Source: an optimization exercise on an open RTL-to-GDS flow (aim: small area, a short achievable clock period and few clock cycles per item). Production flows keep margins and buffers that such runs may drop.
In this exercise RTL edits were held to simulation tests only and were not proved equivalent to the original.
Not every run is shown, and edits may drop behaviour that the tests do not exercise.

Figure 1. Logic cells by family (run 1).
Scale: 3 px per um.
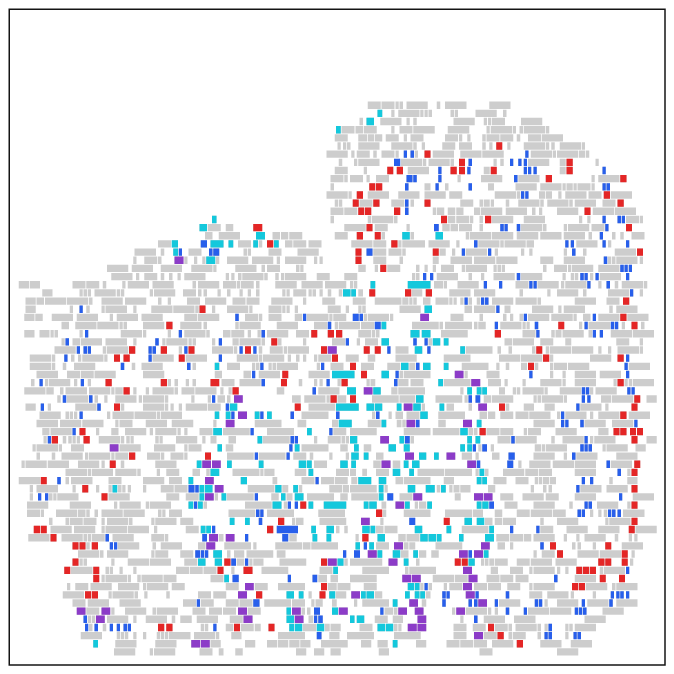
Figure 2. Layout detail (run 1).
Window x 35 to 75, y 35 to 75 um. Cells in grey, sequential cells in the stronger grey; small squares are vias.
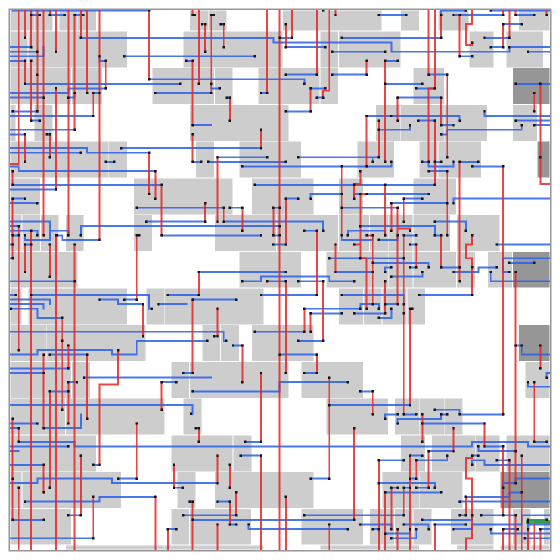
Figure 3. Metal 4 (run 1).
Scale: 1.5 px per um.
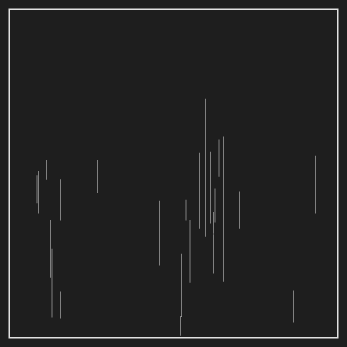
## design.v

```verilog
module sin_coeff_lut #(parameter WIDTH = 16, parameter DEPTH = 8) (
    input  logic [$clog2(DEPTH)-1:0] addr,
    output logic [WIDTH-1:0]         data
);
logic  [WIDTH-1:0] data_temp;
always_comb begin 
    case (addr)
        0: data_temp = 16'h7FFF; 
        1: data_temp = 16'h1555; 
        2: data_temp = 16'h0666; 
        3: data_temp = 16'h030B; 
        4: data_temp = 16'h01C4; 
        5: data_temp = 16'h0126; 
        6: data_temp = 16'h00D1; 
        7: data_temp = 16'h009A; 
        default: data_temp = 16'h0000;
    endcase
end
assign data = data_temp;
endmodule
module sin_controller (
    input  logic        clk,
    input  logic        rst_n,
    input  logic        start,
    input  logic        co,
    output logic        done,
    output logic        load_xpowertwo,
    output logic        init_xpowertwo,
    output logic        load_mult_reg,
    output logic        init_mult_reg,
    output logic        load_result,
    output logic        init_result,
    output logic        inc_counter,
    output logic        init_counter,
    output logic        sel_mult_in
);
typedef enum logic [2:0] {
    idle,
    starting,
    init,
    mult1,
    mult2,
    add_sub
} state_t;
state_t current_state, next_state;
always_ff @(posedge clk or negedge rst_n) begin
    if (!rst_n) begin
        current_state <= idle;
    end else begin
        current_state <= next_state;
    end
end
always_comb begin
    next_state = idle;
    case (current_state)
        idle: next_state = start ? starting : idle;
        starting: next_state = start ? starting : init;
        init: next_state = mult1;
        mult1: next_state = mult2;
        mult2: next_state = add_sub;
        add_sub: next_state = co ? idle : mult1;
        default: next_state = idle;
    endcase
end
always_comb begin
    load_xpowertwo = 1'b0;
    init_xpowertwo = 1'b0;
    load_mult_reg = 1'b0;
    init_mult_reg = 1'b0;
    load_result = 1'b0;
    init_result = 1'b0;
    inc_counter = 1'b0;
    init_counter = 1'b0;
    sel_mult_in = 1'b0;
    done = 1'b0;
    case (current_state)
        idle: begin
            done = 1'b1;
            init_counter = 1'b1; 
            init_xpowertwo = 1'b1; 
        end
        starting: begin
            done = 1'b0;
        end
        init: begin
            init_mult_reg = 1'b1; 
            init_result = 1'b1;
            inc_counter = 1'b1;
            load_xpowertwo = 1'b1; 
        end
        mult1: begin
            load_mult_reg = 1'b1; 
            sel_mult_in = 1'b1;   
        end
        mult2: begin
            load_mult_reg = 1'b1; 
            sel_mult_in = 1'b0;   
        end
        add_sub: begin
            load_result = 1'b1;   
            inc_counter = 1'b1;
        end
        default: begin
            load_xpowertwo = 1'b0;
            init_xpowertwo = 1'b0;
            load_mult_reg = 1'b0;
            init_mult_reg = 1'b0;
            load_result = 1'b0;
            init_result = 1'b0;
            inc_counter = 1'b0;
            init_counter = 1'b0;
            sel_mult_in = 1'b0;
            done = 1'b0;
        end
    endcase
end
endmodule
module sin_datapath (
    input  logic                    clk,
    input  logic                    rst_n,
    input  logic                    load_xpowertwo,
    input  logic                    init_xpowertwo,
    input  logic                    load_mult_reg,
    input  logic                    init_mult_reg,
    input  logic                    load_result,
    input  logic                    init_result,
    input  logic                    inc_counter,
    input  logic                    init_counter,
    input  logic                    sel_mult_in,
    output logic                    co,
    input  logic [15:0]             x,
    output logic [15:0]             result
); 
logic [15:0] x_reg;
logic [15:0] xpowertwo_reg;
logic [15:0] mult_reg, mult_out,muxout;
logic [15:0] add_sub_out;
logic        add_sub;
logic [15:0] result_reg;
logic [2:0]  counter;
logic [15:0] coeff;
logic [31:0] xpowertwo, mult;
sin_coeff_lut #(.WIDTH(16), .DEPTH(8)) lut (
    .addr(counter),
    .data(coeff)
);
always_ff @(posedge clk or negedge rst_n) begin
    if (!rst_n) begin
        xpowertwo_reg <= 16'h0000;
    end else if (init_xpowertwo) begin
        xpowertwo_reg <= 16'h0000;
    end else if (load_xpowertwo) begin
        xpowertwo_reg <= xpowertwo[30:15];
    end
end
assign xpowertwo = x * x;
always_ff @(posedge clk or negedge rst_n) begin
    if (!rst_n) begin
        mult_reg <= 16'h0000;
    end else if (init_mult_reg) begin
        mult_reg <= x;
    end else if (load_mult_reg) begin
        mult_reg <= mult_out;
    end
end
always_ff @(posedge clk or negedge rst_n) begin
    if (!rst_n) begin
        result_reg <= 16'h0000;
    end else if (init_result) begin
        result_reg <= x;
    end else if (load_result) begin
        result_reg <= add_sub_out;
    end
end
always_ff @(posedge clk or negedge rst_n) begin
    if (!rst_n) begin
        counter <= 3'b000;
    end else if (init_counter) begin
        counter <= 3'b000;
    end else if (inc_counter) begin
        counter <= counter + 1;
    end
end 
assign co = &counter;
assign add_sub = counter[0];
assign muxout = (sel_mult_in) ? coeff : xpowertwo_reg;
assign mult = mult_reg * muxout;
assign add_sub_out = (~add_sub) ? (result_reg + mult_reg) : (result_reg - mult_reg);
assign mult_out = mult[30:15];
assign result = result_reg;
endmodule
module sin (
    input  logic        clk,
    input  logic        rst_n,
    input  logic [15:0] x,
    input  logic        start,
    output logic [15:0] result,
    output logic        done
);
logic        load_xpowertwo;
logic        init_xpowertwo;
logic        load_mult_reg;
logic        init_mult_reg;
logic        load_result;
logic        init_result;
logic        inc_counter;
logic        init_counter;
logic        sel_mult_in;
logic        co;
sin_controller controller (
    .clk(clk),
    .rst_n(rst_n),
    .start(start),
    .co(co),
    .done(done),
    .load_xpowertwo(load_xpowertwo),
    .init_xpowertwo(init_xpowertwo),
    .load_mult_reg(load_mult_reg),
    .init_mult_reg(init_mult_reg),
    .load_result(load_result),
    .init_result(init_result),
    .inc_counter(inc_counter),
    .init_counter(init_counter),
    .sel_mult_in(sel_mult_in)
);
sin_datapath datapath (
    .clk(clk),
    .rst_n(rst_n),
    .load_xpowertwo(load_xpowertwo),
    .init_xpowertwo(init_xpowertwo),
    .load_mult_reg(load_mult_reg),
    .init_mult_reg(init_mult_reg),
    .load_result(load_result),
    .init_result(init_result),
    .inc_counter(inc_counter),
    .init_counter(init_counter),
    .sel_mult_in(sel_mult_in),
    .co(co),
    .x(x),
    .result(result)
);
endmodule
```

## run.sh

```bash
#!/bin/bash
# synth_recipe.tcl (not shown) runs the flow's synth.tcl, then flattens the netlist and writes it again
# the make line also repeats each setting of config.mk as NAME=value (left out here)
make -C /OpenROAD-flow-scripts/flow DESIGN_CONFIG=/design/flow/config.mk WORK_HOME=/design/flow/orfs CLKGATE_MAP_FILE= SYNTH_SCRIPT=/design/flow/synth_recipe.tcl finish
```

## config.mk

```make
export PLATFORM = sky130hd
export DESIGN_NAME = sin
export DESIGN_NICKNAME = sin
export VERILOG_FILES = /design/flow/design.v
export SDC_FILE = /design/flow/constraint.sdc
export NUM_CORES = 4
export LEC_CHECK = 0
export CAP_MARGIN = 20
export CORE_MARGIN = 2
export CORE_UTILIZATION = 40
export SLEW_MARGIN = 20
```

## constraint.sdc

```tcl
create_clock -name core_clock -period 9.5 [get_ports {clk}]
set_input_delay 1.9000 -clock core_clock [delete_from_list [all_inputs] [get_ports {clk}]]
set_output_delay 1.9000 -clock core_clock [all_outputs]
set_load 0.01 [all_outputs]
```

==> results.txt, run 1 <==
outcome no timing/DRC/antenna violations; relative slew slack 0.353; Worst-Skew Late Latency 300 ps; met3 Resource Use GR 0.0121; top metal layer carrying routed signals met4; synth unique cells 62; highest clock rate 120 MHz; flip-flop cell with the highest count after synthesis sky130_fd_sc_hd__dfrtp_1; maximum number of buffers from clock root to sink 2; multi-input combinational cell area 14,800 um^2; clk cell area share 0.00863; TritonCTS clock tree built; number of slew-limit violations in the final report 0; buffer count from post-CTS setup fixing 0; Cells on Worst Hold Path 2; CTS HTree Levels 2; DRC violations left 0; multiplexer share of the synthesized area 0.00341; number of synthesized register bits 54; length in cells of the worst reg-to-reg path 25; remaining global-route overflow 0; # nets final 2,656; Detail Route met2 WL 23,400 um; full die area 47,600 um^2; GR Util All Layers 0.210; Worst Hold End datapath.xpowertwo_reg[1]; highest-count cells in the layout ignoring fill and taps sky130_fd_sc_hd__inv_1 (490), sky130_fd_sc_hd__fa_1 (357), sky130_fd_sc_hd__nand2_1 (243); final wirelength 47,500 um; synthesized-area fraction occupied by and/or/nand/nor cells 0.149; detailed-route via count 13,600; Sinks on Clock Net 54; Clock Skew 8.54 ps; most crowded layer after global routing met2; share of synthesized registers carrying an async set or reset 1.00; CP Data Arrival Time 8530 ps
Testbench counts for the RTL of run 1, summed over its fixed seeds: cycles 9,216, items 384.
Notes on Figure 1 above:
Key: aoi and oai cells = cyan [cells 178, most used a21oi_1]; xor and xnor cells = purple [cells 67, most used xnor2_1]; and/or cells = red [cells 155, most used and2_1]; nand cells = blue [cells 272, most used nand2_1]

Notes on Figure 2 above:
Key: M2 = red; M3 = green; M1 = blue
104 logic cells have their middle in the window. Most frequent: inv_1 (25), fa_1 (18), ha_1 (16). Sequential cells in the window: 0.

Notes on Figure 3 above:
The layer carries 820 um of wire. 21 nets have wire on it. The layer holds 1.7% of the routed length. The longest straight run is 96.6 um. The wires run mostly vertical.

-- run 1: through the flow --
| step | hold slack, ps | instance area (um^2) | setup slack [ps] | utilization |
|---|---|---|---|---|
| floorplan | 438 | 18300 | 1750 | - |
| global placement | 461 | 19400 | 890 | 0.428 |
| detailed placement | 472 | 19400 | 833 | 0.428 |
| CTS | 489 | 19600 | 1150 | 0.432 |
| global route | 515 | 19600 | 843 | 0.432 |
| finish | 488 | 19600 | 1160 | 0.432 |
-- run 1: logic make-up after synthesis --
group / after synthesis
buf+inv: 578
fa+ha+maj: 576
simple gates: 560
compound gates: 229
xor+xnor: 67
flops: 54
mux: 6
Figure 4. Clock tree after CTS (run 1).
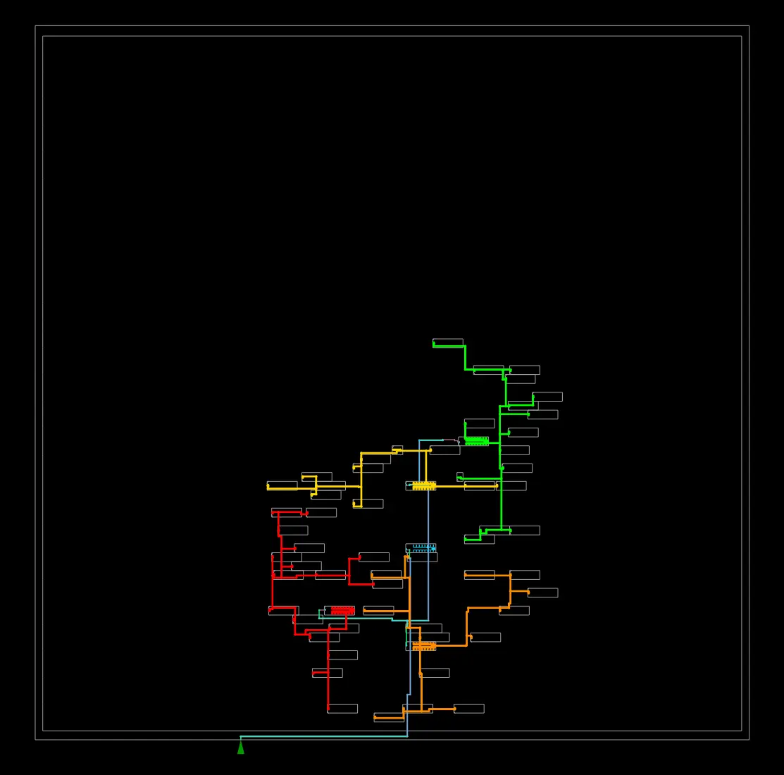

## Run 2: files that changed since run 1, shown whole
==> design.v <==
module sin_coeff_lut (
    input  logic [14:0] x,
    output logic [15:0] m3
);
assign m3 = 16'(x >= 15'h657c) + 16'(x >= 15'h6df4) + 16'(x >= 15'h745c)
          + 16'(x >= 15'h799a) + 16'(x >= 15'h7e1c);
endmodule
module sin_controller (
    input  logic       clk,
    input  logic       rst_n,
    input  logic       start,
    output logic [4:1] st,
    output logic       done
);
always_ff @(posedge clk or negedge rst_n) begin
    if (!rst_n) begin
        st <= 4'b0000;
    end else begin
        st <= {st[3:1], done & start};
    end
end
assign done = ~|st;
endmodule
module sin_datapath (
    input  logic [14:0] ma,
    input  logic [14:0] mb,
    input  logic [15:0] acc,
    output logic [15:0] p,
    input  logic [14:0] a,
    output logic [12:0] t1
);
wire p1 = ma[0] & mb[0];
wire p2 = ma[0] & mb[1];
wire p3 = ma[0] & mb[2];
wire p4 = ma[0] & mb[3];
wire p5 = ma[0] & mb[4];
wire p6 = ma[0] & mb[5];
wire p7 = ma[0] & mb[6];
wire p8 = ma[0] & mb[7];
wire p9 = ma[0] & mb[8];
wire p10 = ma[0] & mb[9];
wire p11 = ma[0] & mb[10];
wire p12 = ma[0] & mb[11];
wire p13 = ma[0] & mb[12];
wire p14 = ma[0] & mb[13];
wire p15 = ma[0] & mb[14];
wire p16 = ma[1] & mb[0];
wire p17 = ma[1] & mb[1];
wire p18 = ma[1] & mb[2];
wire p19 = ma[1] & mb[3];
wire p20 = ma[1] & mb[4];
wire p21 = ma[1] & mb[5];
wire p22 = ma[1] & mb[6];
wire p23 = ma[1] & mb[7];
wire p24 = ma[1] & mb[8];
wire p25 = ma[1] & mb[9];
wire p26 = ma[1] & mb[10];
wire p27 = ma[1] & mb[11];
wire p28 = ma[1] & mb[12];
wire p29 = ma[1] & mb[13];
wire p30 = ma[1] & mb[14];
wire p31 = ma[2] & mb[0];
wire p32 = ma[2] & mb[1];
wire p33 = ma[2] & mb[2];
wire p34 = ma[2] & mb[3];
wire p35 = ma[2] & mb[4];
wire p36 = ma[2] & mb[5];
wire p37 = ma[2] & mb[6];
wire p38 = ma[2] & mb[7];
wire p39 = ma[2] & mb[8];
wire p40 = ma[2] & mb[9];
wire p41 = ma[2] & mb[10];
wire p42 = ma[2] & mb[11];
wire p43 = ma[2] & mb[12];
wire p44 = ma[2] & mb[13];
wire p45 = ma[2] & mb[14];
wire p46 = ma[3] & mb[0];
wire p47 = ma[3] & mb[1];
wire p48 = ma[3] & mb[2];
wire p49 = ma[3] & mb[3];
wire p50 = ma[3] & mb[4];
wire p51 = ma[3] & mb[5];
wire p52 = ma[3] & mb[6];
wire p53 = ma[3] & mb[7];
wire p54 = ma[3] & mb[8];
wire p55 = ma[3] & mb[9];
wire p56 = ma[3] & mb[10];
wire p57 = ma[3] & mb[11];
wire p58 = ma[3] & mb[12];
wire p59 = ma[3] & mb[13];
wire p60 = ma[3] & mb[14];
wire p61 = ma[4] & mb[0];
wire p62 = ma[4] & mb[1];
wire p63 = ma[4] & mb[2];
wire p64 = ma[4] & mb[3];
wire p65 = ma[4] & mb[4];
wire p66 = ma[4] & mb[5];
wire p67 = ma[4] & mb[6];
wire p68 = ma[4] & mb[7];
wire p69 = ma[4] & mb[8];
wire p70 = ma[4] & mb[9];
wire p71 = ma[4] & mb[10];
wire p72 = ma[4] & mb[11];
wire p73 = ma[4] & mb[12];
wire p74 = ma[4] & mb[13];
wire p75 = ma[4] & mb[14];
wire p76 = ma[5] & mb[0];
wire p77 = ma[5] & mb[1];
wire p78 = ma[5] & mb[2];
wire p79 = ma[5] & mb[3];
wire p80 = ma[5] & mb[4];
wire p81 = ma[5] & mb[5];
wire p82 = ma[5] & mb[6];
wire p83 = ma[5] & mb[7];
wire p84 = ma[5] & mb[8];
wire p85 = ma[5] & mb[9];
wire p86 = ma[5] & mb[10];
wire p87 = ma[5] & mb[11];
wire p88 = ma[5] & mb[12];
wire p89 = ma[5] & mb[13];
wire p90 = ma[5] & mb[14];
wire p91 = ma[6] & mb[0];
wire p92 = ma[6] & mb[1];
wire p93 = ma[6] & mb[2];
wire p94 = ma[6] & mb[3];
wire p95 = ma[6] & mb[4];
wire p96 = ma[6] & mb[5];
wire p97 = ma[6] & mb[6];
wire p98 = ma[6] & mb[7];
wire p99 = ma[6] & mb[8];
wire p100 = ma[6] & mb[9];
wire p101 = ma[6] & mb[10];
wire p102 = ma[6] & mb[11];
wire p103 = ma[6] & mb[12];
wire p104 = ma[6] & mb[13];
wire p105 = ma[6] & mb[14];
wire p106 = ma[7] & mb[0];
wire p107 = ma[7] & mb[1];
wire p108 = ma[7] & mb[2];
wire p109 = ma[7] & mb[3];
wire p110 = ma[7] & mb[4];
wire p111 = ma[7] & mb[5];
wire p112 = ma[7] & mb[6];
wire p113 = ma[7] & mb[7];
wire p114 = ma[7] & mb[8];
wire p115 = ma[7] & mb[9];
wire p116 = ma[7] & mb[10];
wire p117 = ma[7] & mb[11];
wire p118 = ma[7] & mb[12];
wire p119 = ma[7] & mb[13];
wire p120 = ma[7] & mb[14];
wire p121 = ma[8] & mb[0];
wire p122 = ma[8] & mb[1];
wire p123 = ma[8] & mb[2];
wire p124 = ma[8] & mb[3];
wire p125 = ma[8] & mb[4];
wire p126 = ma[8] & mb[5];
wire p127 = ma[8] & mb[6];
wire p128 = ma[8] & mb[7];
wire p129 = ma[8] & mb[8];
wire p130 = ma[8] & mb[9];
wire p131 = ma[8] & mb[10];
wire p132 = ma[8] & mb[11];
wire p133 = ma[8] & mb[12];
wire p134 = ma[8] & mb[13];
wire p135 = ma[8] & mb[14];
wire p136 = ma[9] & mb[0];
wire p137 = ma[9] & mb[1];
wire p138 = ma[9] & mb[2];
wire p139 = ma[9] & mb[3];
wire p140 = ma[9] & mb[4];
wire p141 = ma[9] & mb[5];
wire p142 = ma[9] & mb[6];
wire p143 = ma[9] & mb[7];
wire p144 = ma[9] & mb[8];
wire p145 = ma[9] & mb[9];
wire p146 = ma[9] & mb[10];
wire p147 = ma[9] & mb[11];
wire p148 = ma[9] & mb[12];
wire p149 = ma[9] & mb[13];
wire p150 = ma[9] & mb[14];
wire p151 = ma[10] & mb[0];
wire p152 = ma[10] & mb[1];
wire p153 = ma[10] & mb[2];
wire p154 = ma[10] & mb[3];
wire p155 = ma[10] & mb[4];
wire p156 = ma[10] & mb[5];
wire p157 = ma[10] & mb[6];
wire p158 = ma[10] & mb[7];
wire p159 = ma[10] & mb[8];
wire p160 = ma[10] & mb[9];
wire p161 = ma[10] & mb[10];
wire p162 = ma[10] & mb[11];
wire p163 = ma[10] & mb[12];
wire p164 = ma[10] & mb[13];
wire p165 = ma[10] & mb[14];
wire p166 = ma[11] & mb[0];
wire p167 = ma[11] & mb[1];
wire p168 = ma[11] & mb[2];
wire p169 = ma[11] & mb[3];
wire p170 = ma[11] & mb[4];
wire p171 = ma[11] & mb[5];
wire p172 = ma[11] & mb[6];
wire p173 = ma[11] & mb[7];
wire p174 = ma[11] & mb[8];
wire p175 = ma[11] & mb[9];
wire p176 = ma[11] & mb[10];
wire p177 = ma[11] & mb[11];
wire p178 = ma[11] & mb[12];
wire p179 = ma[11] & mb[13];
wire p180 = ma[11] & mb[14];
wire p181 = ma[12] & mb[0];
wire p182 = ma[12] & mb[1];
wire p183 = ma[12] & mb[2];
wire p184 = ma[12] & mb[3];
wire p185 = ma[12] & mb[4];
wire p186 = ma[12] & mb[5];
wire p187 = ma[12] & mb[6];
wire p188 = ma[12] & mb[7];
wire p189 = ma[12] & mb[8];
wire p190 = ma[12] & mb[9];
wire p191 = ma[12] & mb[10];
wire p192 = ma[12] & mb[11];
wire p193 = ma[12] & mb[12];
wire p194 = ma[12] & mb[13];
wire p195 = ma[12] & mb[14];
wire p196 = ma[13] & mb[0];
wire p197 = ma[13] & mb[1];
wire p198 = ma[13] & mb[2];
wire p199 = ma[13] & mb[3];
wire p200 = ma[13] & mb[4];
wire p201 = ma[13] & mb[5];
wire p202 = ma[13] & mb[6];
wire p203 = ma[13] & mb[7];
wire p204 = ma[13] & mb[8];
wire p205 = ma[13] & mb[9];
wire p206 = ma[13] & mb[10];
wire p207 = ma[13] & mb[11];
wire p208 = ma[13] & mb[12];
wire p209 = ma[13] & mb[13];
wire p210 = ma[13] & mb[14];
wire p211 = ma[14] & mb[0];
wire p212 = ma[14] & mb[1];
wire p213 = ma[14] & mb[2];
wire p214 = ma[14] & mb[3];
wire p215 = ma[14] & mb[4];
wire p216 = ma[14] & mb[5];
wire p217 = ma[14] & mb[6];
wire p218 = ma[14] & mb[7];
wire p219 = ma[14] & mb[8];
wire p220 = ma[14] & mb[9];
wire p221 = ma[14] & mb[10];
wire p222 = ma[14] & mb[11];
wire p223 = ma[14] & mb[12];
wire p224 = ma[14] & mb[13];
wire p225 = ma[14] & mb[14];
wire s226 = p14 ^ p28;
wire c227 = p14 & p28;
wire x228 = p15 ^ p29;
wire s229 = x228 ^ p43;
wire c230 = (p15 & p29) | (x228 & p43);
wire s231 = p57 ^ p71;
wire c232 = p57 & p71;
wire x233 = p30 ^ p44;
wire s234 = x233 ^ p58;
wire c235 = (p30 & p44) | (x233 & p58);
wire x236 = p72 ^ p86;
wire s237 = x236 ^ p100;
wire c238 = (p72 & p86) | (x236 & p100);
wire x239 = p45 ^ p59;
wire s240 = x239 ^ p73;
wire c241 = (p45 & p59) | (x239 & p73);
wire s242 = p87 ^ p101;
wire c243 = p87 & p101;
wire x244 = p60 ^ p74;
wire s245 = x244 ^ p88;
wire c246 = (p60 & p74) | (x244 & p88);
wire s247 = p10 ^ p24;
wire c248 = p10 & p24;
wire x249 = p11 ^ p25;
wire s250 = x249 ^ p39;
wire c251 = (p11 & p25) | (x249 & p39);
wire s252 = p53 ^ p67;
wire c253 = p53 & p67;
wire x254 = p12 ^ p26;
wire s255 = x254 ^ p40;
wire c256 = (p12 & p26) | (x254 & p40);
wire x257 = p54 ^ p68;
wire s258 = x257 ^ p82;
wire c259 = (p54 & p68) | (x257 & p82);
wire s260 = p96 ^ p110;
wire c261 = p96 & p110;
wire x262 = p13 ^ p27;
wire s263 = x262 ^ p41;
wire c264 = (p13 & p27) | (x262 & p41);
wire x265 = p55 ^ p69;
wire s266 = x265 ^ p83;
wire c267 = (p55 & p69) | (x265 & p83);
wire x268 = p97 ^ p111;
wire s269 = x268 ^ p125;
wire c270 = (p97 & p111) | (x268 & p125);
wire s271 = p139 ^ p153;
wire c272 = p139 & p153;
wire x273 = s226 ^ p42;
wire s274 = x273 ^ p56;
wire c275 = (s226 & p42) | (x273 & p56);
wire x276 = p70 ^ p84;
wire s277 = x276 ^ p98;
wire c278 = (p70 & p84) | (x276 & p98);
wire x279 = p112 ^ p126;
wire s280 = x279 ^ p140;
wire c281 = (p112 & p126) | (x279 & p140);
wire x282 = p154 ^ p168;
wire s283 = x282 ^ p182;
wire c284 = (p154 & p168) | (x282 & p182);
wire x285 = s229 ^ s231;
wire s286 = x285 ^ p85;
wire c287 = (s229 & s231) | (x285 & p85);
wire x288 = p99 ^ p113;
wire s289 = x288 ^ p127;
wire c290 = (p99 & p113) | (x288 & p127);
wire x291 = p141 ^ p155;
wire s292 = x291 ^ p169;
wire c293 = (p141 & p155) | (x291 & p169);
wire x294 = p183 ^ p197;
wire s295 = x294 ^ p211;
wire c296 = (p183 & p197) | (x294 & p211);
wire x297 = s234 ^ s237;
wire s298 = x297 ^ p114;
wire c299 = (s234 & s237) | (x297 & p114);
wire x300 = p128 ^ p142;
wire s301 = x300 ^ p156;
wire c302 = (p128 & p142) | (x300 & p156);
wire x303 = p170 ^ p184;
wire s304 = x303 ^ p198;
wire c305 = (p170 & p184) | (x303 & p198);
wire x306 = p212 ^ acc[0];
wire s307 = x306 ^ c230;
wire c308 = (p212 & acc[0]) | (x306 & c230);
wire x309 = s240 ^ s242;
wire s310 = x309 ^ p115;
wire c311 = (s240 & s242) | (x309 & p115);
wire x312 = p129 ^ p143;
wire s313 = x312 ^ p157;
wire c314 = (p129 & p143) | (x312 & p157);
wire x315 = p171 ^ p185;
wire s316 = x315 ^ p199;
wire c317 = (p171 & p185) | (x315 & p199);
wire x318 = p213 ^ acc[1];
wire s319 = x318 ^ c235;
wire c320 = (p213 & acc[1]) | (x318 & c235);
wire x321 = s245 ^ p102;
wire s322 = x321 ^ p116;
wire c323 = (s245 & p102) | (x321 & p116);
wire x324 = p130 ^ p144;
wire s325 = x324 ^ p158;
wire c326 = (p130 & p144) | (x324 & p158);
wire x327 = p172 ^ p186;
wire s328 = x327 ^ p200;
wire c329 = (p172 & p186) | (x327 & p200);
wire x330 = p214 ^ acc[2];
wire s331 = x330 ^ c241;
wire c332 = (p214 & acc[2]) | (x330 & c241);
wire x333 = p75 ^ p89;
wire s334 = x333 ^ p103;
wire c335 = (p75 & p89) | (x333 & p103);
wire x336 = p117 ^ p131;
wire s337 = x336 ^ p145;
wire c338 = (p117 & p131) | (x336 & p145);
wire x339 = p159 ^ p173;
wire s340 = x339 ^ p187;
wire c341 = (p159 & p173) | (x339 & p187);
wire x342 = p201 ^ p215;
wire s343 = x342 ^ acc[3];
wire c344 = (p201 & p215) | (x342 & acc[3]);
wire x345 = p90 ^ p104;
wire s346 = x345 ^ p118;
wire c347 = (p90 & p104) | (x345 & p118);
wire x348 = p132 ^ p146;
wire s349 = x348 ^ p160;
wire c350 = (p132 & p146) | (x348 & p160);
wire x351 = p174 ^ p188;
wire s352 = x351 ^ p202;
wire c353 = (p174 & p188) | (x351 & p202);
wire x354 = p105 ^ p119;
wire s355 = x354 ^ p133;
wire c356 = (p105 & p119) | (x354 & p133);
wire x357 = p147 ^ p161;
wire s358 = x357 ^ p175;
wire c359 = (p147 & p161) | (x357 & p175);
wire x360 = p120 ^ p134;
wire s361 = x360 ^ p148;
wire c362 = (p120 & p134) | (x360 & p148);
wire s363 = p7 ^ p21;
wire c364 = p7 & p21;
wire x365 = p8 ^ p22;
wire s366 = x365 ^ p36;
wire c367 = (p8 & p22) | (x365 & p36);
wire s368 = p50 ^ p64;
wire c369 = p50 & p64;
wire x370 = p9 ^ p23;
wire s371 = x370 ^ p37;
wire c372 = (p9 & p23) | (x370 & p37);
wire x373 = p51 ^ p65;
wire s374 = x373 ^ p79;
wire c375 = (p51 & p65) | (x373 & p79);
wire s376 = p93 ^ p107;
wire c377 = p93 & p107;
wire x378 = s247 ^ p38;
wire s379 = x378 ^ p52;
wire c380 = (s247 & p38) | (x378 & p52);
wire x381 = p66 ^ p80;
wire s382 = x381 ^ p94;
wire c383 = (p66 & p80) | (x381 & p94);
wire x384 = p108 ^ p122;
wire s385 = x384 ^ p136;
wire c386 = (p108 & p122) | (x384 & p136);
wire x387 = s250 ^ s252;
wire s388 = x387 ^ p81;
wire c389 = (s250 & s252) | (x387 & p81);
wire x390 = p95 ^ p109;
wire s391 = x390 ^ p123;
wire c392 = (p95 & p109) | (x390 & p123);
wire x393 = p137 ^ p151;
wire s394 = x393 ^ c248;
wire c395 = (p137 & p151) | (x393 & c248);
wire x396 = s255 ^ s258;
wire s397 = x396 ^ s260;
wire c398 = (s255 & s258) | (x396 & s260);
wire x399 = p124 ^ p138;
wire s400 = x399 ^ p152;
wire c401 = (p124 & p138) | (x399 & p152);
wire x402 = p166 ^ c251;
wire s403 = x402 ^ c253;
wire c404 = (p166 & c251) | (x402 & c253);
wire x405 = s263 ^ s266;
wire s406 = x405 ^ s269;
wire c407 = (s263 & s266) | (x405 & s269);
wire x408 = s271 ^ p167;
wire s409 = x408 ^ p181;
wire c410 = (s271 & p167) | (x408 & p181);
wire x411 = c256 ^ c259;
wire s412 = x411 ^ c261;
wire c413 = (c256 & c259) | (x411 & c261);
wire x414 = s274 ^ s277;
wire s415 = x414 ^ s280;
wire c416 = (s274 & s277) | (x414 & s280);
wire x417 = s283 ^ p196;
wire s418 = x417 ^ c264;
wire c419 = (s283 & p196) | (x417 & c264);
wire x420 = c267 ^ c270;
wire s421 = x420 ^ c272;
wire c422 = (c267 & c270) | (x420 & c272);
wire x423 = s286 ^ s289;
wire s424 = x423 ^ s292;
wire c425 = (s286 & s289) | (x423 & s292);
wire x426 = s295 ^ c227;
wire s427 = x426 ^ c275;
wire c428 = (s295 & c227) | (x426 & c275);
wire x429 = c278 ^ c281;
wire s430 = x429 ^ c284;
wire c431 = (c278 & c281) | (x429 & c284);
wire x432 = s298 ^ s301;
wire s433 = x432 ^ s304;
wire c434 = (s298 & s301) | (x432 & s304);
wire x435 = s307 ^ c232;
wire s436 = x435 ^ c287;
wire c437 = (s307 & c232) | (x435 & c287);
wire x438 = c290 ^ c293;
wire s439 = x438 ^ c296;
wire c440 = (c290 & c293) | (x438 & c296);
wire x441 = s310 ^ s313;
wire s442 = x441 ^ s316;
wire c443 = (s310 & s313) | (x441 & s316);
wire x444 = s319 ^ c238;
wire s445 = x444 ^ c299;
wire c446 = (s319 & c238) | (x444 & c299);
wire x447 = c302 ^ c305;
wire s448 = x447 ^ c308;
wire c449 = (c302 & c305) | (x447 & c308);
wire x450 = s322 ^ s325;
wire s451 = x450 ^ s328;
wire c452 = (s322 & s325) | (x450 & s328);
wire x453 = s331 ^ c243;
wire s454 = x453 ^ c311;
wire c455 = (s331 & c243) | (x453 & c311);
wire x456 = c314 ^ c317;
wire s457 = x456 ^ c320;
wire c458 = (c314 & c317) | (x456 & c320);
wire x459 = s334 ^ s337;
wire s460 = x459 ^ s340;
wire c461 = (s334 & s337) | (x459 & s340);
wire x462 = s343 ^ c246;
wire s463 = x462 ^ c323;
wire c464 = (s343 & c246) | (x462 & c323);
wire x465 = c326 ^ c329;
wire s466 = x465 ^ c332;
wire c467 = (c326 & c329) | (x465 & c332);
wire x468 = s346 ^ s349;
wire s469 = x468 ^ s352;
wire c470 = (s346 & s349) | (x468 & s352);
wire x471 = p216 ^ acc[4];
wire s472 = x471 ^ c335;
wire c473 = (p216 & acc[4]) | (x471 & c335);
wire x474 = c338 ^ c341;
wire s475 = x474 ^ c344;
wire c476 = (c338 & c341) | (x474 & c344);
wire x477 = s355 ^ s358;
wire s478 = x477 ^ p189;
wire c479 = (s355 & s358) | (x477 & p189);
wire x480 = p203 ^ p217;
wire s481 = x480 ^ acc[5];
wire c482 = (p203 & p217) | (x480 & acc[5]);
wire x483 = c347 ^ c350;
wire s484 = x483 ^ c353;
wire c485 = (c347 & c350) | (x483 & c353);
wire x486 = s361 ^ p162;
wire s487 = x486 ^ p176;
wire c488 = (s361 & p162) | (x486 & p176);
wire x489 = p190 ^ p204;
wire s490 = x489 ^ p218;
wire c491 = (p190 & p204) | (x489 & p218);
wire x492 = acc[6] ^ c356;
wire s493 = x492 ^ c359;
wire c494 = (acc[6] & c356) | (x492 & c359);
wire x495 = p135 ^ p149;
wire s496 = x495 ^ p163;
wire c497 = (p135 & p149) | (x495 & p163);
wire x498 = p177 ^ p191;
wire s499 = x498 ^ p205;
wire c500 = (p177 & p191) | (x498 & p205);
wire x501 = p219 ^ acc[7];
wire s502 = x501 ^ c362;
wire c503 = (p219 & acc[7]) | (x501 & c362);
wire x504 = p150 ^ p164;
wire s505 = x504 ^ p178;
wire c506 = (p150 & p164) | (x504 & p178);
wire x507 = p192 ^ p206;
wire s508 = x507 ^ p220;
wire c509 = (p192 & p206) | (x507 & p220);
wire x510 = p165 ^ p179;
wire s511 = x510 ^ p193;
wire c512 = (p165 & p179) | (x510 & p193);
wire s513 = p5 ^ p19;
wire c514 = p5 & p19;
wire x515 = p6 ^ p20;
wire s516 = x515 ^ p34;
wire c517 = (p6 & p20) | (x515 & p34);
wire s518 = p48 ^ p62;
wire c519 = p48 & p62;
wire x520 = s363 ^ p35;
wire s521 = x520 ^ p49;
wire c522 = (s363 & p35) | (x520 & p49);
wire x523 = p63 ^ p77;
wire s524 = x523 ^ p91;
wire c525 = (p63 & p77) | (x523 & p91);
wire x526 = s366 ^ s368;
wire s527 = x526 ^ p78;
wire c528 = (s366 & s368) | (x526 & p78);
wire x529 = p92 ^ p106;
wire s530 = x529 ^ c364;
wire c531 = (p92 & p106) | (x529 & c364);
wire x532 = s371 ^ s374;
wire s533 = x532 ^ s376;
wire c534 = (s371 & s374) | (x532 & s376);
wire x535 = p121 ^ c367;
wire s536 = x535 ^ c369;
wire c537 = (p121 & c367) | (x535 & c369);
wire x538 = s379 ^ s382;
wire s539 = x538 ^ s385;
wire c540 = (s379 & s382) | (x538 & s385);
wire x541 = c372 ^ c375;
wire s542 = x541 ^ c377;
wire c543 = (c372 & c375) | (x541 & c377);
wire x544 = s388 ^ s391;
wire s545 = x544 ^ s394;
wire c546 = (s388 & s391) | (x544 & s394);
wire x547 = c380 ^ c383;
wire s548 = x547 ^ c386;
wire c549 = (c380 & c383) | (x547 & c386);
wire x550 = s397 ^ s400;
wire s551 = x550 ^ s403;
wire c552 = (s397 & s400) | (x550 & s403);
wire x553 = c389 ^ c392;
wire s554 = x553 ^ c395;
wire c555 = (c389 & c392) | (x553 & c395);
wire x556 = s406 ^ s409;
wire s557 = x556 ^ s412;
wire c558 = (s406 & s409) | (x556 & s412);
wire x559 = c398 ^ c401;
wire s560 = x559 ^ c404;
wire c561 = (c398 & c401) | (x559 & c404);
wire x562 = s415 ^ s418;
wire s563 = x562 ^ s421;
wire c564 = (s415 & s418) | (x562 & s421);
wire x565 = c407 ^ c410;
wire s566 = x565 ^ c413;
wire c567 = (c407 & c410) | (x565 & c413);
wire x568 = s424 ^ s427;
wire s569 = x568 ^ s430;
wire c570 = (s424 & s427) | (x568 & s430);
wire x571 = c416 ^ c419;
wire s572 = x571 ^ c422;
wire c573 = (c416 & c419) | (x571 & c422);
wire x574 = s433 ^ s436;
wire s575 = x574 ^ s439;
wire c576 = (s433 & s436) | (x574 & s439);
wire x577 = c425 ^ c428;
wire s578 = x577 ^ c431;
wire c579 = (c425 & c428) | (x577 & c431);
wire x580 = s442 ^ s445;
wire s581 = x580 ^ s448;
wire c582 = (s442 & s445) | (x580 & s448);
wire x583 = c434 ^ c437;
wire s584 = x583 ^ c440;
wire c585 = (c434 & c437) | (x583 & c440);
wire x586 = s451 ^ s454;
wire s587 = x586 ^ s457;
wire c588 = (s451 & s454) | (x586 & s457);
wire x589 = c443 ^ c446;
wire s590 = x589 ^ c449;
wire c591 = (c443 & c446) | (x589 & c449);
wire x592 = s460 ^ s463;
wire s593 = x592 ^ s466;
wire c594 = (s460 & s463) | (x592 & s466);
wire x595 = c452 ^ c455;
wire s596 = x595 ^ c458;
wire c597 = (c452 & c455) | (x595 & c458);
wire x598 = s469 ^ s472;
wire s599 = x598 ^ s475;
wire c600 = (s469 & s472) | (x598 & s475);
wire x601 = c461 ^ c464;
wire s602 = x601 ^ c467;
wire c603 = (c461 & c464) | (x601 & c467);
wire x604 = s478 ^ s481;
wire s605 = x604 ^ s484;
wire c606 = (s478 & s481) | (x604 & s484);
wire x607 = c470 ^ c473;
wire s608 = x607 ^ c476;
wire c609 = (c470 & c473) | (x607 & c476);
wire x610 = s487 ^ s490;
wire s611 = x610 ^ s493;
wire c612 = (s487 & s490) | (x610 & s493);
wire x613 = c479 ^ c482;
wire s614 = x613 ^ c485;
wire c615 = (c479 & c482) | (x613 & c485);
wire x616 = s496 ^ s499;
wire s617 = x616 ^ s502;
wire c618 = (s496 & s499) | (x616 & s502);
wire x619 = c488 ^ c491;
wire s620 = x619 ^ c494;
wire c621 = (c488 & c491) | (x619 & c494);
wire x622 = s505 ^ s508;
wire s623 = x622 ^ acc[8];
wire c624 = (s505 & s508) | (x622 & acc[8]);
wire x625 = c497 ^ c500;
wire s626 = x625 ^ c503;
wire c627 = (c497 & c500) | (x625 & c503);
wire x628 = s511 ^ p207;
wire s629 = x628 ^ p221;
wire c630 = (s511 & p207) | (x628 & p221);
wire x631 = acc[9] ^ c506;
wire s632 = x631 ^ c509;
wire c633 = (acc[9] & c506) | (x631 & c509);
wire x634 = p180 ^ p194;
wire s635 = x634 ^ p208;
wire c636 = (p180 & p194) | (x634 & p208);
wire x637 = p222 ^ acc[10];
wire s638 = x637 ^ c512;
wire c639 = (p222 & acc[10]) | (x637 & c512);
wire x640 = p195 ^ p209;
wire s641 = x640 ^ p223;
wire c642 = (p195 & p209) | (x640 & p223);
wire s643 = p4 ^ p18;
wire c644 = p4 & p18;
wire x645 = s513 ^ p33;
wire s646 = x645 ^ p47;
wire c647 = (s513 & p33) | (x645 & p47);
wire x648 = s516 ^ s518;
wire s649 = x648 ^ p76;
wire c650 = (s516 & s518) | (x648 & p76);
wire x651 = s521 ^ s524;
wire s652 = x651 ^ c517;
wire c653 = (s521 & s524) | (x651 & c517);
wire x654 = s527 ^ s530;
wire s655 = x654 ^ c522;
wire c656 = (s527 & s530) | (x654 & c522);
wire x657 = s533 ^ s536;
wire s658 = x657 ^ c528;
wire c659 = (s533 & s536) | (x657 & c528);
wire x660 = s539 ^ s542;
wire s661 = x660 ^ c534;
wire c662 = (s539 & s542) | (x660 & c534);
wire x663 = s545 ^ s548;
wire s664 = x663 ^ c540;
wire c665 = (s545 & s548) | (x663 & c540);
wire x666 = s551 ^ s554;
wire s667 = x666 ^ c546;
wire c668 = (s551 & s554) | (x666 & c546);
wire x669 = s557 ^ s560;
wire s670 = x669 ^ c552;
wire c671 = (s557 & s560) | (x669 & c552);
wire x672 = s563 ^ s566;
wire s673 = x672 ^ c558;
wire c674 = (s563 & s566) | (x672 & c558);
wire x675 = s569 ^ s572;
wire s676 = x675 ^ c564;
wire c677 = (s569 & s572) | (x675 & c564);
wire x678 = s575 ^ s578;
wire s679 = x678 ^ c570;
wire c680 = (s575 & s578) | (x678 & c570);
wire x681 = s581 ^ s584;
wire s682 = x681 ^ c576;
wire c683 = (s581 & s584) | (x681 & c576);
wire x684 = s587 ^ s590;
wire s685 = x684 ^ c582;
wire c686 = (s587 & s590) | (x684 & c582);
wire x687 = s593 ^ s596;
wire s688 = x687 ^ c588;
wire c689 = (s593 & s596) | (x687 & c588);
wire x690 = s599 ^ s602;
wire s691 = x690 ^ c594;
wire c692 = (s599 & s602) | (x690 & c594);
wire x693 = s605 ^ s608;
wire s694 = x693 ^ c600;
wire c695 = (s605 & s608) | (x693 & c600);
wire x696 = s611 ^ s614;
wire s697 = x696 ^ c606;
wire c698 = (s611 & s614) | (x696 & c606);
wire x699 = s617 ^ s620;
wire s700 = x699 ^ c612;
wire c701 = (s617 & s620) | (x699 & c612);
wire x702 = s623 ^ s626;
wire s703 = x702 ^ c618;
wire c704 = (s623 & s626) | (x702 & c618);
wire x705 = s629 ^ s632;
wire s706 = x705 ^ c624;
wire c707 = (s629 & s632) | (x705 & c624);
wire x708 = s635 ^ s638;
wire s709 = x708 ^ c630;
wire c710 = (s635 & s638) | (x708 & c630);
wire x711 = s641 ^ acc[11];
wire s712 = x711 ^ c636;
wire c713 = (s641 & acc[11]) | (x711 & c636);
wire x714 = p210 ^ p224;
wire s715 = x714 ^ acc[12];
wire c716 = (p210 & p224) | (x714 & acc[12]);
wire s717 = p3 ^ p17;
wire c718 = p3 & p17;
wire x719 = s643 ^ p32;
wire s720 = x719 ^ p46;
wire c721 = (s643 & p32) | (x719 & p46);
wire x722 = s646 ^ p61;
wire s723 = x722 ^ c644;
wire c724 = (s646 & p61) | (x722 & c644);
wire x725 = s649 ^ c514;
wire s726 = x725 ^ c647;
wire c727 = (s649 & c514) | (x725 & c647);
wire x728 = s652 ^ c519;
wire s729 = x728 ^ c650;
wire c730 = (s652 & c519) | (x728 & c650);
wire x731 = s655 ^ c525;
wire s732 = x731 ^ c653;
wire c733 = (s655 & c525) | (x731 & c653);
wire x734 = s658 ^ c531;
wire s735 = x734 ^ c656;
wire c736 = (s658 & c531) | (x734 & c656);
wire x737 = s661 ^ c537;
wire s738 = x737 ^ c659;
wire c739 = (s661 & c537) | (x737 & c659);
wire x740 = s664 ^ c543;
wire s741 = x740 ^ c662;
wire c742 = (s664 & c543) | (x740 & c662);
wire x743 = s667 ^ c549;
wire s744 = x743 ^ c665;
wire c745 = (s667 & c549) | (x743 & c665);
wire x746 = s670 ^ c555;
wire s747 = x746 ^ c668;
wire c748 = (s670 & c555) | (x746 & c668);
wire x749 = s673 ^ c561;
wire s750 = x749 ^ c671;
wire c751 = (s673 & c561) | (x749 & c671);
wire x752 = s676 ^ c567;
wire s753 = x752 ^ c674;
wire c754 = (s676 & c567) | (x752 & c674);
wire x755 = s679 ^ c573;
wire s756 = x755 ^ c677;
wire c757 = (s679 & c573) | (x755 & c677);
wire x758 = s682 ^ c579;
wire s759 = x758 ^ c680;
wire c760 = (s682 & c579) | (x758 & c680);
wire x761 = s685 ^ c585;
wire s762 = x761 ^ c683;
wire c763 = (s685 & c585) | (x761 & c683);
wire x764 = s688 ^ c591;
wire s765 = x764 ^ c686;
wire c766 = (s688 & c591) | (x764 & c686);
wire x767 = s691 ^ c597;
wire s768 = x767 ^ c689;
wire c769 = (s691 & c597) | (x767 & c689);
wire x770 = s694 ^ c603;
wire s771 = x770 ^ c692;
wire c772 = (s694 & c603) | (x770 & c692);
wire x773 = s697 ^ c609;
wire s774 = x773 ^ c695;
wire c775 = (s697 & c609) | (x773 & c695);
wire x776 = s700 ^ c615;
wire s777 = x776 ^ c698;
wire c778 = (s700 & c615) | (x776 & c698);
wire x779 = s703 ^ c621;
wire s780 = x779 ^ c701;
wire c781 = (s703 & c621) | (x779 & c701);
wire x782 = s706 ^ c627;
wire s783 = x782 ^ c704;
wire c784 = (s706 & c627) | (x782 & c704);
wire x785 = s709 ^ c633;
wire s786 = x785 ^ c707;
wire c787 = (s709 & c633) | (x785 & c707);
wire x788 = s712 ^ c639;
wire s789 = x788 ^ c710;
wire c790 = (s712 & c639) | (x788 & c710);
wire x791 = s715 ^ c642;
wire s792 = x791 ^ c713;
wire c793 = (s715 & c642) | (x791 & c713);
wire x794 = p225 ^ acc[13];
wire s795 = x794 ^ c716;
wire c796 = (p225 & acc[13]) | (x794 & c716);
wire [30:0] pa = {acc[15], acc[14], s795, s792, s789, s786, s783, s780, s777, s774, s771, s768, s765, s762, s759, s756, s753, s750, s747, s744, s741, s738, s735, s732, s729, s726, s723, s720, s717, p2, p1};
wire [30:0] pb = {1'b0, c796, c793, c790, c787, c784, c781, c778, c775, c772, c769, c766, c763, c760, c757, c754, c751, c748, c745, c742, c739, c736, c733, c730, c727, c724, c721, c718, p31, p16, 1'b0};
wire [30:0] ps = pa + pb;
assign p = ps[30:15];
wire s100001 = a[12] ^ a[10];
wire c100002 = a[12] & a[10];
wire x100003 = a[13] ^ a[11];
wire s100004 = x100003 ^ a[9];
wire c100005 = (a[13] & a[11]) | (x100003 & a[9]);
wire x100006 = a[14] ^ a[12];
wire s100007 = x100006 ^ a[10];
wire c100008 = (a[14] & a[12]) | (x100006 & a[10]);
wire s100009 = a[13] ^ a[11];
wire c100010 = a[13] & a[11];
wire s100011 = a[14] ^ a[12];
wire c100012 = a[14] & a[12];
wire s100013 = a[8] ^ a[6];
wire c100014 = a[8] & a[6];
wire x100015 = a[9] ^ a[7];
wire s100016 = x100015 ^ a[5];
wire c100017 = (a[9] & a[7]) | (x100015 & a[5]);
wire x100018 = a[10] ^ a[8];
wire s100019 = x100018 ^ a[6];
wire c100020 = (a[10] & a[8]) | (x100018 & a[6]);
wire s100021 = a[4] ^ a[2];
wire c100022 = a[4] & a[2];
wire x100023 = a[11] ^ a[9];
wire s100024 = x100023 ^ a[7];
wire c100025 = (a[11] & a[9]) | (x100023 & a[7]);
wire x100026 = a[5] ^ a[3];
wire s100027 = x100026 ^ a[1];
wire c100028 = (a[5] & a[3]) | (x100026 & a[1]);
wire x100029 = s100001 ^ a[8];
wire s100030 = x100029 ^ a[6];
wire c100031 = (s100001 & a[8]) | (x100029 & a[6]);
wire x100032 = a[4] ^ a[2];
wire s100033 = x100032 ^ a[0];
wire c100034 = (a[4] & a[2]) | (x100032 & a[0]);
wire x100035 = s100004 ^ a[7];
wire s100036 = x100035 ^ a[5];
wire c100037 = (s100004 & a[7]) | (x100035 & a[5]);
wire x100038 = a[3] ^ a[1];
wire s100039 = x100038 ^ c100002;
wire c100040 = (a[3] & a[1]) | (x100038 & c100002);
wire x100041 = s100007 ^ a[8];
wire s100042 = x100041 ^ a[6];
wire c100043 = (s100007 & a[8]) | (x100041 & a[6]);
wire x100044 = a[4] ^ a[2];
wire s100045 = x100044 ^ c100005;
wire c100046 = (a[4] & a[2]) | (x100044 & c100005);
wire x100047 = s100009 ^ a[9];
wire s100048 = x100047 ^ a[7];
wire c100049 = (s100009 & a[9]) | (x100047 & a[7]);
wire x100050 = a[5] ^ a[3];
wire s100051 = x100050 ^ c100008;
wire c100052 = (a[5] & a[3]) | (x100050 & c100008);
wire x100053 = s100011 ^ a[10];
wire s100054 = x100053 ^ a[8];
wire c100055 = (s100011 & a[10]) | (x100053 & a[8]);
wire x100056 = a[6] ^ a[4];
wire s100057 = x100056 ^ c100010;
wire c100058 = (a[6] & a[4]) | (x100056 & c100010);
wire x100059 = a[13] ^ a[11];
wire s100060 = x100059 ^ a[9];
wire c100061 = (a[13] & a[11]) | (x100059 & a[9]);
wire x100062 = a[7] ^ a[5];
wire s100063 = x100062 ^ c100012;
wire c100064 = (a[7] & a[5]) | (x100062 & c100012);
wire x100065 = a[14] ^ a[12];
wire s100066 = x100065 ^ a[10];
wire c100067 = (a[14] & a[12]) | (x100065 & a[10]);
wire s100068 = a[8] ^ a[6];
wire c100069 = a[8] & a[6];
wire x100070 = a[13] ^ a[11];
wire s100071 = x100070 ^ a[9];
wire c100072 = (a[13] & a[11]) | (x100070 & a[9]);
wire s100073 = a[14] ^ a[12];
wire c100074 = a[14] & a[12];
wire s100075 = a[6] ^ a[4];
wire c100076 = a[6] & a[4];
wire x100077 = a[7] ^ a[5];
wire s100078 = x100077 ^ a[3];
wire c100079 = (a[7] & a[5]) | (x100077 & a[3]);
wire x100080 = s100013 ^ a[4];
wire s100081 = x100080 ^ a[2];
wire c100082 = (s100013 & a[4]) | (x100080 & a[2]);
wire x100083 = s100016 ^ a[3];
wire s100084 = x100083 ^ a[1];
wire c100085 = (s100016 & a[3]) | (x100083 & a[1]);
wire x100086 = s100019 ^ s100021;
wire s100087 = x100086 ^ a[0];
wire c100088 = (s100019 & s100021) | (x100086 & a[0]);
wire x100089 = s100024 ^ s100027;
wire s100090 = x100089 ^ c100020;
wire c100091 = (s100024 & s100027) | (x100089 & c100020);
wire x100092 = s100030 ^ s100033;
wire s100093 = x100092 ^ c100025;
wire c100094 = (s100030 & s100033) | (x100092 & c100025);
wire x100095 = s100036 ^ s100039;
wire s100096 = x100095 ^ c100031;
wire c100097 = (s100036 & s100039) | (x100095 & c100031);
wire x100098 = s100042 ^ s100045;
wire s100099 = x100098 ^ c100037;
wire c100100 = (s100042 & s100045) | (x100098 & c100037);
wire x100101 = s100048 ^ s100051;
wire s100102 = x100101 ^ c100043;
wire c100103 = (s100048 & s100051) | (x100101 & c100043);
wire x100104 = s100054 ^ s100057;
wire s100105 = x100104 ^ c100049;
wire c100106 = (s100054 & s100057) | (x100104 & c100049);
wire x100107 = s100060 ^ s100063;
wire s100108 = x100107 ^ c100055;
wire c100109 = (s100060 & s100063) | (x100107 & c100055);
wire x100110 = s100066 ^ s100068;
wire s100111 = x100110 ^ c100061;
wire c100112 = (s100066 & s100068) | (x100110 & c100061);
wire x100113 = s100071 ^ a[7];
wire s100114 = x100113 ^ c100067;
wire c100115 = (s100071 & a[7]) | (x100113 & c100067);
wire x100116 = s100073 ^ a[10];
wire s100117 = x100116 ^ a[8];
wire c100118 = (s100073 & a[10]) | (x100116 & a[8]);
wire x100119 = a[13] ^ a[11];
wire s100120 = x100119 ^ a[9];
wire c100121 = (a[13] & a[11]) | (x100119 & a[9]);
wire s100122 = a[14] ^ a[12];
wire c100123 = a[14] & a[12];
wire s100124 = a[4] ^ a[2];
wire c100125 = a[4] & a[2];
wire x100126 = a[5] ^ a[3];
wire s100127 = x100126 ^ a[1];
wire c100128 = (a[5] & a[3]) | (x100126 & a[1]);
wire x100129 = s100075 ^ a[2];
wire s100130 = x100129 ^ a[0];
wire c100131 = (s100075 & a[2]) | (x100129 & a[0]);
wire x100132 = s100078 ^ a[1];
wire s100133 = x100132 ^ c100076;
wire c100134 = (s100078 & a[1]) | (x100132 & c100076);
wire x100135 = s100081 ^ a[0];
wire s100136 = x100135 ^ c100079;
wire c100137 = (s100081 & a[0]) | (x100135 & c100079);
wire x100138 = s100084 ^ c100014;
wire s100139 = x100138 ^ c100082;
wire c100140 = (s100084 & c100014) | (x100138 & c100082);
wire x100141 = s100087 ^ c100017;
wire s100142 = x100141 ^ c100085;
wire c100143 = (s100087 & c100017) | (x100141 & c100085);
wire x100144 = s100090 ^ c100022;
wire s100145 = x100144 ^ c100088;
wire c100146 = (s100090 & c100022) | (x100144 & c100088);
wire x100147 = s100093 ^ c100028;
wire s100148 = x100147 ^ c100091;
wire c100149 = (s100093 & c100028) | (x100147 & c100091);
wire x100150 = s100096 ^ c100034;
wire s100151 = x100150 ^ c100094;
wire c100152 = (s100096 & c100034) | (x100150 & c100094);
wire x100153 = s100099 ^ c100040;
wire s100154 = x100153 ^ c100097;
wire c100155 = (s100099 & c100040) | (x100153 & c100097);
wire x100156 = s100102 ^ c100046;
wire s100157 = x100156 ^ c100100;
wire c100158 = (s100102 & c100046) | (x100156 & c100100);
wire x100159 = s100105 ^ c100052;
wire s100160 = x100159 ^ c100103;
wire c100161 = (s100105 & c100052) | (x100159 & c100103);
wire x100162 = s100108 ^ c100058;
wire s100163 = x100162 ^ c100106;
wire c100164 = (s100108 & c100058) | (x100162 & c100106);
wire x100165 = s100111 ^ c100064;
wire s100166 = x100165 ^ c100109;
wire c100167 = (s100111 & c100064) | (x100165 & c100109);
wire x100168 = s100114 ^ c100069;
wire s100169 = x100168 ^ c100112;
wire c100170 = (s100114 & c100069) | (x100168 & c100112);
wire x100171 = s100117 ^ c100072;
wire s100172 = x100171 ^ c100115;
wire c100173 = (s100117 & c100072) | (x100171 & c100115);
wire x100174 = s100120 ^ c100074;
wire s100175 = x100174 ^ c100118;
wire c100176 = (s100120 & c100074) | (x100174 & c100118);
wire x100177 = s100122 ^ a[10];
wire s100178 = x100177 ^ c100121;
wire c100179 = (s100122 & a[10]) | (x100177 & c100121);
wire x100180 = a[13] ^ a[11];
wire s100181 = x100180 ^ c100123;
wire c100182 = (a[13] & a[11]) | (x100180 & c100123);
wire s100183 = a[14] ^ a[12];
wire c100184 = a[14] & a[12];
wire [27:0] t1w_a = {1'b0, a[14], a[13], s100183, s100181, s100178, s100175, s100172, s100169, s100166, s100163, s100160, s100157, s100154, s100151, s100148, s100145, s100142, s100139, s100136, s100133, s100130, s100127, s100124, a[3], a[2], a[1], a[0]};
wire [27:0] t1w_b = {1'b0, 1'b0, c100184, c100182, c100179, c100176, c100173, c100170, c100167, c100164, c100161, c100158, c100155, c100152, c100149, c100146, c100143, c100140, c100137, c100134, c100131, c100128, c100125, a[0], a[1], a[0], 1'b0, 1'b0};
wire [27:0] t1w_s = t1w_a + t1w_b;
wire [12:0] t1w = t1w_s[27:15];
assign t1 = t1w;
endmodule
module sin (
    input  logic        clk,
    input  logic        rst_n,
    input  logic [15:0] x,
    input  logic        start,
    output logic [15:0] result,
    output logic        done
);
logic [4:1]  st;
logic [14:0] ra, rb, rx;
logic [12:0] t1;
logic [15:0] acc, p, m3;
sin_controller controller (.clk(clk), .rst_n(rst_n), .start(start), .st(st), .done(done));
sin_coeff_lut lut (.x(x[14:0]), .m3(m3));
assign acc = st[4] ? result : 16'h0000;
sin_datapath datapath (.ma(ra), .mb(rb), .acc(acc), .p(p), .a(x[14:0]), .t1(t1));
always_ff @(posedge clk) begin
    if (done) begin
        if (start) begin
            ra     <= x[14:0];
            rb     <= x[14:0];
            rx     <= {2'b00, t1};
            result <= {1'b0, x[14:0]} - m3;
        end
    end
    if (st[1]) begin
        ra <= rx;
        rb <= p[14:0];
        rx <= p[14:0];
    end
    if (st[2]) begin
        ra <= p[14:0];
        rb <= 15'h0666;
    end
    if (st[3]) begin
        ra     <= p[14:0];
        rb     <= rx;
        result <= result - {1'b0, ra};
    end
    if (st[4]) result <= p;
end
endmodule
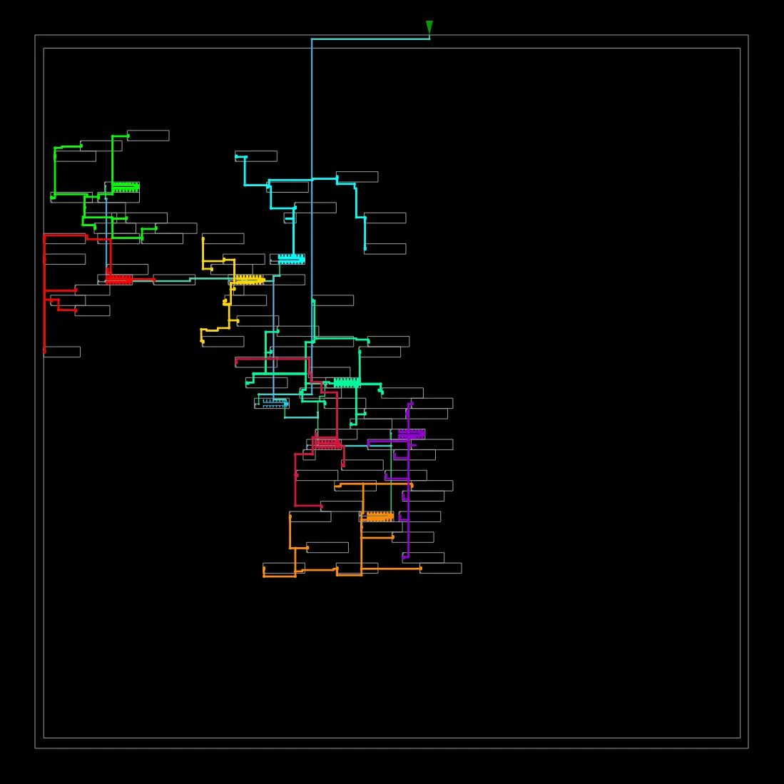
Figure 5: run 2, clock tree after CTS.
Sinks on Clock Net: 65
Num CTS Buffers: 9

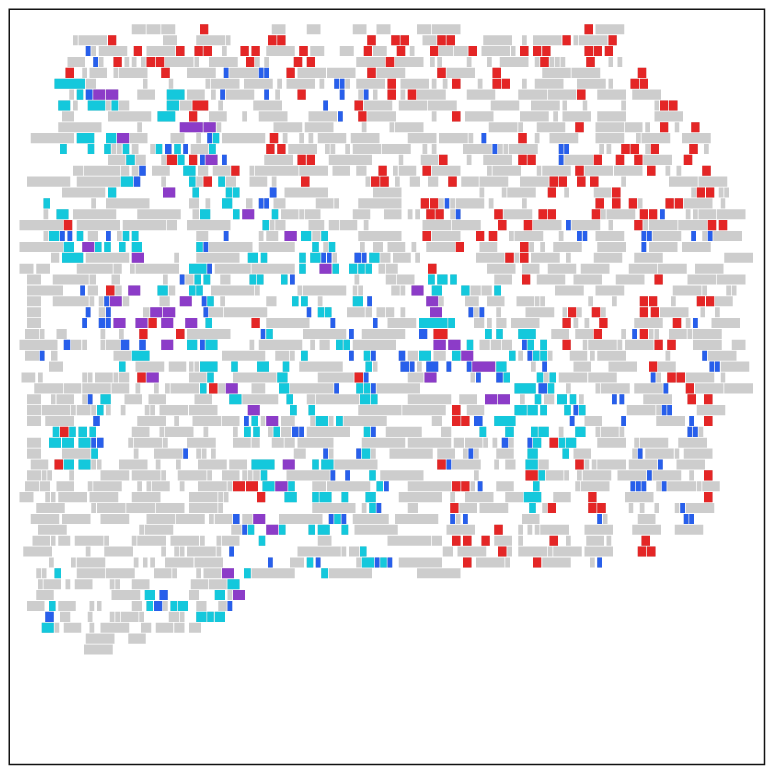
Figure 6: run 2, logic cells by family.
Scale: 4 px per um.
Key: nand cells = blue [cells 157, most used nand2_1]; and/or cells = red [cells 198, most used and2_1]; aoi and oai cells = cyan [cells 210, most used a21oi_1]; xor and xnor cells = purple [cells 42, most used xnor2_1]

==> results.txt, run 2 <==
outcome no timing/DRC/antenna violations (unchanged); detailed-route via count 10,400 (was 13,600); GR Util All Layers 0.217 (was 0.210); synthesized-area fraction occupied by and/or/nand/nor cells 0.168 (was 0.149); relative slew slack 0.385 (was 0.353); library cell occupying the most area in the post-synthesis netlist sky130_fd_sc_hd__fa_1 (unchanged); most frequent cell after synthesis sky130_fd_sc_hd__inv_1 (unchanged); CP Data Arrival Time 7950 ps (was 8530 ps); Clock Skew 9.72 ps (was 8.54 ps); number of synthesized register bits 65 (was 54); setup repair after global routing missed its margin no (unchanged); Detail Route met2 WL 18,200 um (was 23,400 um); Cells on Worst Hold Path 2 (unchanged); buffer count from post-CTS setup fixing 0 (unchanged); category of the worst setup path launch point input port (unchanged); CTS root buffer sky130_fd_sc_hd__clkbuf_16 (unchanged); top metal layer carrying routed signals met4 (unchanged); highest-count cells in the layout ignoring fill and taps sky130_fd_sc_hd__inv_1 (286), sky130_fd_sc_hd__fa_1 (235), sky130_fd_sc_hd__and2_1 (177) (was sky130_fd_sc_hd__inv_1 (490), sky130_fd_sc_hd__fa_1 (357), sky130_fd_sc_hd__nand2_1 (243)); length in cells of the worst reg-to-reg path 18 (was 25); share of synthesized registers carrying an async set or reset 0.0615 (was 1.00); Max stage delay cell, worst path sky130_fd_sc_hd__clkdlybuf4s50_1 (unchanged); Worst Hold End rb[11] (was datapath.xpowertwo_reg[1]); final wirelength 37,200 um (was 47,500 um); main combinational cell family by area after synthesis adder cells (unchanged); highest clock rate 129 MHz (was 120 MHz); number of endpoints failing setup at the final stage 0 (unchanged); multiplexer share of the synthesized area 0.00671 (was 0.00341); max-capacitance violation count 0 (unchanged); full die area 35,500 um^2 (was 47,600 um^2); worst setup path class input port to flop (unchanged); TritonCTS clock tree built (unchanged); maximum single-stage delay on the critical path 890 ps (was 850 ps); worst slack on hold paths 583 ps (was 488 ps); Worst-Skew Late Latency 340 ps (was 300 ps); remaining global-route overflow 0 (unchanged); clock input transition at the sequential cells of the worst setup and hold paths 60 ps (was 70 ps); netlist area before placement 13,600 um^2 (was 18,300 um^2); final core occ 0.439 (was 0.432); flip-flop cell with the highest count after synthesis sky130_fd_sc_hd__edfxtp_1 (was sky130_fd_sc_hd__dfrtp_1); # nets final 1,831 (was 2,656); CTS HTree Levels 3 (was 2); maximum number of buffers from clock root to sink 2 (unchanged); commonest non-fill, non-tap cell in the layout sky130_fd_sc_hd__inv_1 (unchanged); number of slew-limit violations in the final report 0 (unchanged); xor-xnor portion of the synthesized cell area 0.0281 (was 0.0320); DRC violations left 0 (unchanged); synth unique cells 76 (was 62)
Testbench counts for the RTL of run 2, summed over its fixed seeds: cycles 1,920, items 384.
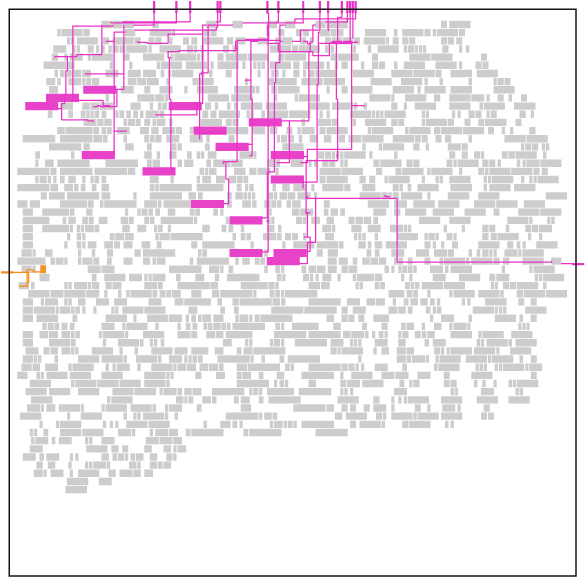
Figure 7: run 2, port wiring.
Scale: 3 px per um.
Key: `done` = orange [bits 1, direction output, end cells 1, buffers 1, wire 22.8 um]; `result` = magenta [bits 16, direction output, end cells 16, buffers 16, wire 1,400 um]

-- run 2: how the worst max path moves through the flow --
stage / slack, ps / startpoint / depth (start not counted) / endpoint
floorplan: 2870 / x[5] / 20 / result[14]
global placement: 1520 / x[7] / 22 / result[14]
detailed placement: 1460 / x[7] / 22 / result[14]
CTS: 1790 / x[7] / 22 / result[14]
global route: 1390 / x[7] / 22 / result[14]
finish: 1740 / x[7] / 22 / result[14]
-- run 2: layout make-up --
cell class,instances,area (um^2)
fill,3330,18800
multi-input combinational,1073,10400
sequential,65,1930
inverter,286,1070
tap,448,561
timing repair buffer,50,460
clock buffer,9,225
clock inverter,7,119
-- run 2: through the flow --
step	area, um^2	worst slack [ps]
2_1_floorplan	13600	2870
3_3_place_gp	14400	1520
3_5_place_dp	14400	1460
4_1_cts	14700	1790
5_1_grt	14700	1390
6_report	14700	1740
-- run 2: routing by layer --
layer,global-route usage,vias up
met4,0.0457,0
met3,0.0196,31
met5,0,-
met2,0.368,327
li1,-,4743
met1,0.303,5262
-- run 2: logic make-up after synthesis --
family / count (synthesis)
compound gates: 255
xor+xnor: 42
fa+ha+maj: 327
buf+inv: 350
flops: 65
mux: 9
simple gates: 440
Figure 8. Metal 4 (run 2).
Scale: 2 px per um.
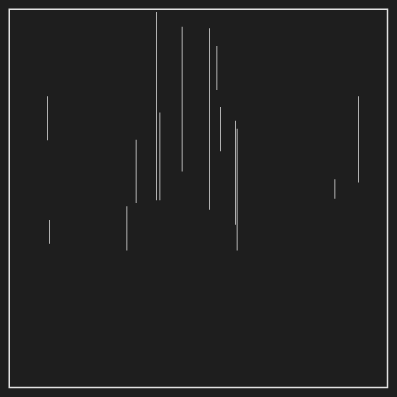

## Run 3: what changed since run 2
--- a/design.v
+++ b/design.v
@@ -1033,2 +1033,3 @@
 logic [15:0] acc, p, m3;
+logic [2:0]  m3r;
 sin_controller controller (.clk(clk), .rst_n(rst_n), .start(start), .st(st), .done(done));
@@ -1043,3 +1044,4 @@
             rx     <= {2'b00, t1};
-            result <= {1'b0, x[14:0]} - m3;
+            result <= {1'b0, x[14:0]};
+            m3r    <= m3[2:0];
         end
@@ -1058,3 +1060,3 @@
         rb     <= rx;
-        result <= result - {1'b0, ra};
+        result <= result - {1'b0, ra} - {13'b0, m3r};
     end
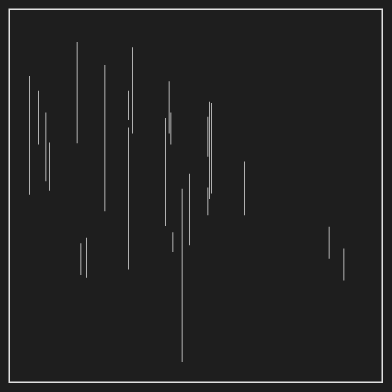
Figure 9: run 3, metal 4.
Scale: 2 px per um.
The wires run mostly vertical. The layer holds 2.4% of the routed length. The longest straight run is 86.4 um. The layer carries 841 um of wire.

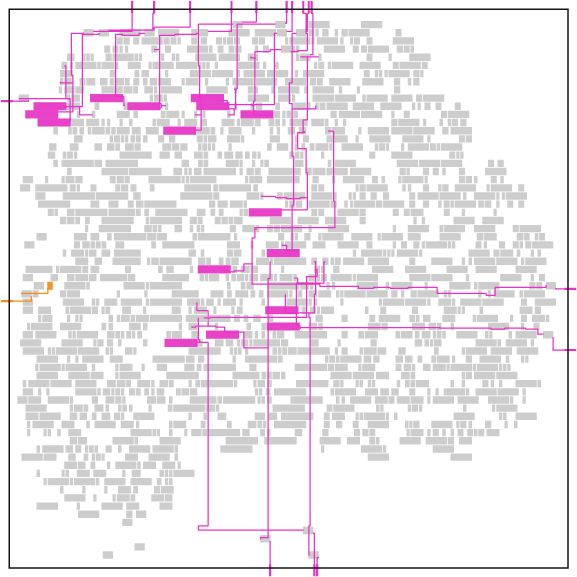
Figure 10: run 3, port wiring.
Scale: 3 px per um.
Key: `result` = magenta [bits 16, direction output, end cells 16, buffers 16, wire 1,490 um]; `done` = orange [bits 1, direction output, end cells 1, buffers 1, wire 19.3 um]

==> results.txt, run 3 <==
final worst setup slack 1980 ps (was 1740 ps); multi-input gates 995 (was 1,073); worst setup timing slack at the placement stage 2030 ps (was 1460 ps); maximum single-stage delay on the critical path 880 ps (was 890 ps); synth unique cells 62 (was 76); detailed-route via count 9,695 (was 10,400); commonest non-fill, non-tap cell in the layout sky130_fd_sc_hd__inv_1 (unchanged); multi-input combinational cell area 9860 um^2 (was 10,400 um^2); buffer count from post-CTS setup fixing 0 (unchanged); max-capacitance violation count 0 (unchanged); Placement Cell Area 14,000 um^2 (was 14,400 um^2); Worst Hold End rb[3] (was rb[11]); clock input transition at the sequential cells of the worst setup and hold paths 60 ps (about the same); invs w/o clock 305 (was 286); clk cell area share 0.0221 (was 0.0234); remaining global-route overflow 0 (unchanged); relative slew slack 0.336 (was 0.385); Clock Skew 9.38 ps (was 9.72 ps); length in cells of the worst reg-to-reg path 19 (was 18); outcome no timing/DRC/antenna violations (unchanged); DRC violations left 0 (unchanged); sequential cell area share 0.141 (was 0.131); Buffers, non-clock 45 (was 50); Cells on Worst Hold Path 2 (unchanged); seq_cells 68 (was 65); full die area 34,500 um^2 (was 35,500 um^2); final wirelength 35,400 um (was 37,200 um); fraction of met1 tracks used by global routing 0.304 (was 0.303); met3 Resource Use GR 0.0254 (was 0.0196); worst setup path class flop to flop (was input port to flop); most frequent cell after synthesis sky130_fd_sc_hd__inv_1 (unchanged); multi-input gate share of total cell area 0.689 (was 0.703); flip-flop cell with the highest count after synthesis sky130_fd_sc_hd__edfxtp_1 (unchanged); number of endpoints failing setup at the final stage 0 (unchanged); TritonCTS clock tree built (unchanged); setup repair after global routing missed its margin no (unchanged); Worst-Skew Late Latency 330 ps (was 340 ps); netlist area before placement 13,200 um^2 (was 13,600 um^2); highest clock rate 133 MHz (was 129 MHz); Sinks on Clock Net 68 (was 65); share of synthesized registers carrying an async set or reset 0.0588 (was 0.0615); number of slew-limit violations in the final report 0 (unchanged); number of clock-tree buffers in the layout 9 (unchanged); CP Data Arrival Time 7590 ps (was 7950 ps)
Testbench counts for the RTL of run 3, summed over its fixed seeds: cycles 1,920, items 384.
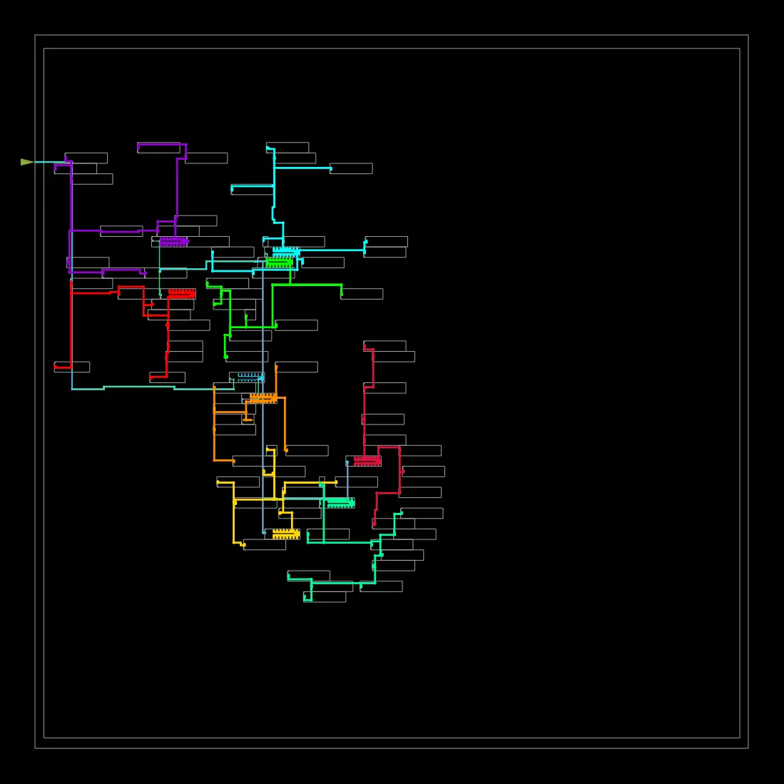
Figure 11: run 3, clock tree after CTS.
CTS HTree Levels: 3
CTS root buffer: sky130_fd_sc_hd__clkbuf_16

run 3: cells by family after synthesis:
logic type,after synthesis,synth area share
simple gates,404,0.162
buf+inv,355,0.101
flops,68,0.153
xor+xnor,31,0.0205
mux,9,0.00682
compound gates,215,0.105
fa+ha+maj,336,0.451
run 3: metal layers:
metal,vias to the layer above,routed length (um),part of all wire
li1,4494,-,-
met1,4888,15800,0.45
met2,262,16900,0.48
met3,51,1860,0.053
met4,0,840,0.024
met5,-,0,0
run 3: through the flow:
stage | hold WS [ps] | cells | utilization
after global placement | 529 | 1855 | 0.430
after floorplan | 352 | 1418 | -
after detailed placement | 563 | 1855 | 0.430
final | 581 | 1871 | 0.440
after CTS | 580 | 1871 | 0.440
after global routing | 603 | 1871 | 0.440
run 3: worst max path at each step:
stage                from  cells past startpoint     end
floorplan           ra[2]                     20   rb[8]
global route        ra[4]                     19  rb[13]
global placement    x[11]                     17   rx[5]
detailed placement  ra[3]                     19  rb[12]
finish              ra[4]                     19  rb[12]
CTS                 ra[4]                     19  rb[12]
Figure 12. Layout detail (run 3).
Window x 26 to 66, y 26 to 66 um. Cells in grey, sequential cells in the stronger grey; small squares are vias.
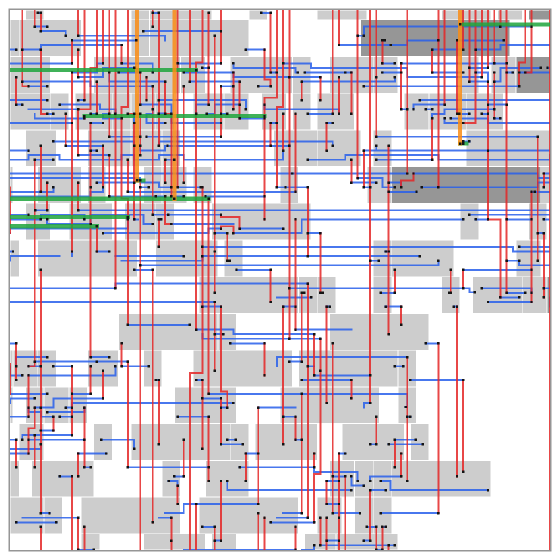

## Run 4: what changed since run 3
--- a/config.mk
+++ b/config.mk
@@ -10,2 +10,3 @@
 export CORE_UTILIZATION = 40
+export SETUP_SLACK_MARGIN = 3.5
 export SLEW_MARGIN = 20
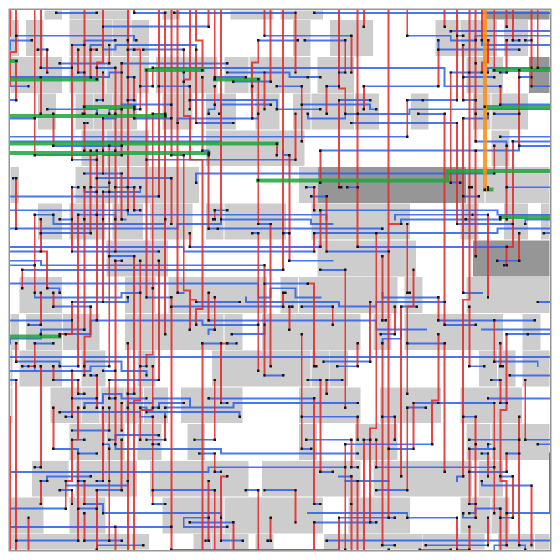
Figure 13: run 4, layout detail.
Window x 26 to 66, y 26 to 66 um. Cells in grey, sequential cells in the stronger grey; small squares are vias.
Key: M4 = orange; M2 = red; M3 = green; M1 = blue
Most frequent: inv_1 (20), fa_1 (14), ha_1 (12). Sequential cells in the window: 2. Netlist names of flops here include `rx` (2). 106 logic cells have their middle in the window.

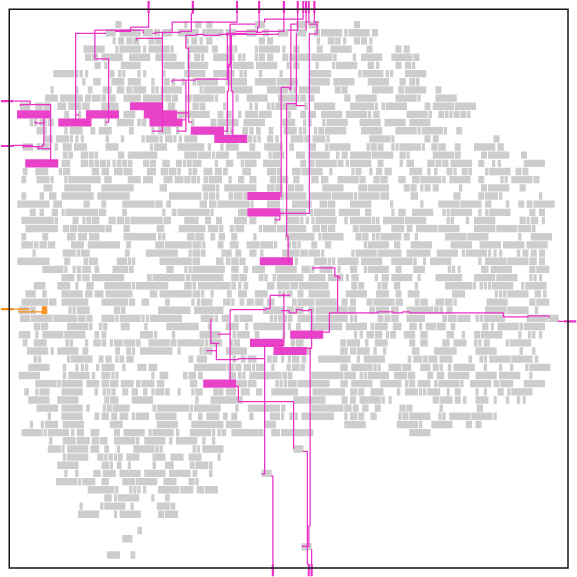
Figure 14: run 4, port wiring.
Scale: 3 px per um.
Key: `done` = orange [bits 1, direction output, end cells 1, buffers 1, wire 14.8 um]; `result` = magenta [bits 16, direction output, end cells 16, buffers 16, wire 1,290 um]

==> results.txt, run 4 <==
outcome no timing/DRC/antenna violations (unchanged); Top class by area multi-input gates (unchanged); final core occ 0.472 (was 0.440); # nets final 1,846 (was 1,779); CTS root buffer sky130_fd_sc_hd__clkbuf_16 (unchanged); Worst path depth 19 (unchanged); seq_cells 68 (unchanged); Cells on Worst Hold Path 2 (unchanged); CP Data Arrival Time 6630 ps (was 7590 ps); Max stage delay cell, worst path sky130_fd_sc_hd__edfxtp_1 (unchanged); max-capacitance violation count 0 (unchanged); number of cells in the finished layout apart from fillers 1,939 (was 1,871); worst setup path class flop to flop (unchanged); Worst-Skew Late Latency 340 ps (was 330 ps); full die area 34,500 um^2 (unchanged); DRC violations left 0 (unchanged); Tapcell Cnt 442 (unchanged); final worst setup slack 3060 ps (was 1980 ps); invs w/o clock 305 (unchanged); relative slew slack 0.418 (was 0.336); share of synthesized registers carrying an async set or reset 0.0588 (unchanged); worst setup timing slack at the placement stage 2240 ps (was 2030 ps); remaining global-route overflow 0 (unchanged); GR Util All Layers 0.224 (was 0.218); number of synthesized register bits 68 (unchanged); Worst Hold End rb[3] (unchanged); Clock Skew 6.59 ps (was 9.38 ps); number of slew-limit violations in the final report 0 (unchanged); Num CTS Buffers 9 (unchanged); sequential cell area share 0.132 (was 0.141); library cell occupying the most area in the post-synthesis netlist sky130_fd_sc_hd__fa_1 (unchanged); netlist area before placement 13,200 um^2 (unchanged); data-path buffer share of cell area in the final layout 0.0604 (was 0.0295); multi-input gates 995 (unchanged); Placement Cell Area 14,100 um^2 (was 14,000 um^2)
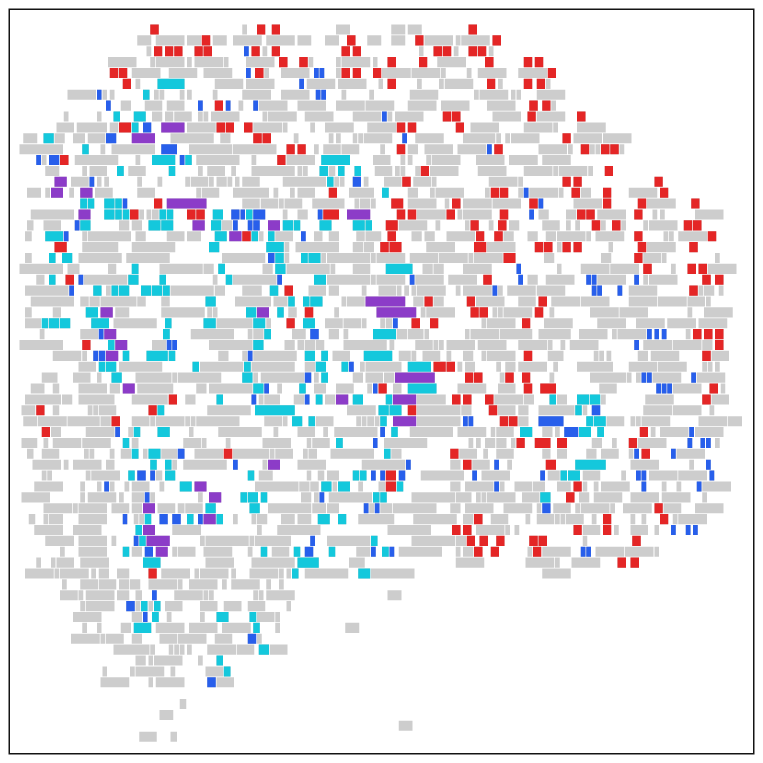
Figure 15: run 4, logic cells by family.
Scale: 4 px per um.
Key: xor and xnor cells = purple [cells 31, most used xnor2_1]; and/or cells = red [cells 205, most used and2_1]; nand cells = blue [cells 133, most used nand2_1]; aoi and oai cells = cyan [cells 180, most used a21oi_1]

run 4: kinds of logic (layout without fill, tap and decap cells):
| kind of cell | count (synthesis) | after routing | synth area share |
|---|---|---|---|
| simple gates | 404 | 404 | 0.162 |
| compound gates | 215 | 215 | 0.105 |
| flops | 68 | 68 | 0.153 |
| other cells | 0 | 1 | 0 |
| fa+ha+maj | 336 | 336 | 0.451 |
| buf+inv | 355 | 433 | 0.101 |
| mux | 9 | 9 | 0.00682 |
| xor+xnor | 31 | 31 | 0.0205 |
run 4: routing by layer:
layer / vias to the layer above / GRT usage / wire, um
met5: - / 0 / 0
li1: 4617 / - / -
met4: 0 / 0.0611 / 952
met2: 276 / 0.381 / 17700
met1: 5101 / 0.306 / 16000
met3: 60 / 0.0231 / 1760
run 4: timing repair:
item	CTS	global route
buffers inserted	63	8
gates resized for setup	85	64
pin swaps	39	22
setup endpoints to repair	60	61
Figure 16. Clock tree after CTS (run 4).
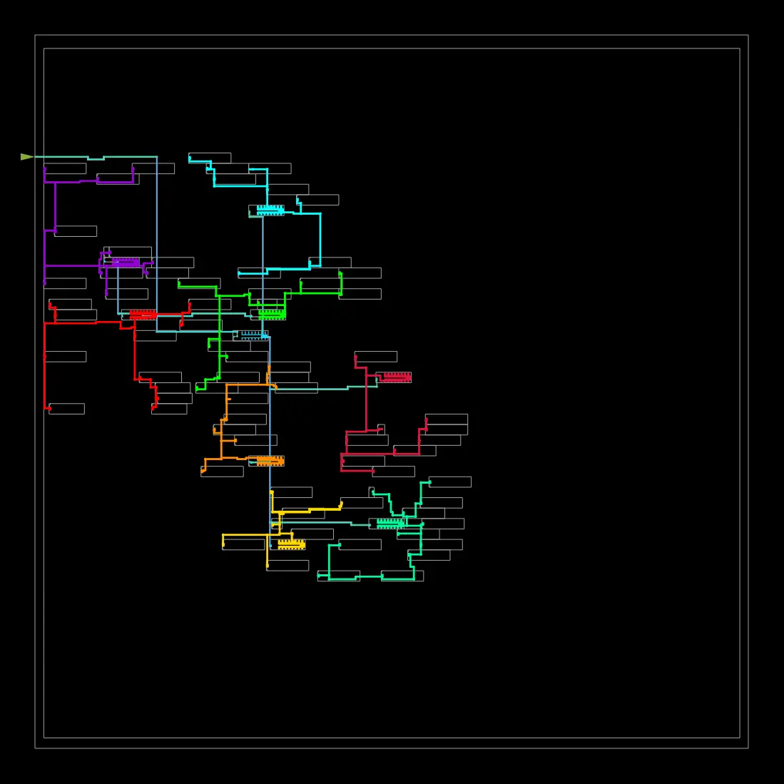

==> run 5: too many edits to list; what changed since run 4 <==
design.v: 1065 -> 776 lines; modules unchanged: 2
  sin_datapath: edited, 998 -> 685 lines
  sin: edited, 44 -> 52 lines
  sin_booth_enc: new, 16 lines
==> module sin_booth_enc as of run 5 <==
module sin_booth_enc (
    input  logic [14:0] b,
    output logic [7:0]  one,
    output logic [7:0]  two,
    output logic [6:0]  neg
);
logic [16:0] e;
assign e = {1'b0, b, 1'b0};
always_comb begin
    for (int i = 0; i < 8; i++) begin
        one[i] = e[2*i+1] ^ e[2*i];
        two[i] = (e[2*i+2] & ~e[2*i+1] & ~e[2*i]) | (~e[2*i+2] & e[2*i+1] & e[2*i]);
    end
    for (int i = 0; i < 7; i++) neg[i] = e[2*i+2];
end
endmodule
==> module sin as of run 5 <==
module sin (
    input  logic        clk,
    input  logic        rst_n,
    input  logic [15:0] x,
    input  logic        start,
    output logic [15:0] result,
    output logic        done
);
logic [4:1]  st;
logic [14:0] ra, rx, bnext;
logic [7:0]  b_one, b_two, n_one, n_two;
logic [6:0]  b_neg, n_neg;
logic [12:0] t1;
logic [15:0] acc, p, m3;
logic [2:0]  m3r;
sin_controller controller (.clk(clk), .rst_n(rst_n), .start(start), .st(st), .done(done));
sin_coeff_lut lut (.x(x[14:0]), .m3(m3));
assign acc = st[4] ? result : 16'h0000;
sin_datapath datapath (.ma(ra), .b_one(b_one), .b_two(b_two), .b_neg(b_neg), .acc(acc), .p(p),
                       .a(ra), .t1(t1));
always_comb begin
    if (st[1])      bnext = {2'b00, t1};
    else if (st[2]) bnext = 15'h0666;
    else if (done)  bnext = x[14:0];
    else            bnext = rx;
end
sin_booth_enc enc (.b(bnext), .one(n_one), .two(n_two), .neg(n_neg));
always_ff @(posedge clk) begin
    if (done) begin
        if (start) begin
            ra     <= x[14:0];
            result <= {1'b0, x[14:0]};
            m3r    <= m3[2:0];
        end
    end
    if ((done & start) | st[1] | st[2] | st[3]) begin
        b_one <= n_one;
        b_two <= n_two;
        b_neg <= n_neg;
    end
    if (st[1]) begin
        ra <= p[14:0];
        rx <= p[14:0];
    end
    if (st[2]) ra <= p[14:0];
    if (st[3]) begin
        ra     <= p[14:0];
        result <= result - {1'b0, ra} - {13'b0, m3r};
    end
    if (st[4]) result <= p;
end
endmodule
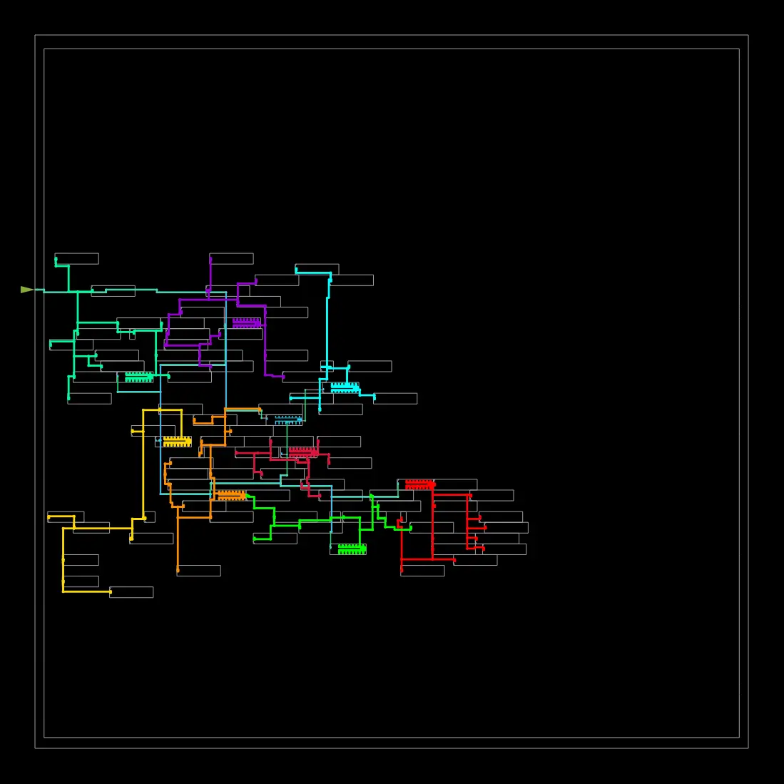
Figure 17: run 5, clock tree after CTS.
Sinks on Clock Net: 76
seq_cells: 76

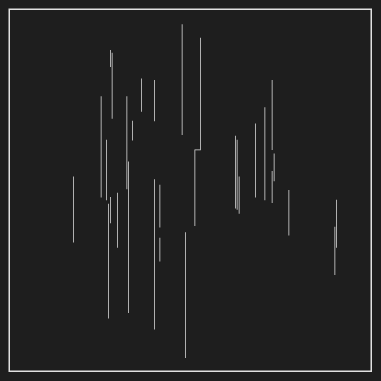
Figure 18: run 5, metal 4.
Scale: 2 px per um.
The wires run mostly vertical. The layer carries 1,050 um of wire. 27 nets have wire on it. The layer holds 2.9% of the routed length.

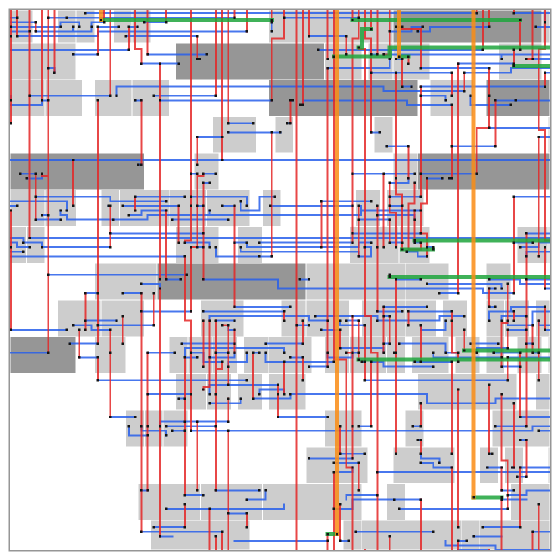
Figure 19: run 5, layout detail.
Window x 25 to 65, y 25 to 65 um. Cells in grey, sequential cells in the stronger grey; small squares are vias.
Key: M1 = blue; M2 = red; M3 = green; M4 = orange
94 logic cells have their middle in the window. Most frequent: inv_1 (15). Netlist names of flops here include `b_neg` (2), `b_two` (2). Sequential cells in the window: 6.

==> results.txt, run 5 <==
outcome no timing/DRC/antenna violations (unchanged); final core occ 0.456 (was 0.472); full die area 32,500 um^2 (was 34,500 um^2); highest-count cells in the layout ignoring fill and taps sky130_fd_sc_hd__inv_1 (244), sky130_fd_sc_hd__fa_1 (150), sky130_fd_sc_hd__ha_1 (110) (was sky130_fd_sc_hd__inv_1 (296), sky130_fd_sc_hd__fa_1 (230), sky130_fd_sc_hd__and2_1 (172)); netlist area before placement 12,400 um^2 (was 13,200 um^2); commonest non-fill, non-tap cell in the layout sky130_fd_sc_hd__inv_1 (unchanged); max-capacitance violation count 0 (unchanged); CP Data Arrival Time 5870 ps (was 6630 ps); multiplexer share of the synthesized area 0.0257 (was 0.00682); TritonCTS clock tree built (unchanged); remaining global-route overflow 0 (unchanged); clock input transition at the sequential cells of the worst setup and hold paths 60 ps (about the same); maximum single-stage delay on the critical path 550 ps (was 520 ps); grt met2 use 0.365 (was 0.381); highest clock rate 173 MHz (was 155 MHz); Max stage delay cell, worst path sky130_fd_sc_hd__fa_1 (was sky130_fd_sc_hd__edfxtp_1); Placement Cell Area 13,200 um^2 (was 14,100 um^2); GR Util All Layers 0.224 (about the same); CTS root buffer sky130_fd_sc_hd__clkbuf_16 (unchanged); Num CTS Buffers 9 (unchanged); maximum number of buffers from clock root to sink 2 (unchanged); number of synthesized register bits 76 (was 68); DRC violations left 0 (unchanged); most crowded layer after global routing met2 (unchanged); category of the worst setup path launch point flop (unchanged); most frequent cell after synthesis sky130_fd_sc_hd__inv_1 (unchanged); # nets final 1,648 (was 1,846); Worst-Skew Late Latency 340 ps (about the same); met3 Resource Use GR 0.0287 (was 0.0231); number of placed cells counting well taps 1,700 (was 1,851); CTS HTree Levels 3 (unchanged); synthesized-area fraction occupied by and/or/nand/nor cells 0.0706 (was 0.162); number of endpoints failing setup at the final stage 0 (unchanged); relative slew slack 0.288 (was 0.418); final worst setup slack 3710 ps (was 3060 ps); number of cells in the finished layout apart from fillers 1,771 (was 1,939); area fraction in compound gates after synthesis 0.164 (was 0.105); Final Instance Area 13,900 um^2 (was 15,300 um^2); final wirelength 35,700 um (was 36,400 um); fraction of met1 tracks used by global routing 0.312 (was 0.306); share of synthesized registers carrying an async set or reset 0.0526 (was 0.0588); detailed-route via count 9,834 (was 10,100); worst setup path class flop to flop (unchanged); worst setup timing slack at the placement stage 3140 ps (was 2240 ps); main combinational cell family by area after synthesis adder cells (unchanged); footprint of the flip-flops and latches 2260 um^2 (was 2020 um^2); xor-xnor portion of the synthesized cell area 0.108 (was 0.0205); flip-flop cell with the highest count after synthesis sky130_fd_sc_hd__edfxtp_1 (unchanged)
Testbench counts for the RTL of run 5, summed over its fixed seeds: cycles 1,920, items 384.
[run 5: metal layers]
metal / vias up / share of wire
li1: 4503 / -
met1: 4846 / 0.43
met2: 419 / 0.46
met3: 66 / 0.080
met4: 0 / 0.029
met5: - / 0
[run 5: final timing paths]
check	startpoint	endpoint	slack, ps	cells after the start
worst max-delay path	ra[12]	result[12]	3710	19
worst min-delay path	controller.st[2]	controller.st[3]	430	0
worst max register to register	ra[12]	result[12]	3710	19
worst min register to register	controller.st[2]	controller.st[3]	430	0
max in group asynchronous	rst_n	controller.st[1]	7590	1
min in group asynchronous	rst_n	controller.st[4]	1760	1
[run 5: repair_timing]
action,CTS,global route
setup endpoints to repair,17,32
setup buffers,16,38
resized for setup,2,12
pin swaps,0,3
hold endpoints to repair,0,0
[run 5: final cells by class]
cell class | count | share of cell area
Multi-Input combinational cell | 922 | 0.645
Sequential cell | 76 | 0.162
Timing Repair Buffer | 113 | 0.0713
Inverter | 247 | 0.0668
Tap cell | 396 | 0.0355
Clock buffer | 10 | 0.0164
Clock inverter | 6 | 0.00287
Antenna cell | 1 | 0.000179
Figure 20. Port wiring (run 5).
Scale: 3 px per um.
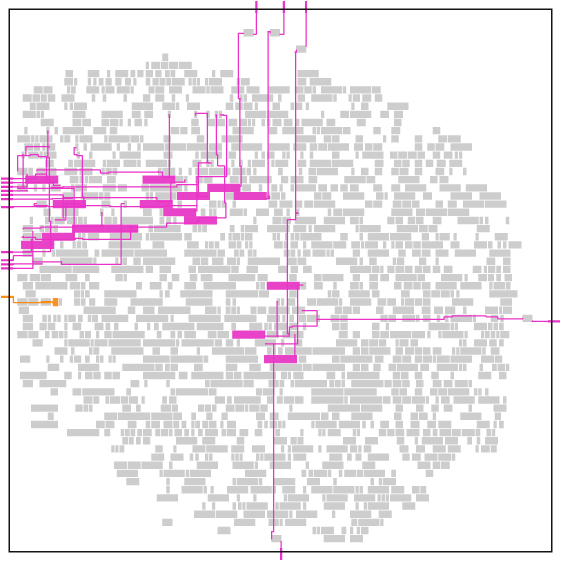

## Run 6: what changed since run 5
--- a/config.mk
+++ b/config.mk
@@ -10,3 +10,3 @@
 export CORE_UTILIZATION = 40
-export SETUP_SLACK_MARGIN = 3.5
+export SETUP_SLACK_MARGIN = 4.5
 export SLEW_MARGIN = 20
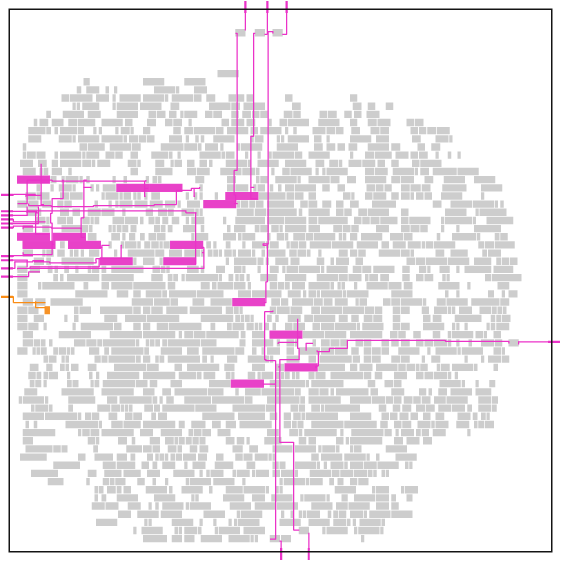
Figure 21: run 6, port wiring.
Scale: 3 px per um.
Key: `result` = magenta [bits 16, direction output, end cells 16, buffers 16, wire 1,090 um]; `done` = orange [bits 1, direction output, end cells 1, buffers 1, wire 18.4 um]

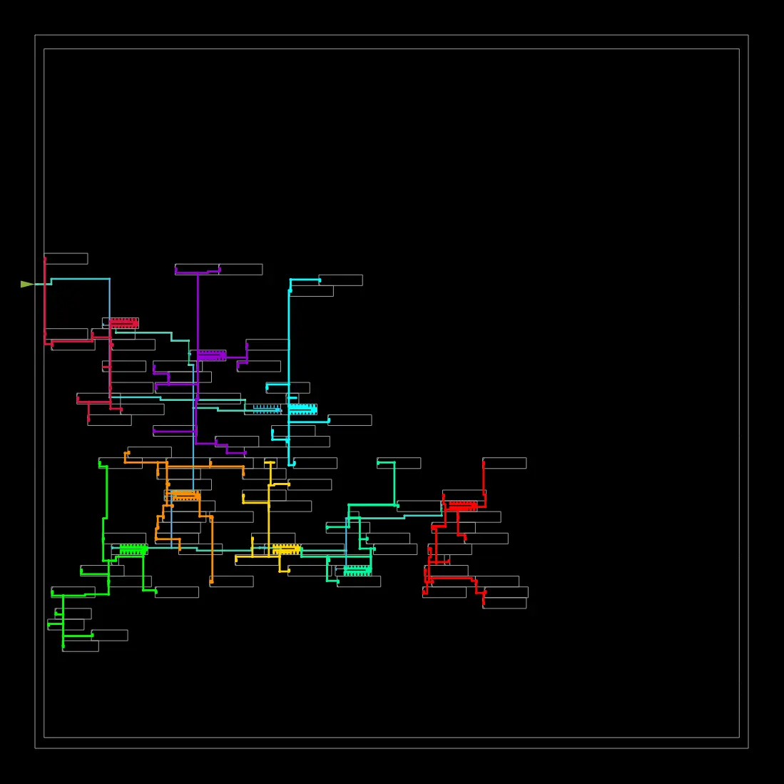
Figure 22: run 6, clock tree after CTS.

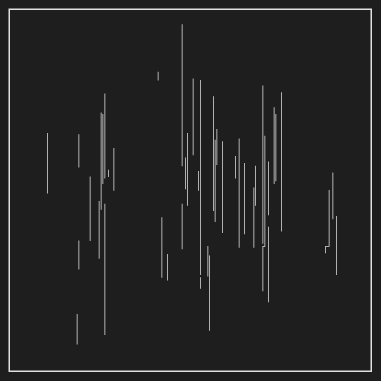
Figure 23: run 6, metal 4.
Scale: 2 px per um.
The layer carries 1,500 um of wire. 38 nets have wire on it. The layer holds 4.1% of the routed length.

==> results.txt, run 6 <==
grt met2 use 0.381 (was 0.365); number of clock-tree buffers in the layout 10 (unchanged); Worst Hold End controller.st[3] (unchanged); number of endpoints failing setup at the final stage 0 (unchanged); GR Util All Layers 0.229 (was 0.224); length in cells of the worst reg-to-reg path 23 (was 19); category of the worst setup path launch point flop (unchanged); top metal layer carrying routed signals met4 (unchanged); synthesized-area fraction occupied by and/or/nand/nor cells 0.0706 (unchanged); detailed-route via count 10,100 (was 9,834); met3 Resource Use GR 0.0344 (was 0.0287); clk cell area share 0.0190 (was 0.0193); library cell occupying the most area in the post-synthesis netlist sky130_fd_sc_hd__fa_1 (unchanged); Cells on Worst Hold Path 0 (unchanged); Detail Route met2 WL 17,400 um (was 16,500 um); Placement Cell Area 13,400 um^2 (was 13,200 um^2); CP Data Arrival Time 5630 ps (was 5870 ps); main combinational cell family by area after synthesis adder cells (unchanged); r2r setup slk 3960 ps (was 3710 ps); maximum single-stage delay on the critical path 570 ps (was 550 ps); Num CTS Buffers 9 (unchanged); DRC violations left 0 (unchanged); max-capacitance violation count 0 (unchanged); number of slew-limit violations in the final report 0 (unchanged); sequential cell area share 0.147 (was 0.162); Worst path depth 23 (was 19); CTS root buffer sky130_fd_sc_hd__clkbuf_16 (unchanged); Worst-Skew Late Latency 340 ps (about the same); HP Start controller.st[2] (unchanged); outcome no timing/DRC/antenna violations (unchanged); routed length on met3 2630 um (was 2870 um); Post-Synth Adder-Cell Area 0.352 (unchanged); synth unique cells 66 (unchanged)
-- run 6: cell types whose count changed in the layout (fill, tap and decap cells not counted), moves of 7 or more --
| cell | before | now |
|---|---|---|
| sky130_fd_sc_hd__buf_12 | 3 | 15 |
| sky130_fd_sc_hd__a21oi_1 | 46 | 36 |
| sky130_fd_sc_hd__a22oi_1 | 106 | 83 |
| sky130_fd_sc_hd__ha_4 | 0 | 8 |
| sky130_fd_sc_hd__buf_6 | 6 | 19 |
| sky130_fd_sc_hd__a21oi_2 | 3 | 10 |
| sky130_fd_sc_hd__xnor2_2 | 2 | 10 |
| sky130_fd_sc_hd__buf_4 | 70 | 98 |
| sky130_fd_sc_hd__o21ai_0 | 39 | 28 |
| sky130_fd_sc_hd__a22oi_2 | 0 | 23 |
| sky130_fd_sc_hd__xnor2_1 | 81 | 72 |
| sky130_fd_sc_hd__ha_1 | 110 | 101 |
Figure 24. Logic cells by family (run 6).
Scale: 4 px per um.
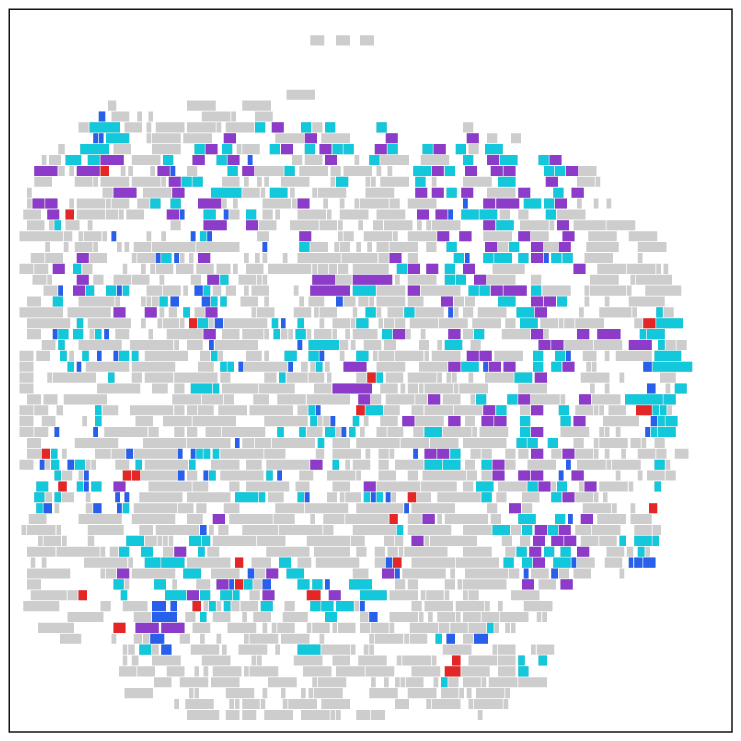

## Run 7: what changed since run 6
--- a/config.mk
+++ b/config.mk
@@ -10,3 +10,3 @@
 export CORE_UTILIZATION = 40
-export SETUP_SLACK_MARGIN = 4.5
+export SETUP_SLACK_MARGIN = 3.0
 export SLEW_MARGIN = 20
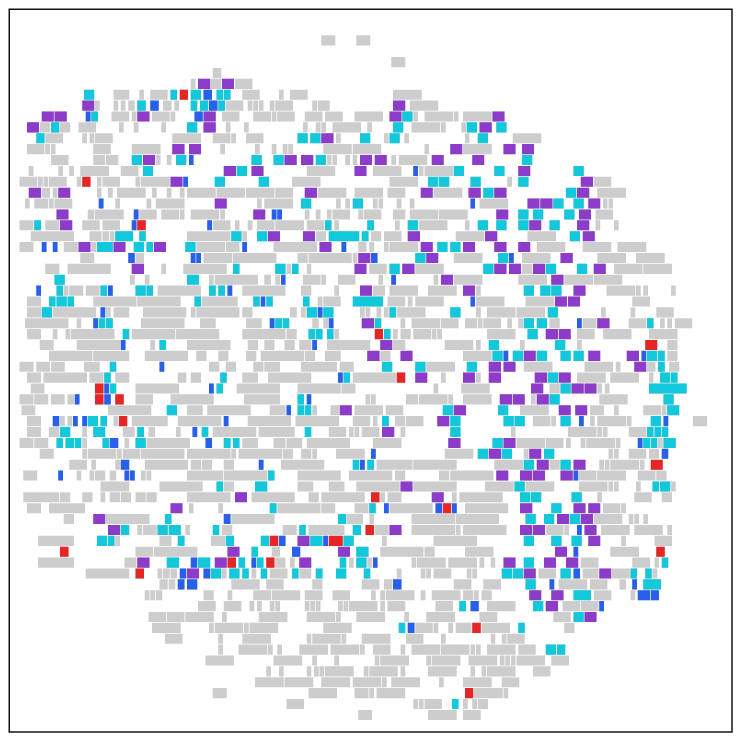
Figure 25: run 7, logic cells by family.
Scale: 4 px per um.
Key: aoi and oai cells = cyan [cells 253, most used a22oi_1]; and/or cells = red [cells 23, most used and2_1]; nand cells = blue [cells 93, most used nand2_1]; xor and xnor cells = purple [cells 153, most used xnor2_1]

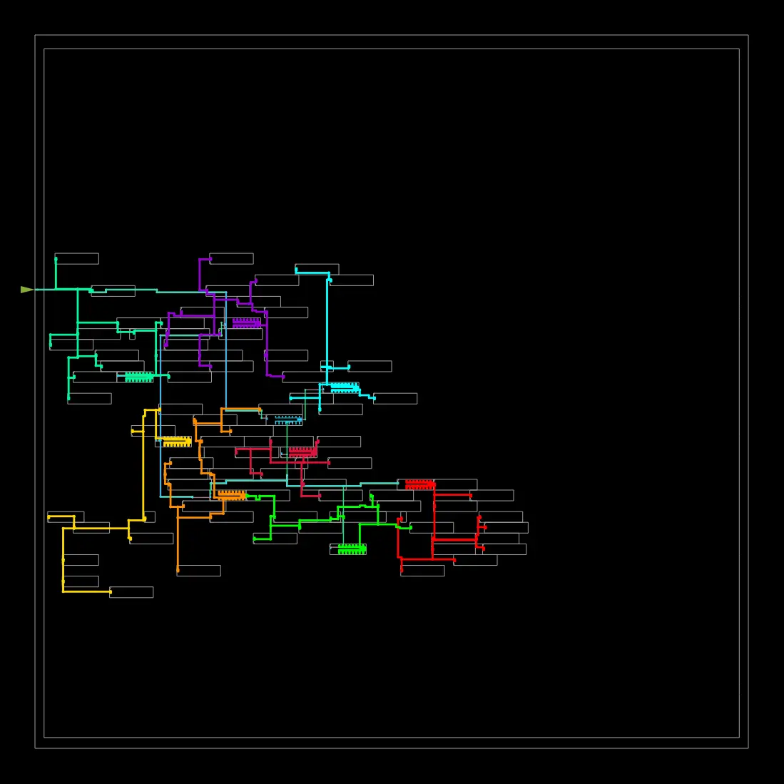
Figure 26: run 7, clock tree after CTS.

==> results.txt, run 7 <==
detailed-routing wirelength on met1 15,200 um (was 15,400 um); highest clock rate 161 MHz (was 181 MHz); worst setup timing slack at the placement stage 3140 ps (was 3440 ps); CTS HTree Levels 3 (unchanged); Final Instance Area 13,500 um^2 (was 15,400 um^2); netlist area before placement 12,400 um^2 (unchanged); library cell occupying the most area in the post-synthesis netlist sky130_fd_sc_hd__fa_1 (unchanged); detailed-route via count 9,587 (was 10,100); Clock Skew 10.9 ps (was 5.44 ps); relative slew slack 0.307 (was 0.308); CP Data Arrival Time 6280 ps (was 5630 ps); highest-count cells in the layout ignoring fill and taps sky130_fd_sc_hd__inv_1 (244), sky130_fd_sc_hd__fa_1 (150), sky130_fd_sc_hd__ha_1 (110) (was sky130_fd_sc_hd__inv_1 (238), sky130_fd_sc_hd__fa_1 (145), sky130_fd_sc_hd__ha_1 (101)); most crowded layer after global routing met2 (unchanged); Num CTS Buffers 9 (unchanged); number of slew-limit violations in the final report 0 (unchanged); top metal layer carrying routed signals met4 (unchanged); most frequent cell after synthesis sky130_fd_sc_hd__inv_1 (unchanged); number of placed cells counting well taps 1,700 (unchanged); Worst-Skew Late Latency 340 ps (about the same); GR Util All Layers 0.222 (was 0.229); final worst setup slack 3290 ps (was 3960 ps); routed length on met3 2690 um (was 2630 um); number of antenna cells inserted 0 (unchanged); # nets final 1,605 (was 1,707); remaining global-route overflow 0 (unchanged); fraction of met1 tracks used by global routing 0.308 (was 0.303); Sinks on Clock Net 76 (unchanged); final core occ 0.442 (was 0.504); outcome no timing/DRC/antenna violations (unchanged); commonest non-fill, non-tap cell in the layout sky130_fd_sc_hd__inv_1 (unchanged); max-capacitance violation count 0 (unchanged); Placement Cell Area 13,200 um^2 (was 13,400 um^2); number of endpoints failing setup at the final stage 0 (unchanged); grt met2 use 0.359 (was 0.381); category of the worst setup path launch point flop (unchanged); met3 Resource Use GR 0.0313 (was 0.0344); flip-flop cell with the highest count after synthesis sky130_fd_sc_hd__edfxtp_1 (unchanged); maximum single-stage delay on the critical path 550 ps (was 570 ps)
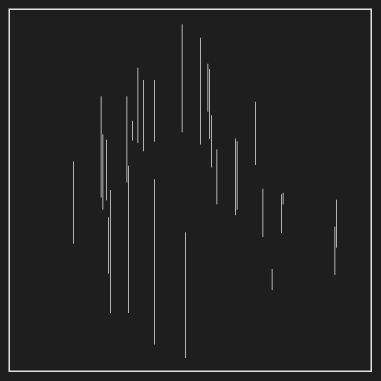
Figure 27: run 7, metal 4.
Scale: 2 px per um.
The layer holds 3.0% of the routed length. The wires run mostly vertical. The layer carries 1,050 um of wire. 24 nets have wire on it.

## run 7: cell count changes in the layout (fill, tap and decap cells not counted), sizes merged
cell	change
buf	-100
bufbuf	-2
bufinv	-1
clkinvlp	+1
## run 7: cell families after synthesis
logic type,after synthesis,synth area share
buffers and inverters,321,0.0983
AO/OA/AOI/OAI,290,0.164
adder cells (fa/ha/maj),260,0.352
AND/OR/NAND/NOR,189,0.0706
XOR/XNOR,153,0.108
flip-flops,76,0.182
multiplexers,30,0.0257
## run 7: worst paths after layout
check | from | end | slack [ps] | cells after the start
setup / recovery | ra[12] | result[12] | 3290 | 19
hold / removal | controller.st[2] | controller.st[3] | 430 | 0
setup reg to reg | ra[12] | result[12] | 3290 | 19
hold reg to reg | controller.st[2] | controller.st[3] | 430 | 0
max in group asynchronous | rst_n | controller.st[1] | 7590 | 1
min in group asynchronous | rst_n | controller.st[4] | 1760 | 1
## run 7: area by class of cell
cell class	count	area, um^2
tap	396	495
sequential	76	2260
clock buffer	10	229
fill	3004	17100
clock inverter	6	40.0
timing repair buffer	70	623
inverter	247	931
multi-input combinational	922	8950
## run 7: timing repair
item                       CTS  global route
setup buffers                0            11
setup endpoints to repair    0             5
hold buffers                 0             0
resized for setup            0             1
Figure 28. Port wiring (run 7).
Scale: 3 px per um.
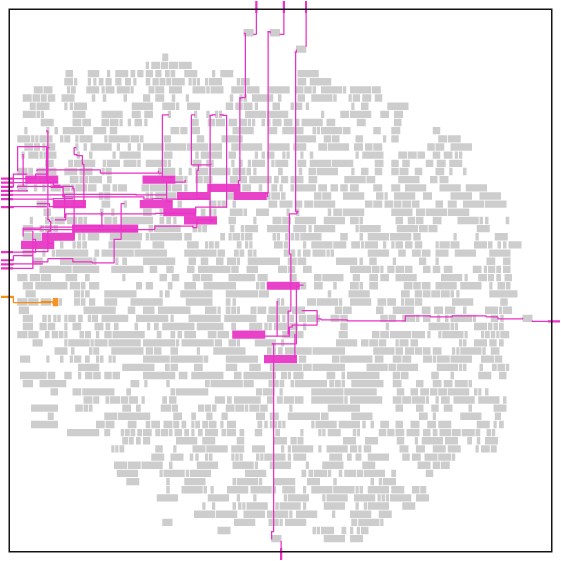

## Run 8: what changed since run 7
--- a/config.mk
+++ b/config.mk
@@ -9,4 +9,4 @@
 export CORE_MARGIN = 2
-export CORE_UTILIZATION = 40
-export SETUP_SLACK_MARGIN = 3.0
+export CORE_UTILIZATION = 65
+export SETUP_SLACK_MARGIN = 3.5
 export SLEW_MARGIN = 20
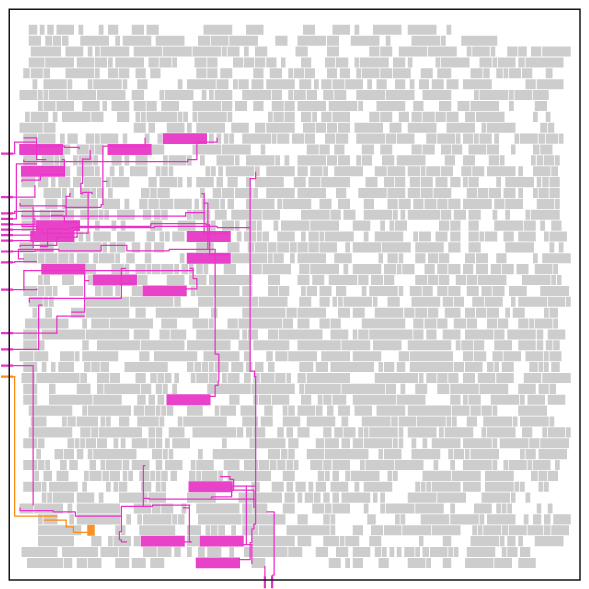
Figure 29: run 8, port wiring.
Scale: 4 px per um.
Key: `result` = magenta [bits 16, direction output, end cells 16, buffers 16, wire 1,090 um]; `done` = orange [bits 1, direction output, end cells 1, buffers 1, wire 60.2 um]

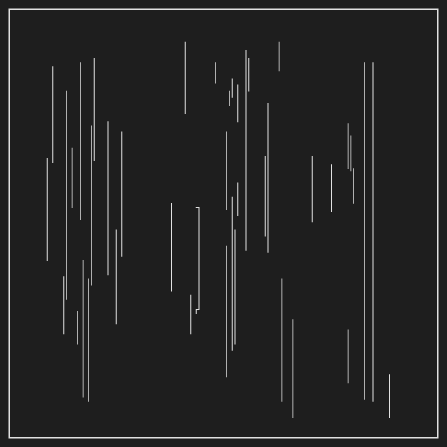
Figure 30: run 8, metal 4.
Scale: 3 px per um.
The layer carries 1,410 um of wire. 37 nets have wire on it.

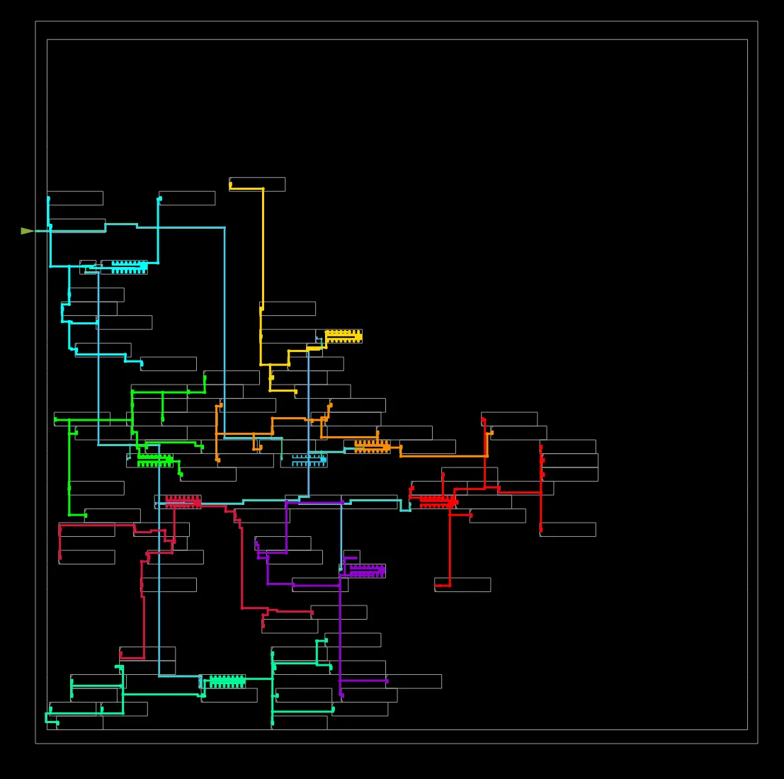
Figure 31: run 8, clock tree after CTS.

==> results.txt, run 8 <==
outcome no timing/DRC/antenna violations (unchanged); share of synthesized registers carrying an async set or reset 0.0526 (unchanged); sequential cell area share 0.162 (was 0.167); full die area 20,300 um^2 (was 32,500 um^2); number of cells in the finished layout apart from fillers 1,615 (was 1,727); clock input transition at the sequential cells of the worst setup and hold paths 70 ps (was 60 ps); TritonCTS clock tree built (unchanged); data-path buffer share of cell area in the final layout 0.0806 (was 0.0461); worst slack on hold paths 472 ps (was 429 ps); number of slew-limit violations in the final report 0 (unchanged); Worst-Skew Late Latency 350 ps (was 340 ps); Placement Cell Area 12,900 um^2 (was 13,200 um^2); multi-input combinational cell area 9060 um^2 (was 8950 um^2); multiplexer share of the synthesized area 0.0257 (unchanged); remaining global-route overflow 0 (unchanged); Num CTS Buffers 9 (unchanged); highest clock rate 171 MHz (was 161 MHz); library cell occupying the most area in the post-synthesis netlist sky130_fd_sc_hd__fa_1 (unchanged); Sinks on Clock Net 76 (unchanged); top metal layer carrying routed signals met4 (unchanged); routed length on met3 2650 um (was 2690 um); fill cell instance count of the final layout 1,376 (was 3,004); area fraction in compound gates after synthesis 0.164 (unchanged); final wirelength 34,800 um (was 35,200 um); number of endpoints failing setup at the final stage 0 (unchanged); Clock Skew 8.31 ps (was 10.9 ps)
## run 8: changes by cell type in the layout (fill, tap and decap cells not counted), moves of 3 or more
cell / previous run / this run
sky130_fd_sc_hd__buf_4: 35 / 70
sky130_fd_sc_hd__a22oi_1: 106 / 99
sky130_fd_sc_hd__buf_6: 0 / 5
sky130_fd_sc_hd__buf_12: 1 / 8
sky130_fd_sc_hd__buf_8: 0 / 3
sky130_fd_sc_hd__a22oi_2: 0 / 7
## run 8: kinds of logic after synthesis
logic type | Yosys count
muxes | 30
DFF | 76
and+or+nand+nor | 189
buffers and inverters | 321
AOI/OAI and AO/OA | 290
xor gates and xnor gates | 153
adders and majority gates | 260
## run 8: final timing paths
kind / from / end / slack (ps) / cells past startpoint
setup / recovery: ra[8] / result[14] / 3640 / 20
hold / removal: controller.st[2] / controller.st[3] / 470 / 0
setup reg to reg: ra[8] / result[14] / 3640 / 20
hold reg to reg: controller.st[2] / controller.st[3] / 470 / 0
max in group asynchronous: rst_n / controller.st[1] / 7600 / 1
min in group asynchronous: rst_n / controller.st[3] / 1740 / 1
Figure 32. Layout detail (run 8).
Window x 16 to 56, y 16 to 56 um. Cells in grey, sequential cells in the stronger grey; small squares are vias.
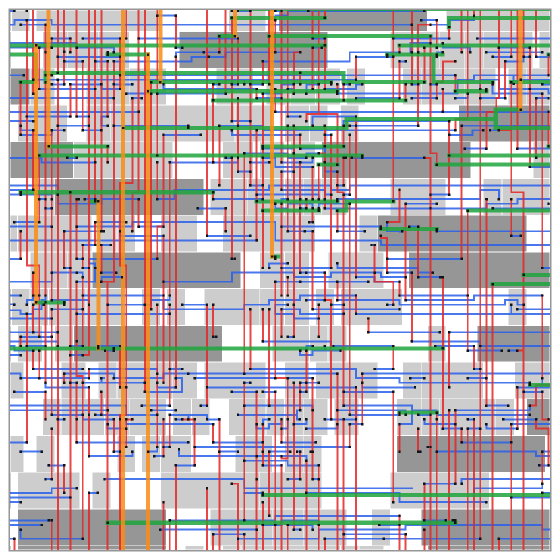

## Run 9: what changed since run 8
--- a/design.v
+++ b/design.v
@@ -7,18 +7,2 @@
 endmodule
-module sin_controller (
-    input  logic       clk,
-    input  logic       rst_n,
-    input  logic       start,
-    output logic [4:1] st,
-    output logic       done
-);
-always_ff @(posedge clk or negedge rst_n) begin
-    if (!rst_n) begin
-        st <= 4'b0000;
-    end else begin
-        st <= {st[3:1], done & start};
-    end
-end
-assign done = ~|st;
-endmodule
 module sin_datapath (
@@ -723,3 +707,10 @@
 logic [2:0]  m3r;
-sin_controller controller (.clk(clk), .rst_n(rst_n), .start(start), .st(st), .done(done));
+always_ff @(posedge clk or negedge rst_n) begin
+    if (!rst_n) begin
+        st <= 4'b0000;
+    end else begin
+        st <= {st[3:1], done & start};
+    end
+end
+assign done = ~|st;
 sin_coeff_lut lut (.x(x[14:0]), .m3(m3));
@@ -736,23 +727,14 @@
 always_ff @(posedge clk) begin
+    ra    <= done ? x[14:0] : p[14:0];
+    b_one <= n_one;
+    b_two <= n_two;
+    b_neg <= n_neg;
+    m3r   <= m3[2:0];
+end
+always_ff @(posedge clk) begin
     if (done) begin
-        if (start) begin
-            ra     <= x[14:0];
-            result <= {1'b0, x[14:0]};
-            m3r    <= m3[2:0];
-        end
-    end
-    if ((done & start) | st[1] | st[2] | st[3]) begin
-        b_one <= n_one;
-        b_two <= n_two;
-        b_neg <= n_neg;
-    end
-    if (st[1]) begin
-        ra <= p[14:0];
-        rx <= p[14:0];
-    end
-    if (st[2]) ra <= p[14:0];
-    if (st[3]) begin
-        ra     <= p[14:0];
-        result <= result - {1'b0, ra} - {13'b0, m3r};
+        if (start) result <= {1'b0, x[14:0]};
     end
+    if (st[1]) rx <= p[14:0];
+    if (st[3]) result <= result - {1'b0, ra} - {13'b0, m3r};
     if (st[4]) result <= p;
--- a/config.mk
+++ b/config.mk
@@ -9,3 +9,3 @@
 export CORE_MARGIN = 2
-export CORE_UTILIZATION = 65
+export CORE_UTILIZATION = 40
 export SETUP_SLACK_MARGIN = 3.5
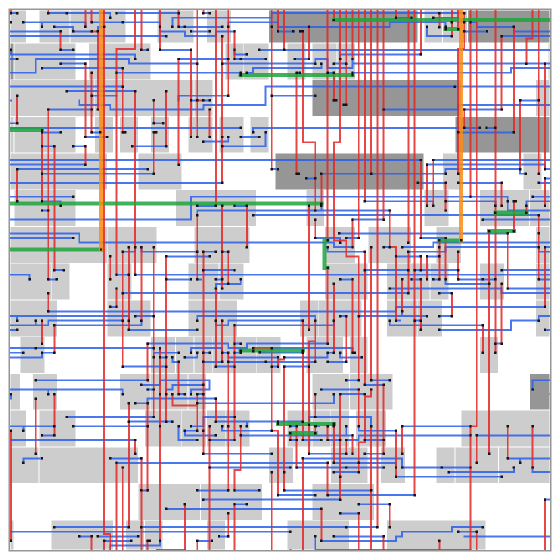
Figure 33: run 9, layout detail.
Window x 25 to 65, y 25 to 65 um. Cells in grey, sequential cells in the stronger grey; small squares are vias.
Key: M4 = orange; M1 = blue; M3 = green; M2 = red
104 logic cells have their middle in the window. Netlist names of flops here include `rx` (3). Sequential cells in the window: 5. Most frequent: nand2_1 (14), inv_1 (10).

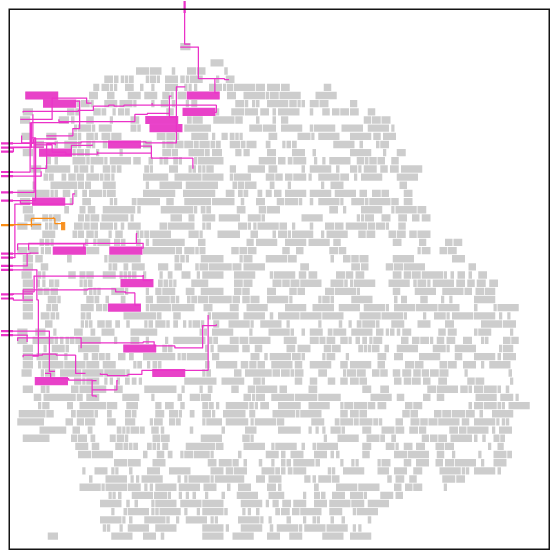
Figure 34: run 9, port wiring.
Scale: 3 px per um.
Key: `result` = magenta [bits 16, direction output, end cells 16, buffers 16, wire 1,090 um]; `done` = orange [bits 1, direction output, end cells 1, buffers 1, wire 25.6 um]

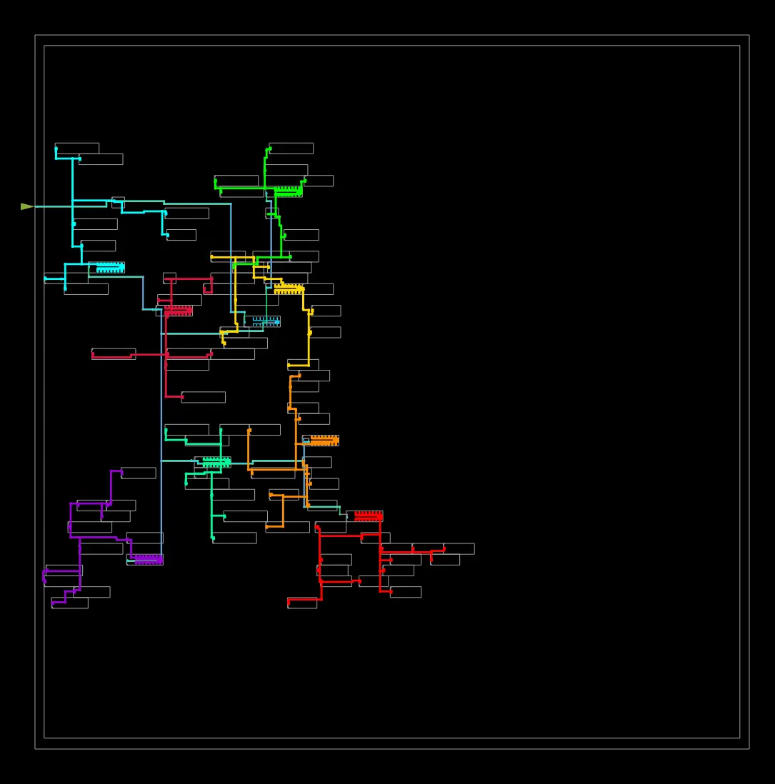
Figure 35: run 9, clock tree after CTS.

==> results.txt, run 9 <==
highest clock rate 173 MHz (was 171 MHz); detailed-routing wirelength on met1 16,000 um (was 13,700 um); met3 Resource Use GR 0.0344 (was 0.0555); routed length on met3 2210 um (was 2650 um); Cells on Worst Hold Path 0 (unchanged); flip-flop cell with the highest count after synthesis sky130_fd_sc_hd__dfxtp_1 (was sky130_fd_sc_hd__edfxtp_1); outcome no timing/DRC/antenna violations (unchanged); DRC violations left 0 (unchanged); relative slew slack 0.431 (was 0.309); multi-input combinational cell area 9220 um^2 (was 9060 um^2); Detail Route met2 WL 15,600 um (was 17,000 um); Worst-Skew Late Latency 350 ps (about the same); start point of the critical path ra[10] (was ra[8]); worst setup path class flop to flop (unchanged); number of cells in the finished layout apart from fillers 1,786 (was 1,615); hold_buf cts 0 (unchanged); category of the worst setup path launch point flop (unchanged); clock input transition at the sequential cells of the worst setup and hold paths 60 ps (was 70 ps); TritonCTS clock tree built (unchanged); Clock Skew 6.39 ps (was 8.31 ps); Final Instance Area 13,500 um^2 (was 14,000 um^2); fill cell instance count of the final layout 3,002 (was 1,376); # nets final 1,664 (was 1,655); detailed-route via count 9,853 (was 9,912); number of slew-limit violations in the final report 0 (unchanged); CTS HTree Levels 3 (unchanged); Sinks on Clock Net 76 (unchanged); final worst setup slack 3730 ps (was 3640 ps); number of endpoints failing setup at the final stage 0 (unchanged); r2r setup slk 3730 ps (was 3640 ps); footprint of the flip-flops and latches 1890 um^2 (was 2260 um^2); GR Util All Layers 0.217 (was 0.359)
Testbench counts for the RTL of run 9, summed over its fixed seeds: cycles 1,920, items 384.
-- run 9: repair_timing --
action / CTS / global route
cloned: 0 / 0
gates resized for setup: 9 / 31
pin swaps: 1 / 0
setup endpoints to repair: 46 / 40
buffers inserted: 2 / 5
-- run 9: cells by family (layout without fill, tap and decap cells) --
logic type	count (synthesis)	in the layout	synth area share
buffers and inverters	344	348	0.105
AO/OA/AOI/OAI	314	314	0.180
adder cells (fa/ha/maj)	260	260	0.356
AND/OR/NAND/NOR	233	233	0.0939
XOR/XNOR	148	148	0.105
flip-flops	76	76	0.150
multiplexers	11	11	0.00975
-- run 9: final cells by class --
class                           count  area share
Clock buffer                       11      0.0204
Timing Repair Buffer               66      0.0433
Clock inverter                      5     0.00296
Inverter                          266      0.0742
Tap cell                          396      0.0367
Sequential cell                    76       0.140
Multi-Input combinational cell    966       0.683

==> re-timing with driven ports <==
The flow's constraints put no driver on any port. The routed layouts listed below were extracted and timed again, unchanged, in two steps.
Step 1, drivers: a clkbuf_16 drives clk and a buf_2 each remaining input, both assumed.
Step 2 adds t to the input delays and takes it off the output delays; t is the mean of the earliest and latest rising clock arrival at the registers after step 1. Input paths then give back, and output paths get back, about the clock's delay inside the block.
a / b / c = ideal / step 1 / step 2; a / b = the first two.
run	shift t [ns]	slack for setup (ns)	worst setup path at the end	slew at the worst register clock pin (ns)	worst data-port slew with drivers (ns)
run 1	0.336	1.164 / 1.126 / 0.790	input to register	0.08 / 0.08	0.08
run 2	0.383	1.742 / 1.765 / 1.382	input to register	0.06 / 0.06	0.03
run 3	0.372	1.977 / 1.977 / 1.977	register to register	0.06 / 0.06	0.04
run 4	0.378	3.064 / 3.064 / 2.950	input to register	0.06 / 0.06	0.03
run 5	0.370	3.710 / 3.710 / 3.710	register to register	0.06 / 0.06	0.03
run 6	0.377	3.962 / 3.962 / 3.962	register to register	0.06 / 0.06	0.03
run 7	0.370	3.293 / 3.293 / 3.293	register to register	0.06 / 0.06	0.03
run 8	0.390	3.645 / 3.645 / 3.645	register to register	0.07 / 0.07	0.04
run 9	0.385	3.735 / 3.735 / 3.735	register to register	0.06 / 0.06	0.05
After both steps every run listed still meets setup and hold. The setup slack of run 1, which loses most, moves by -0.038 ns with the drivers and by -0.374 ns with both steps.
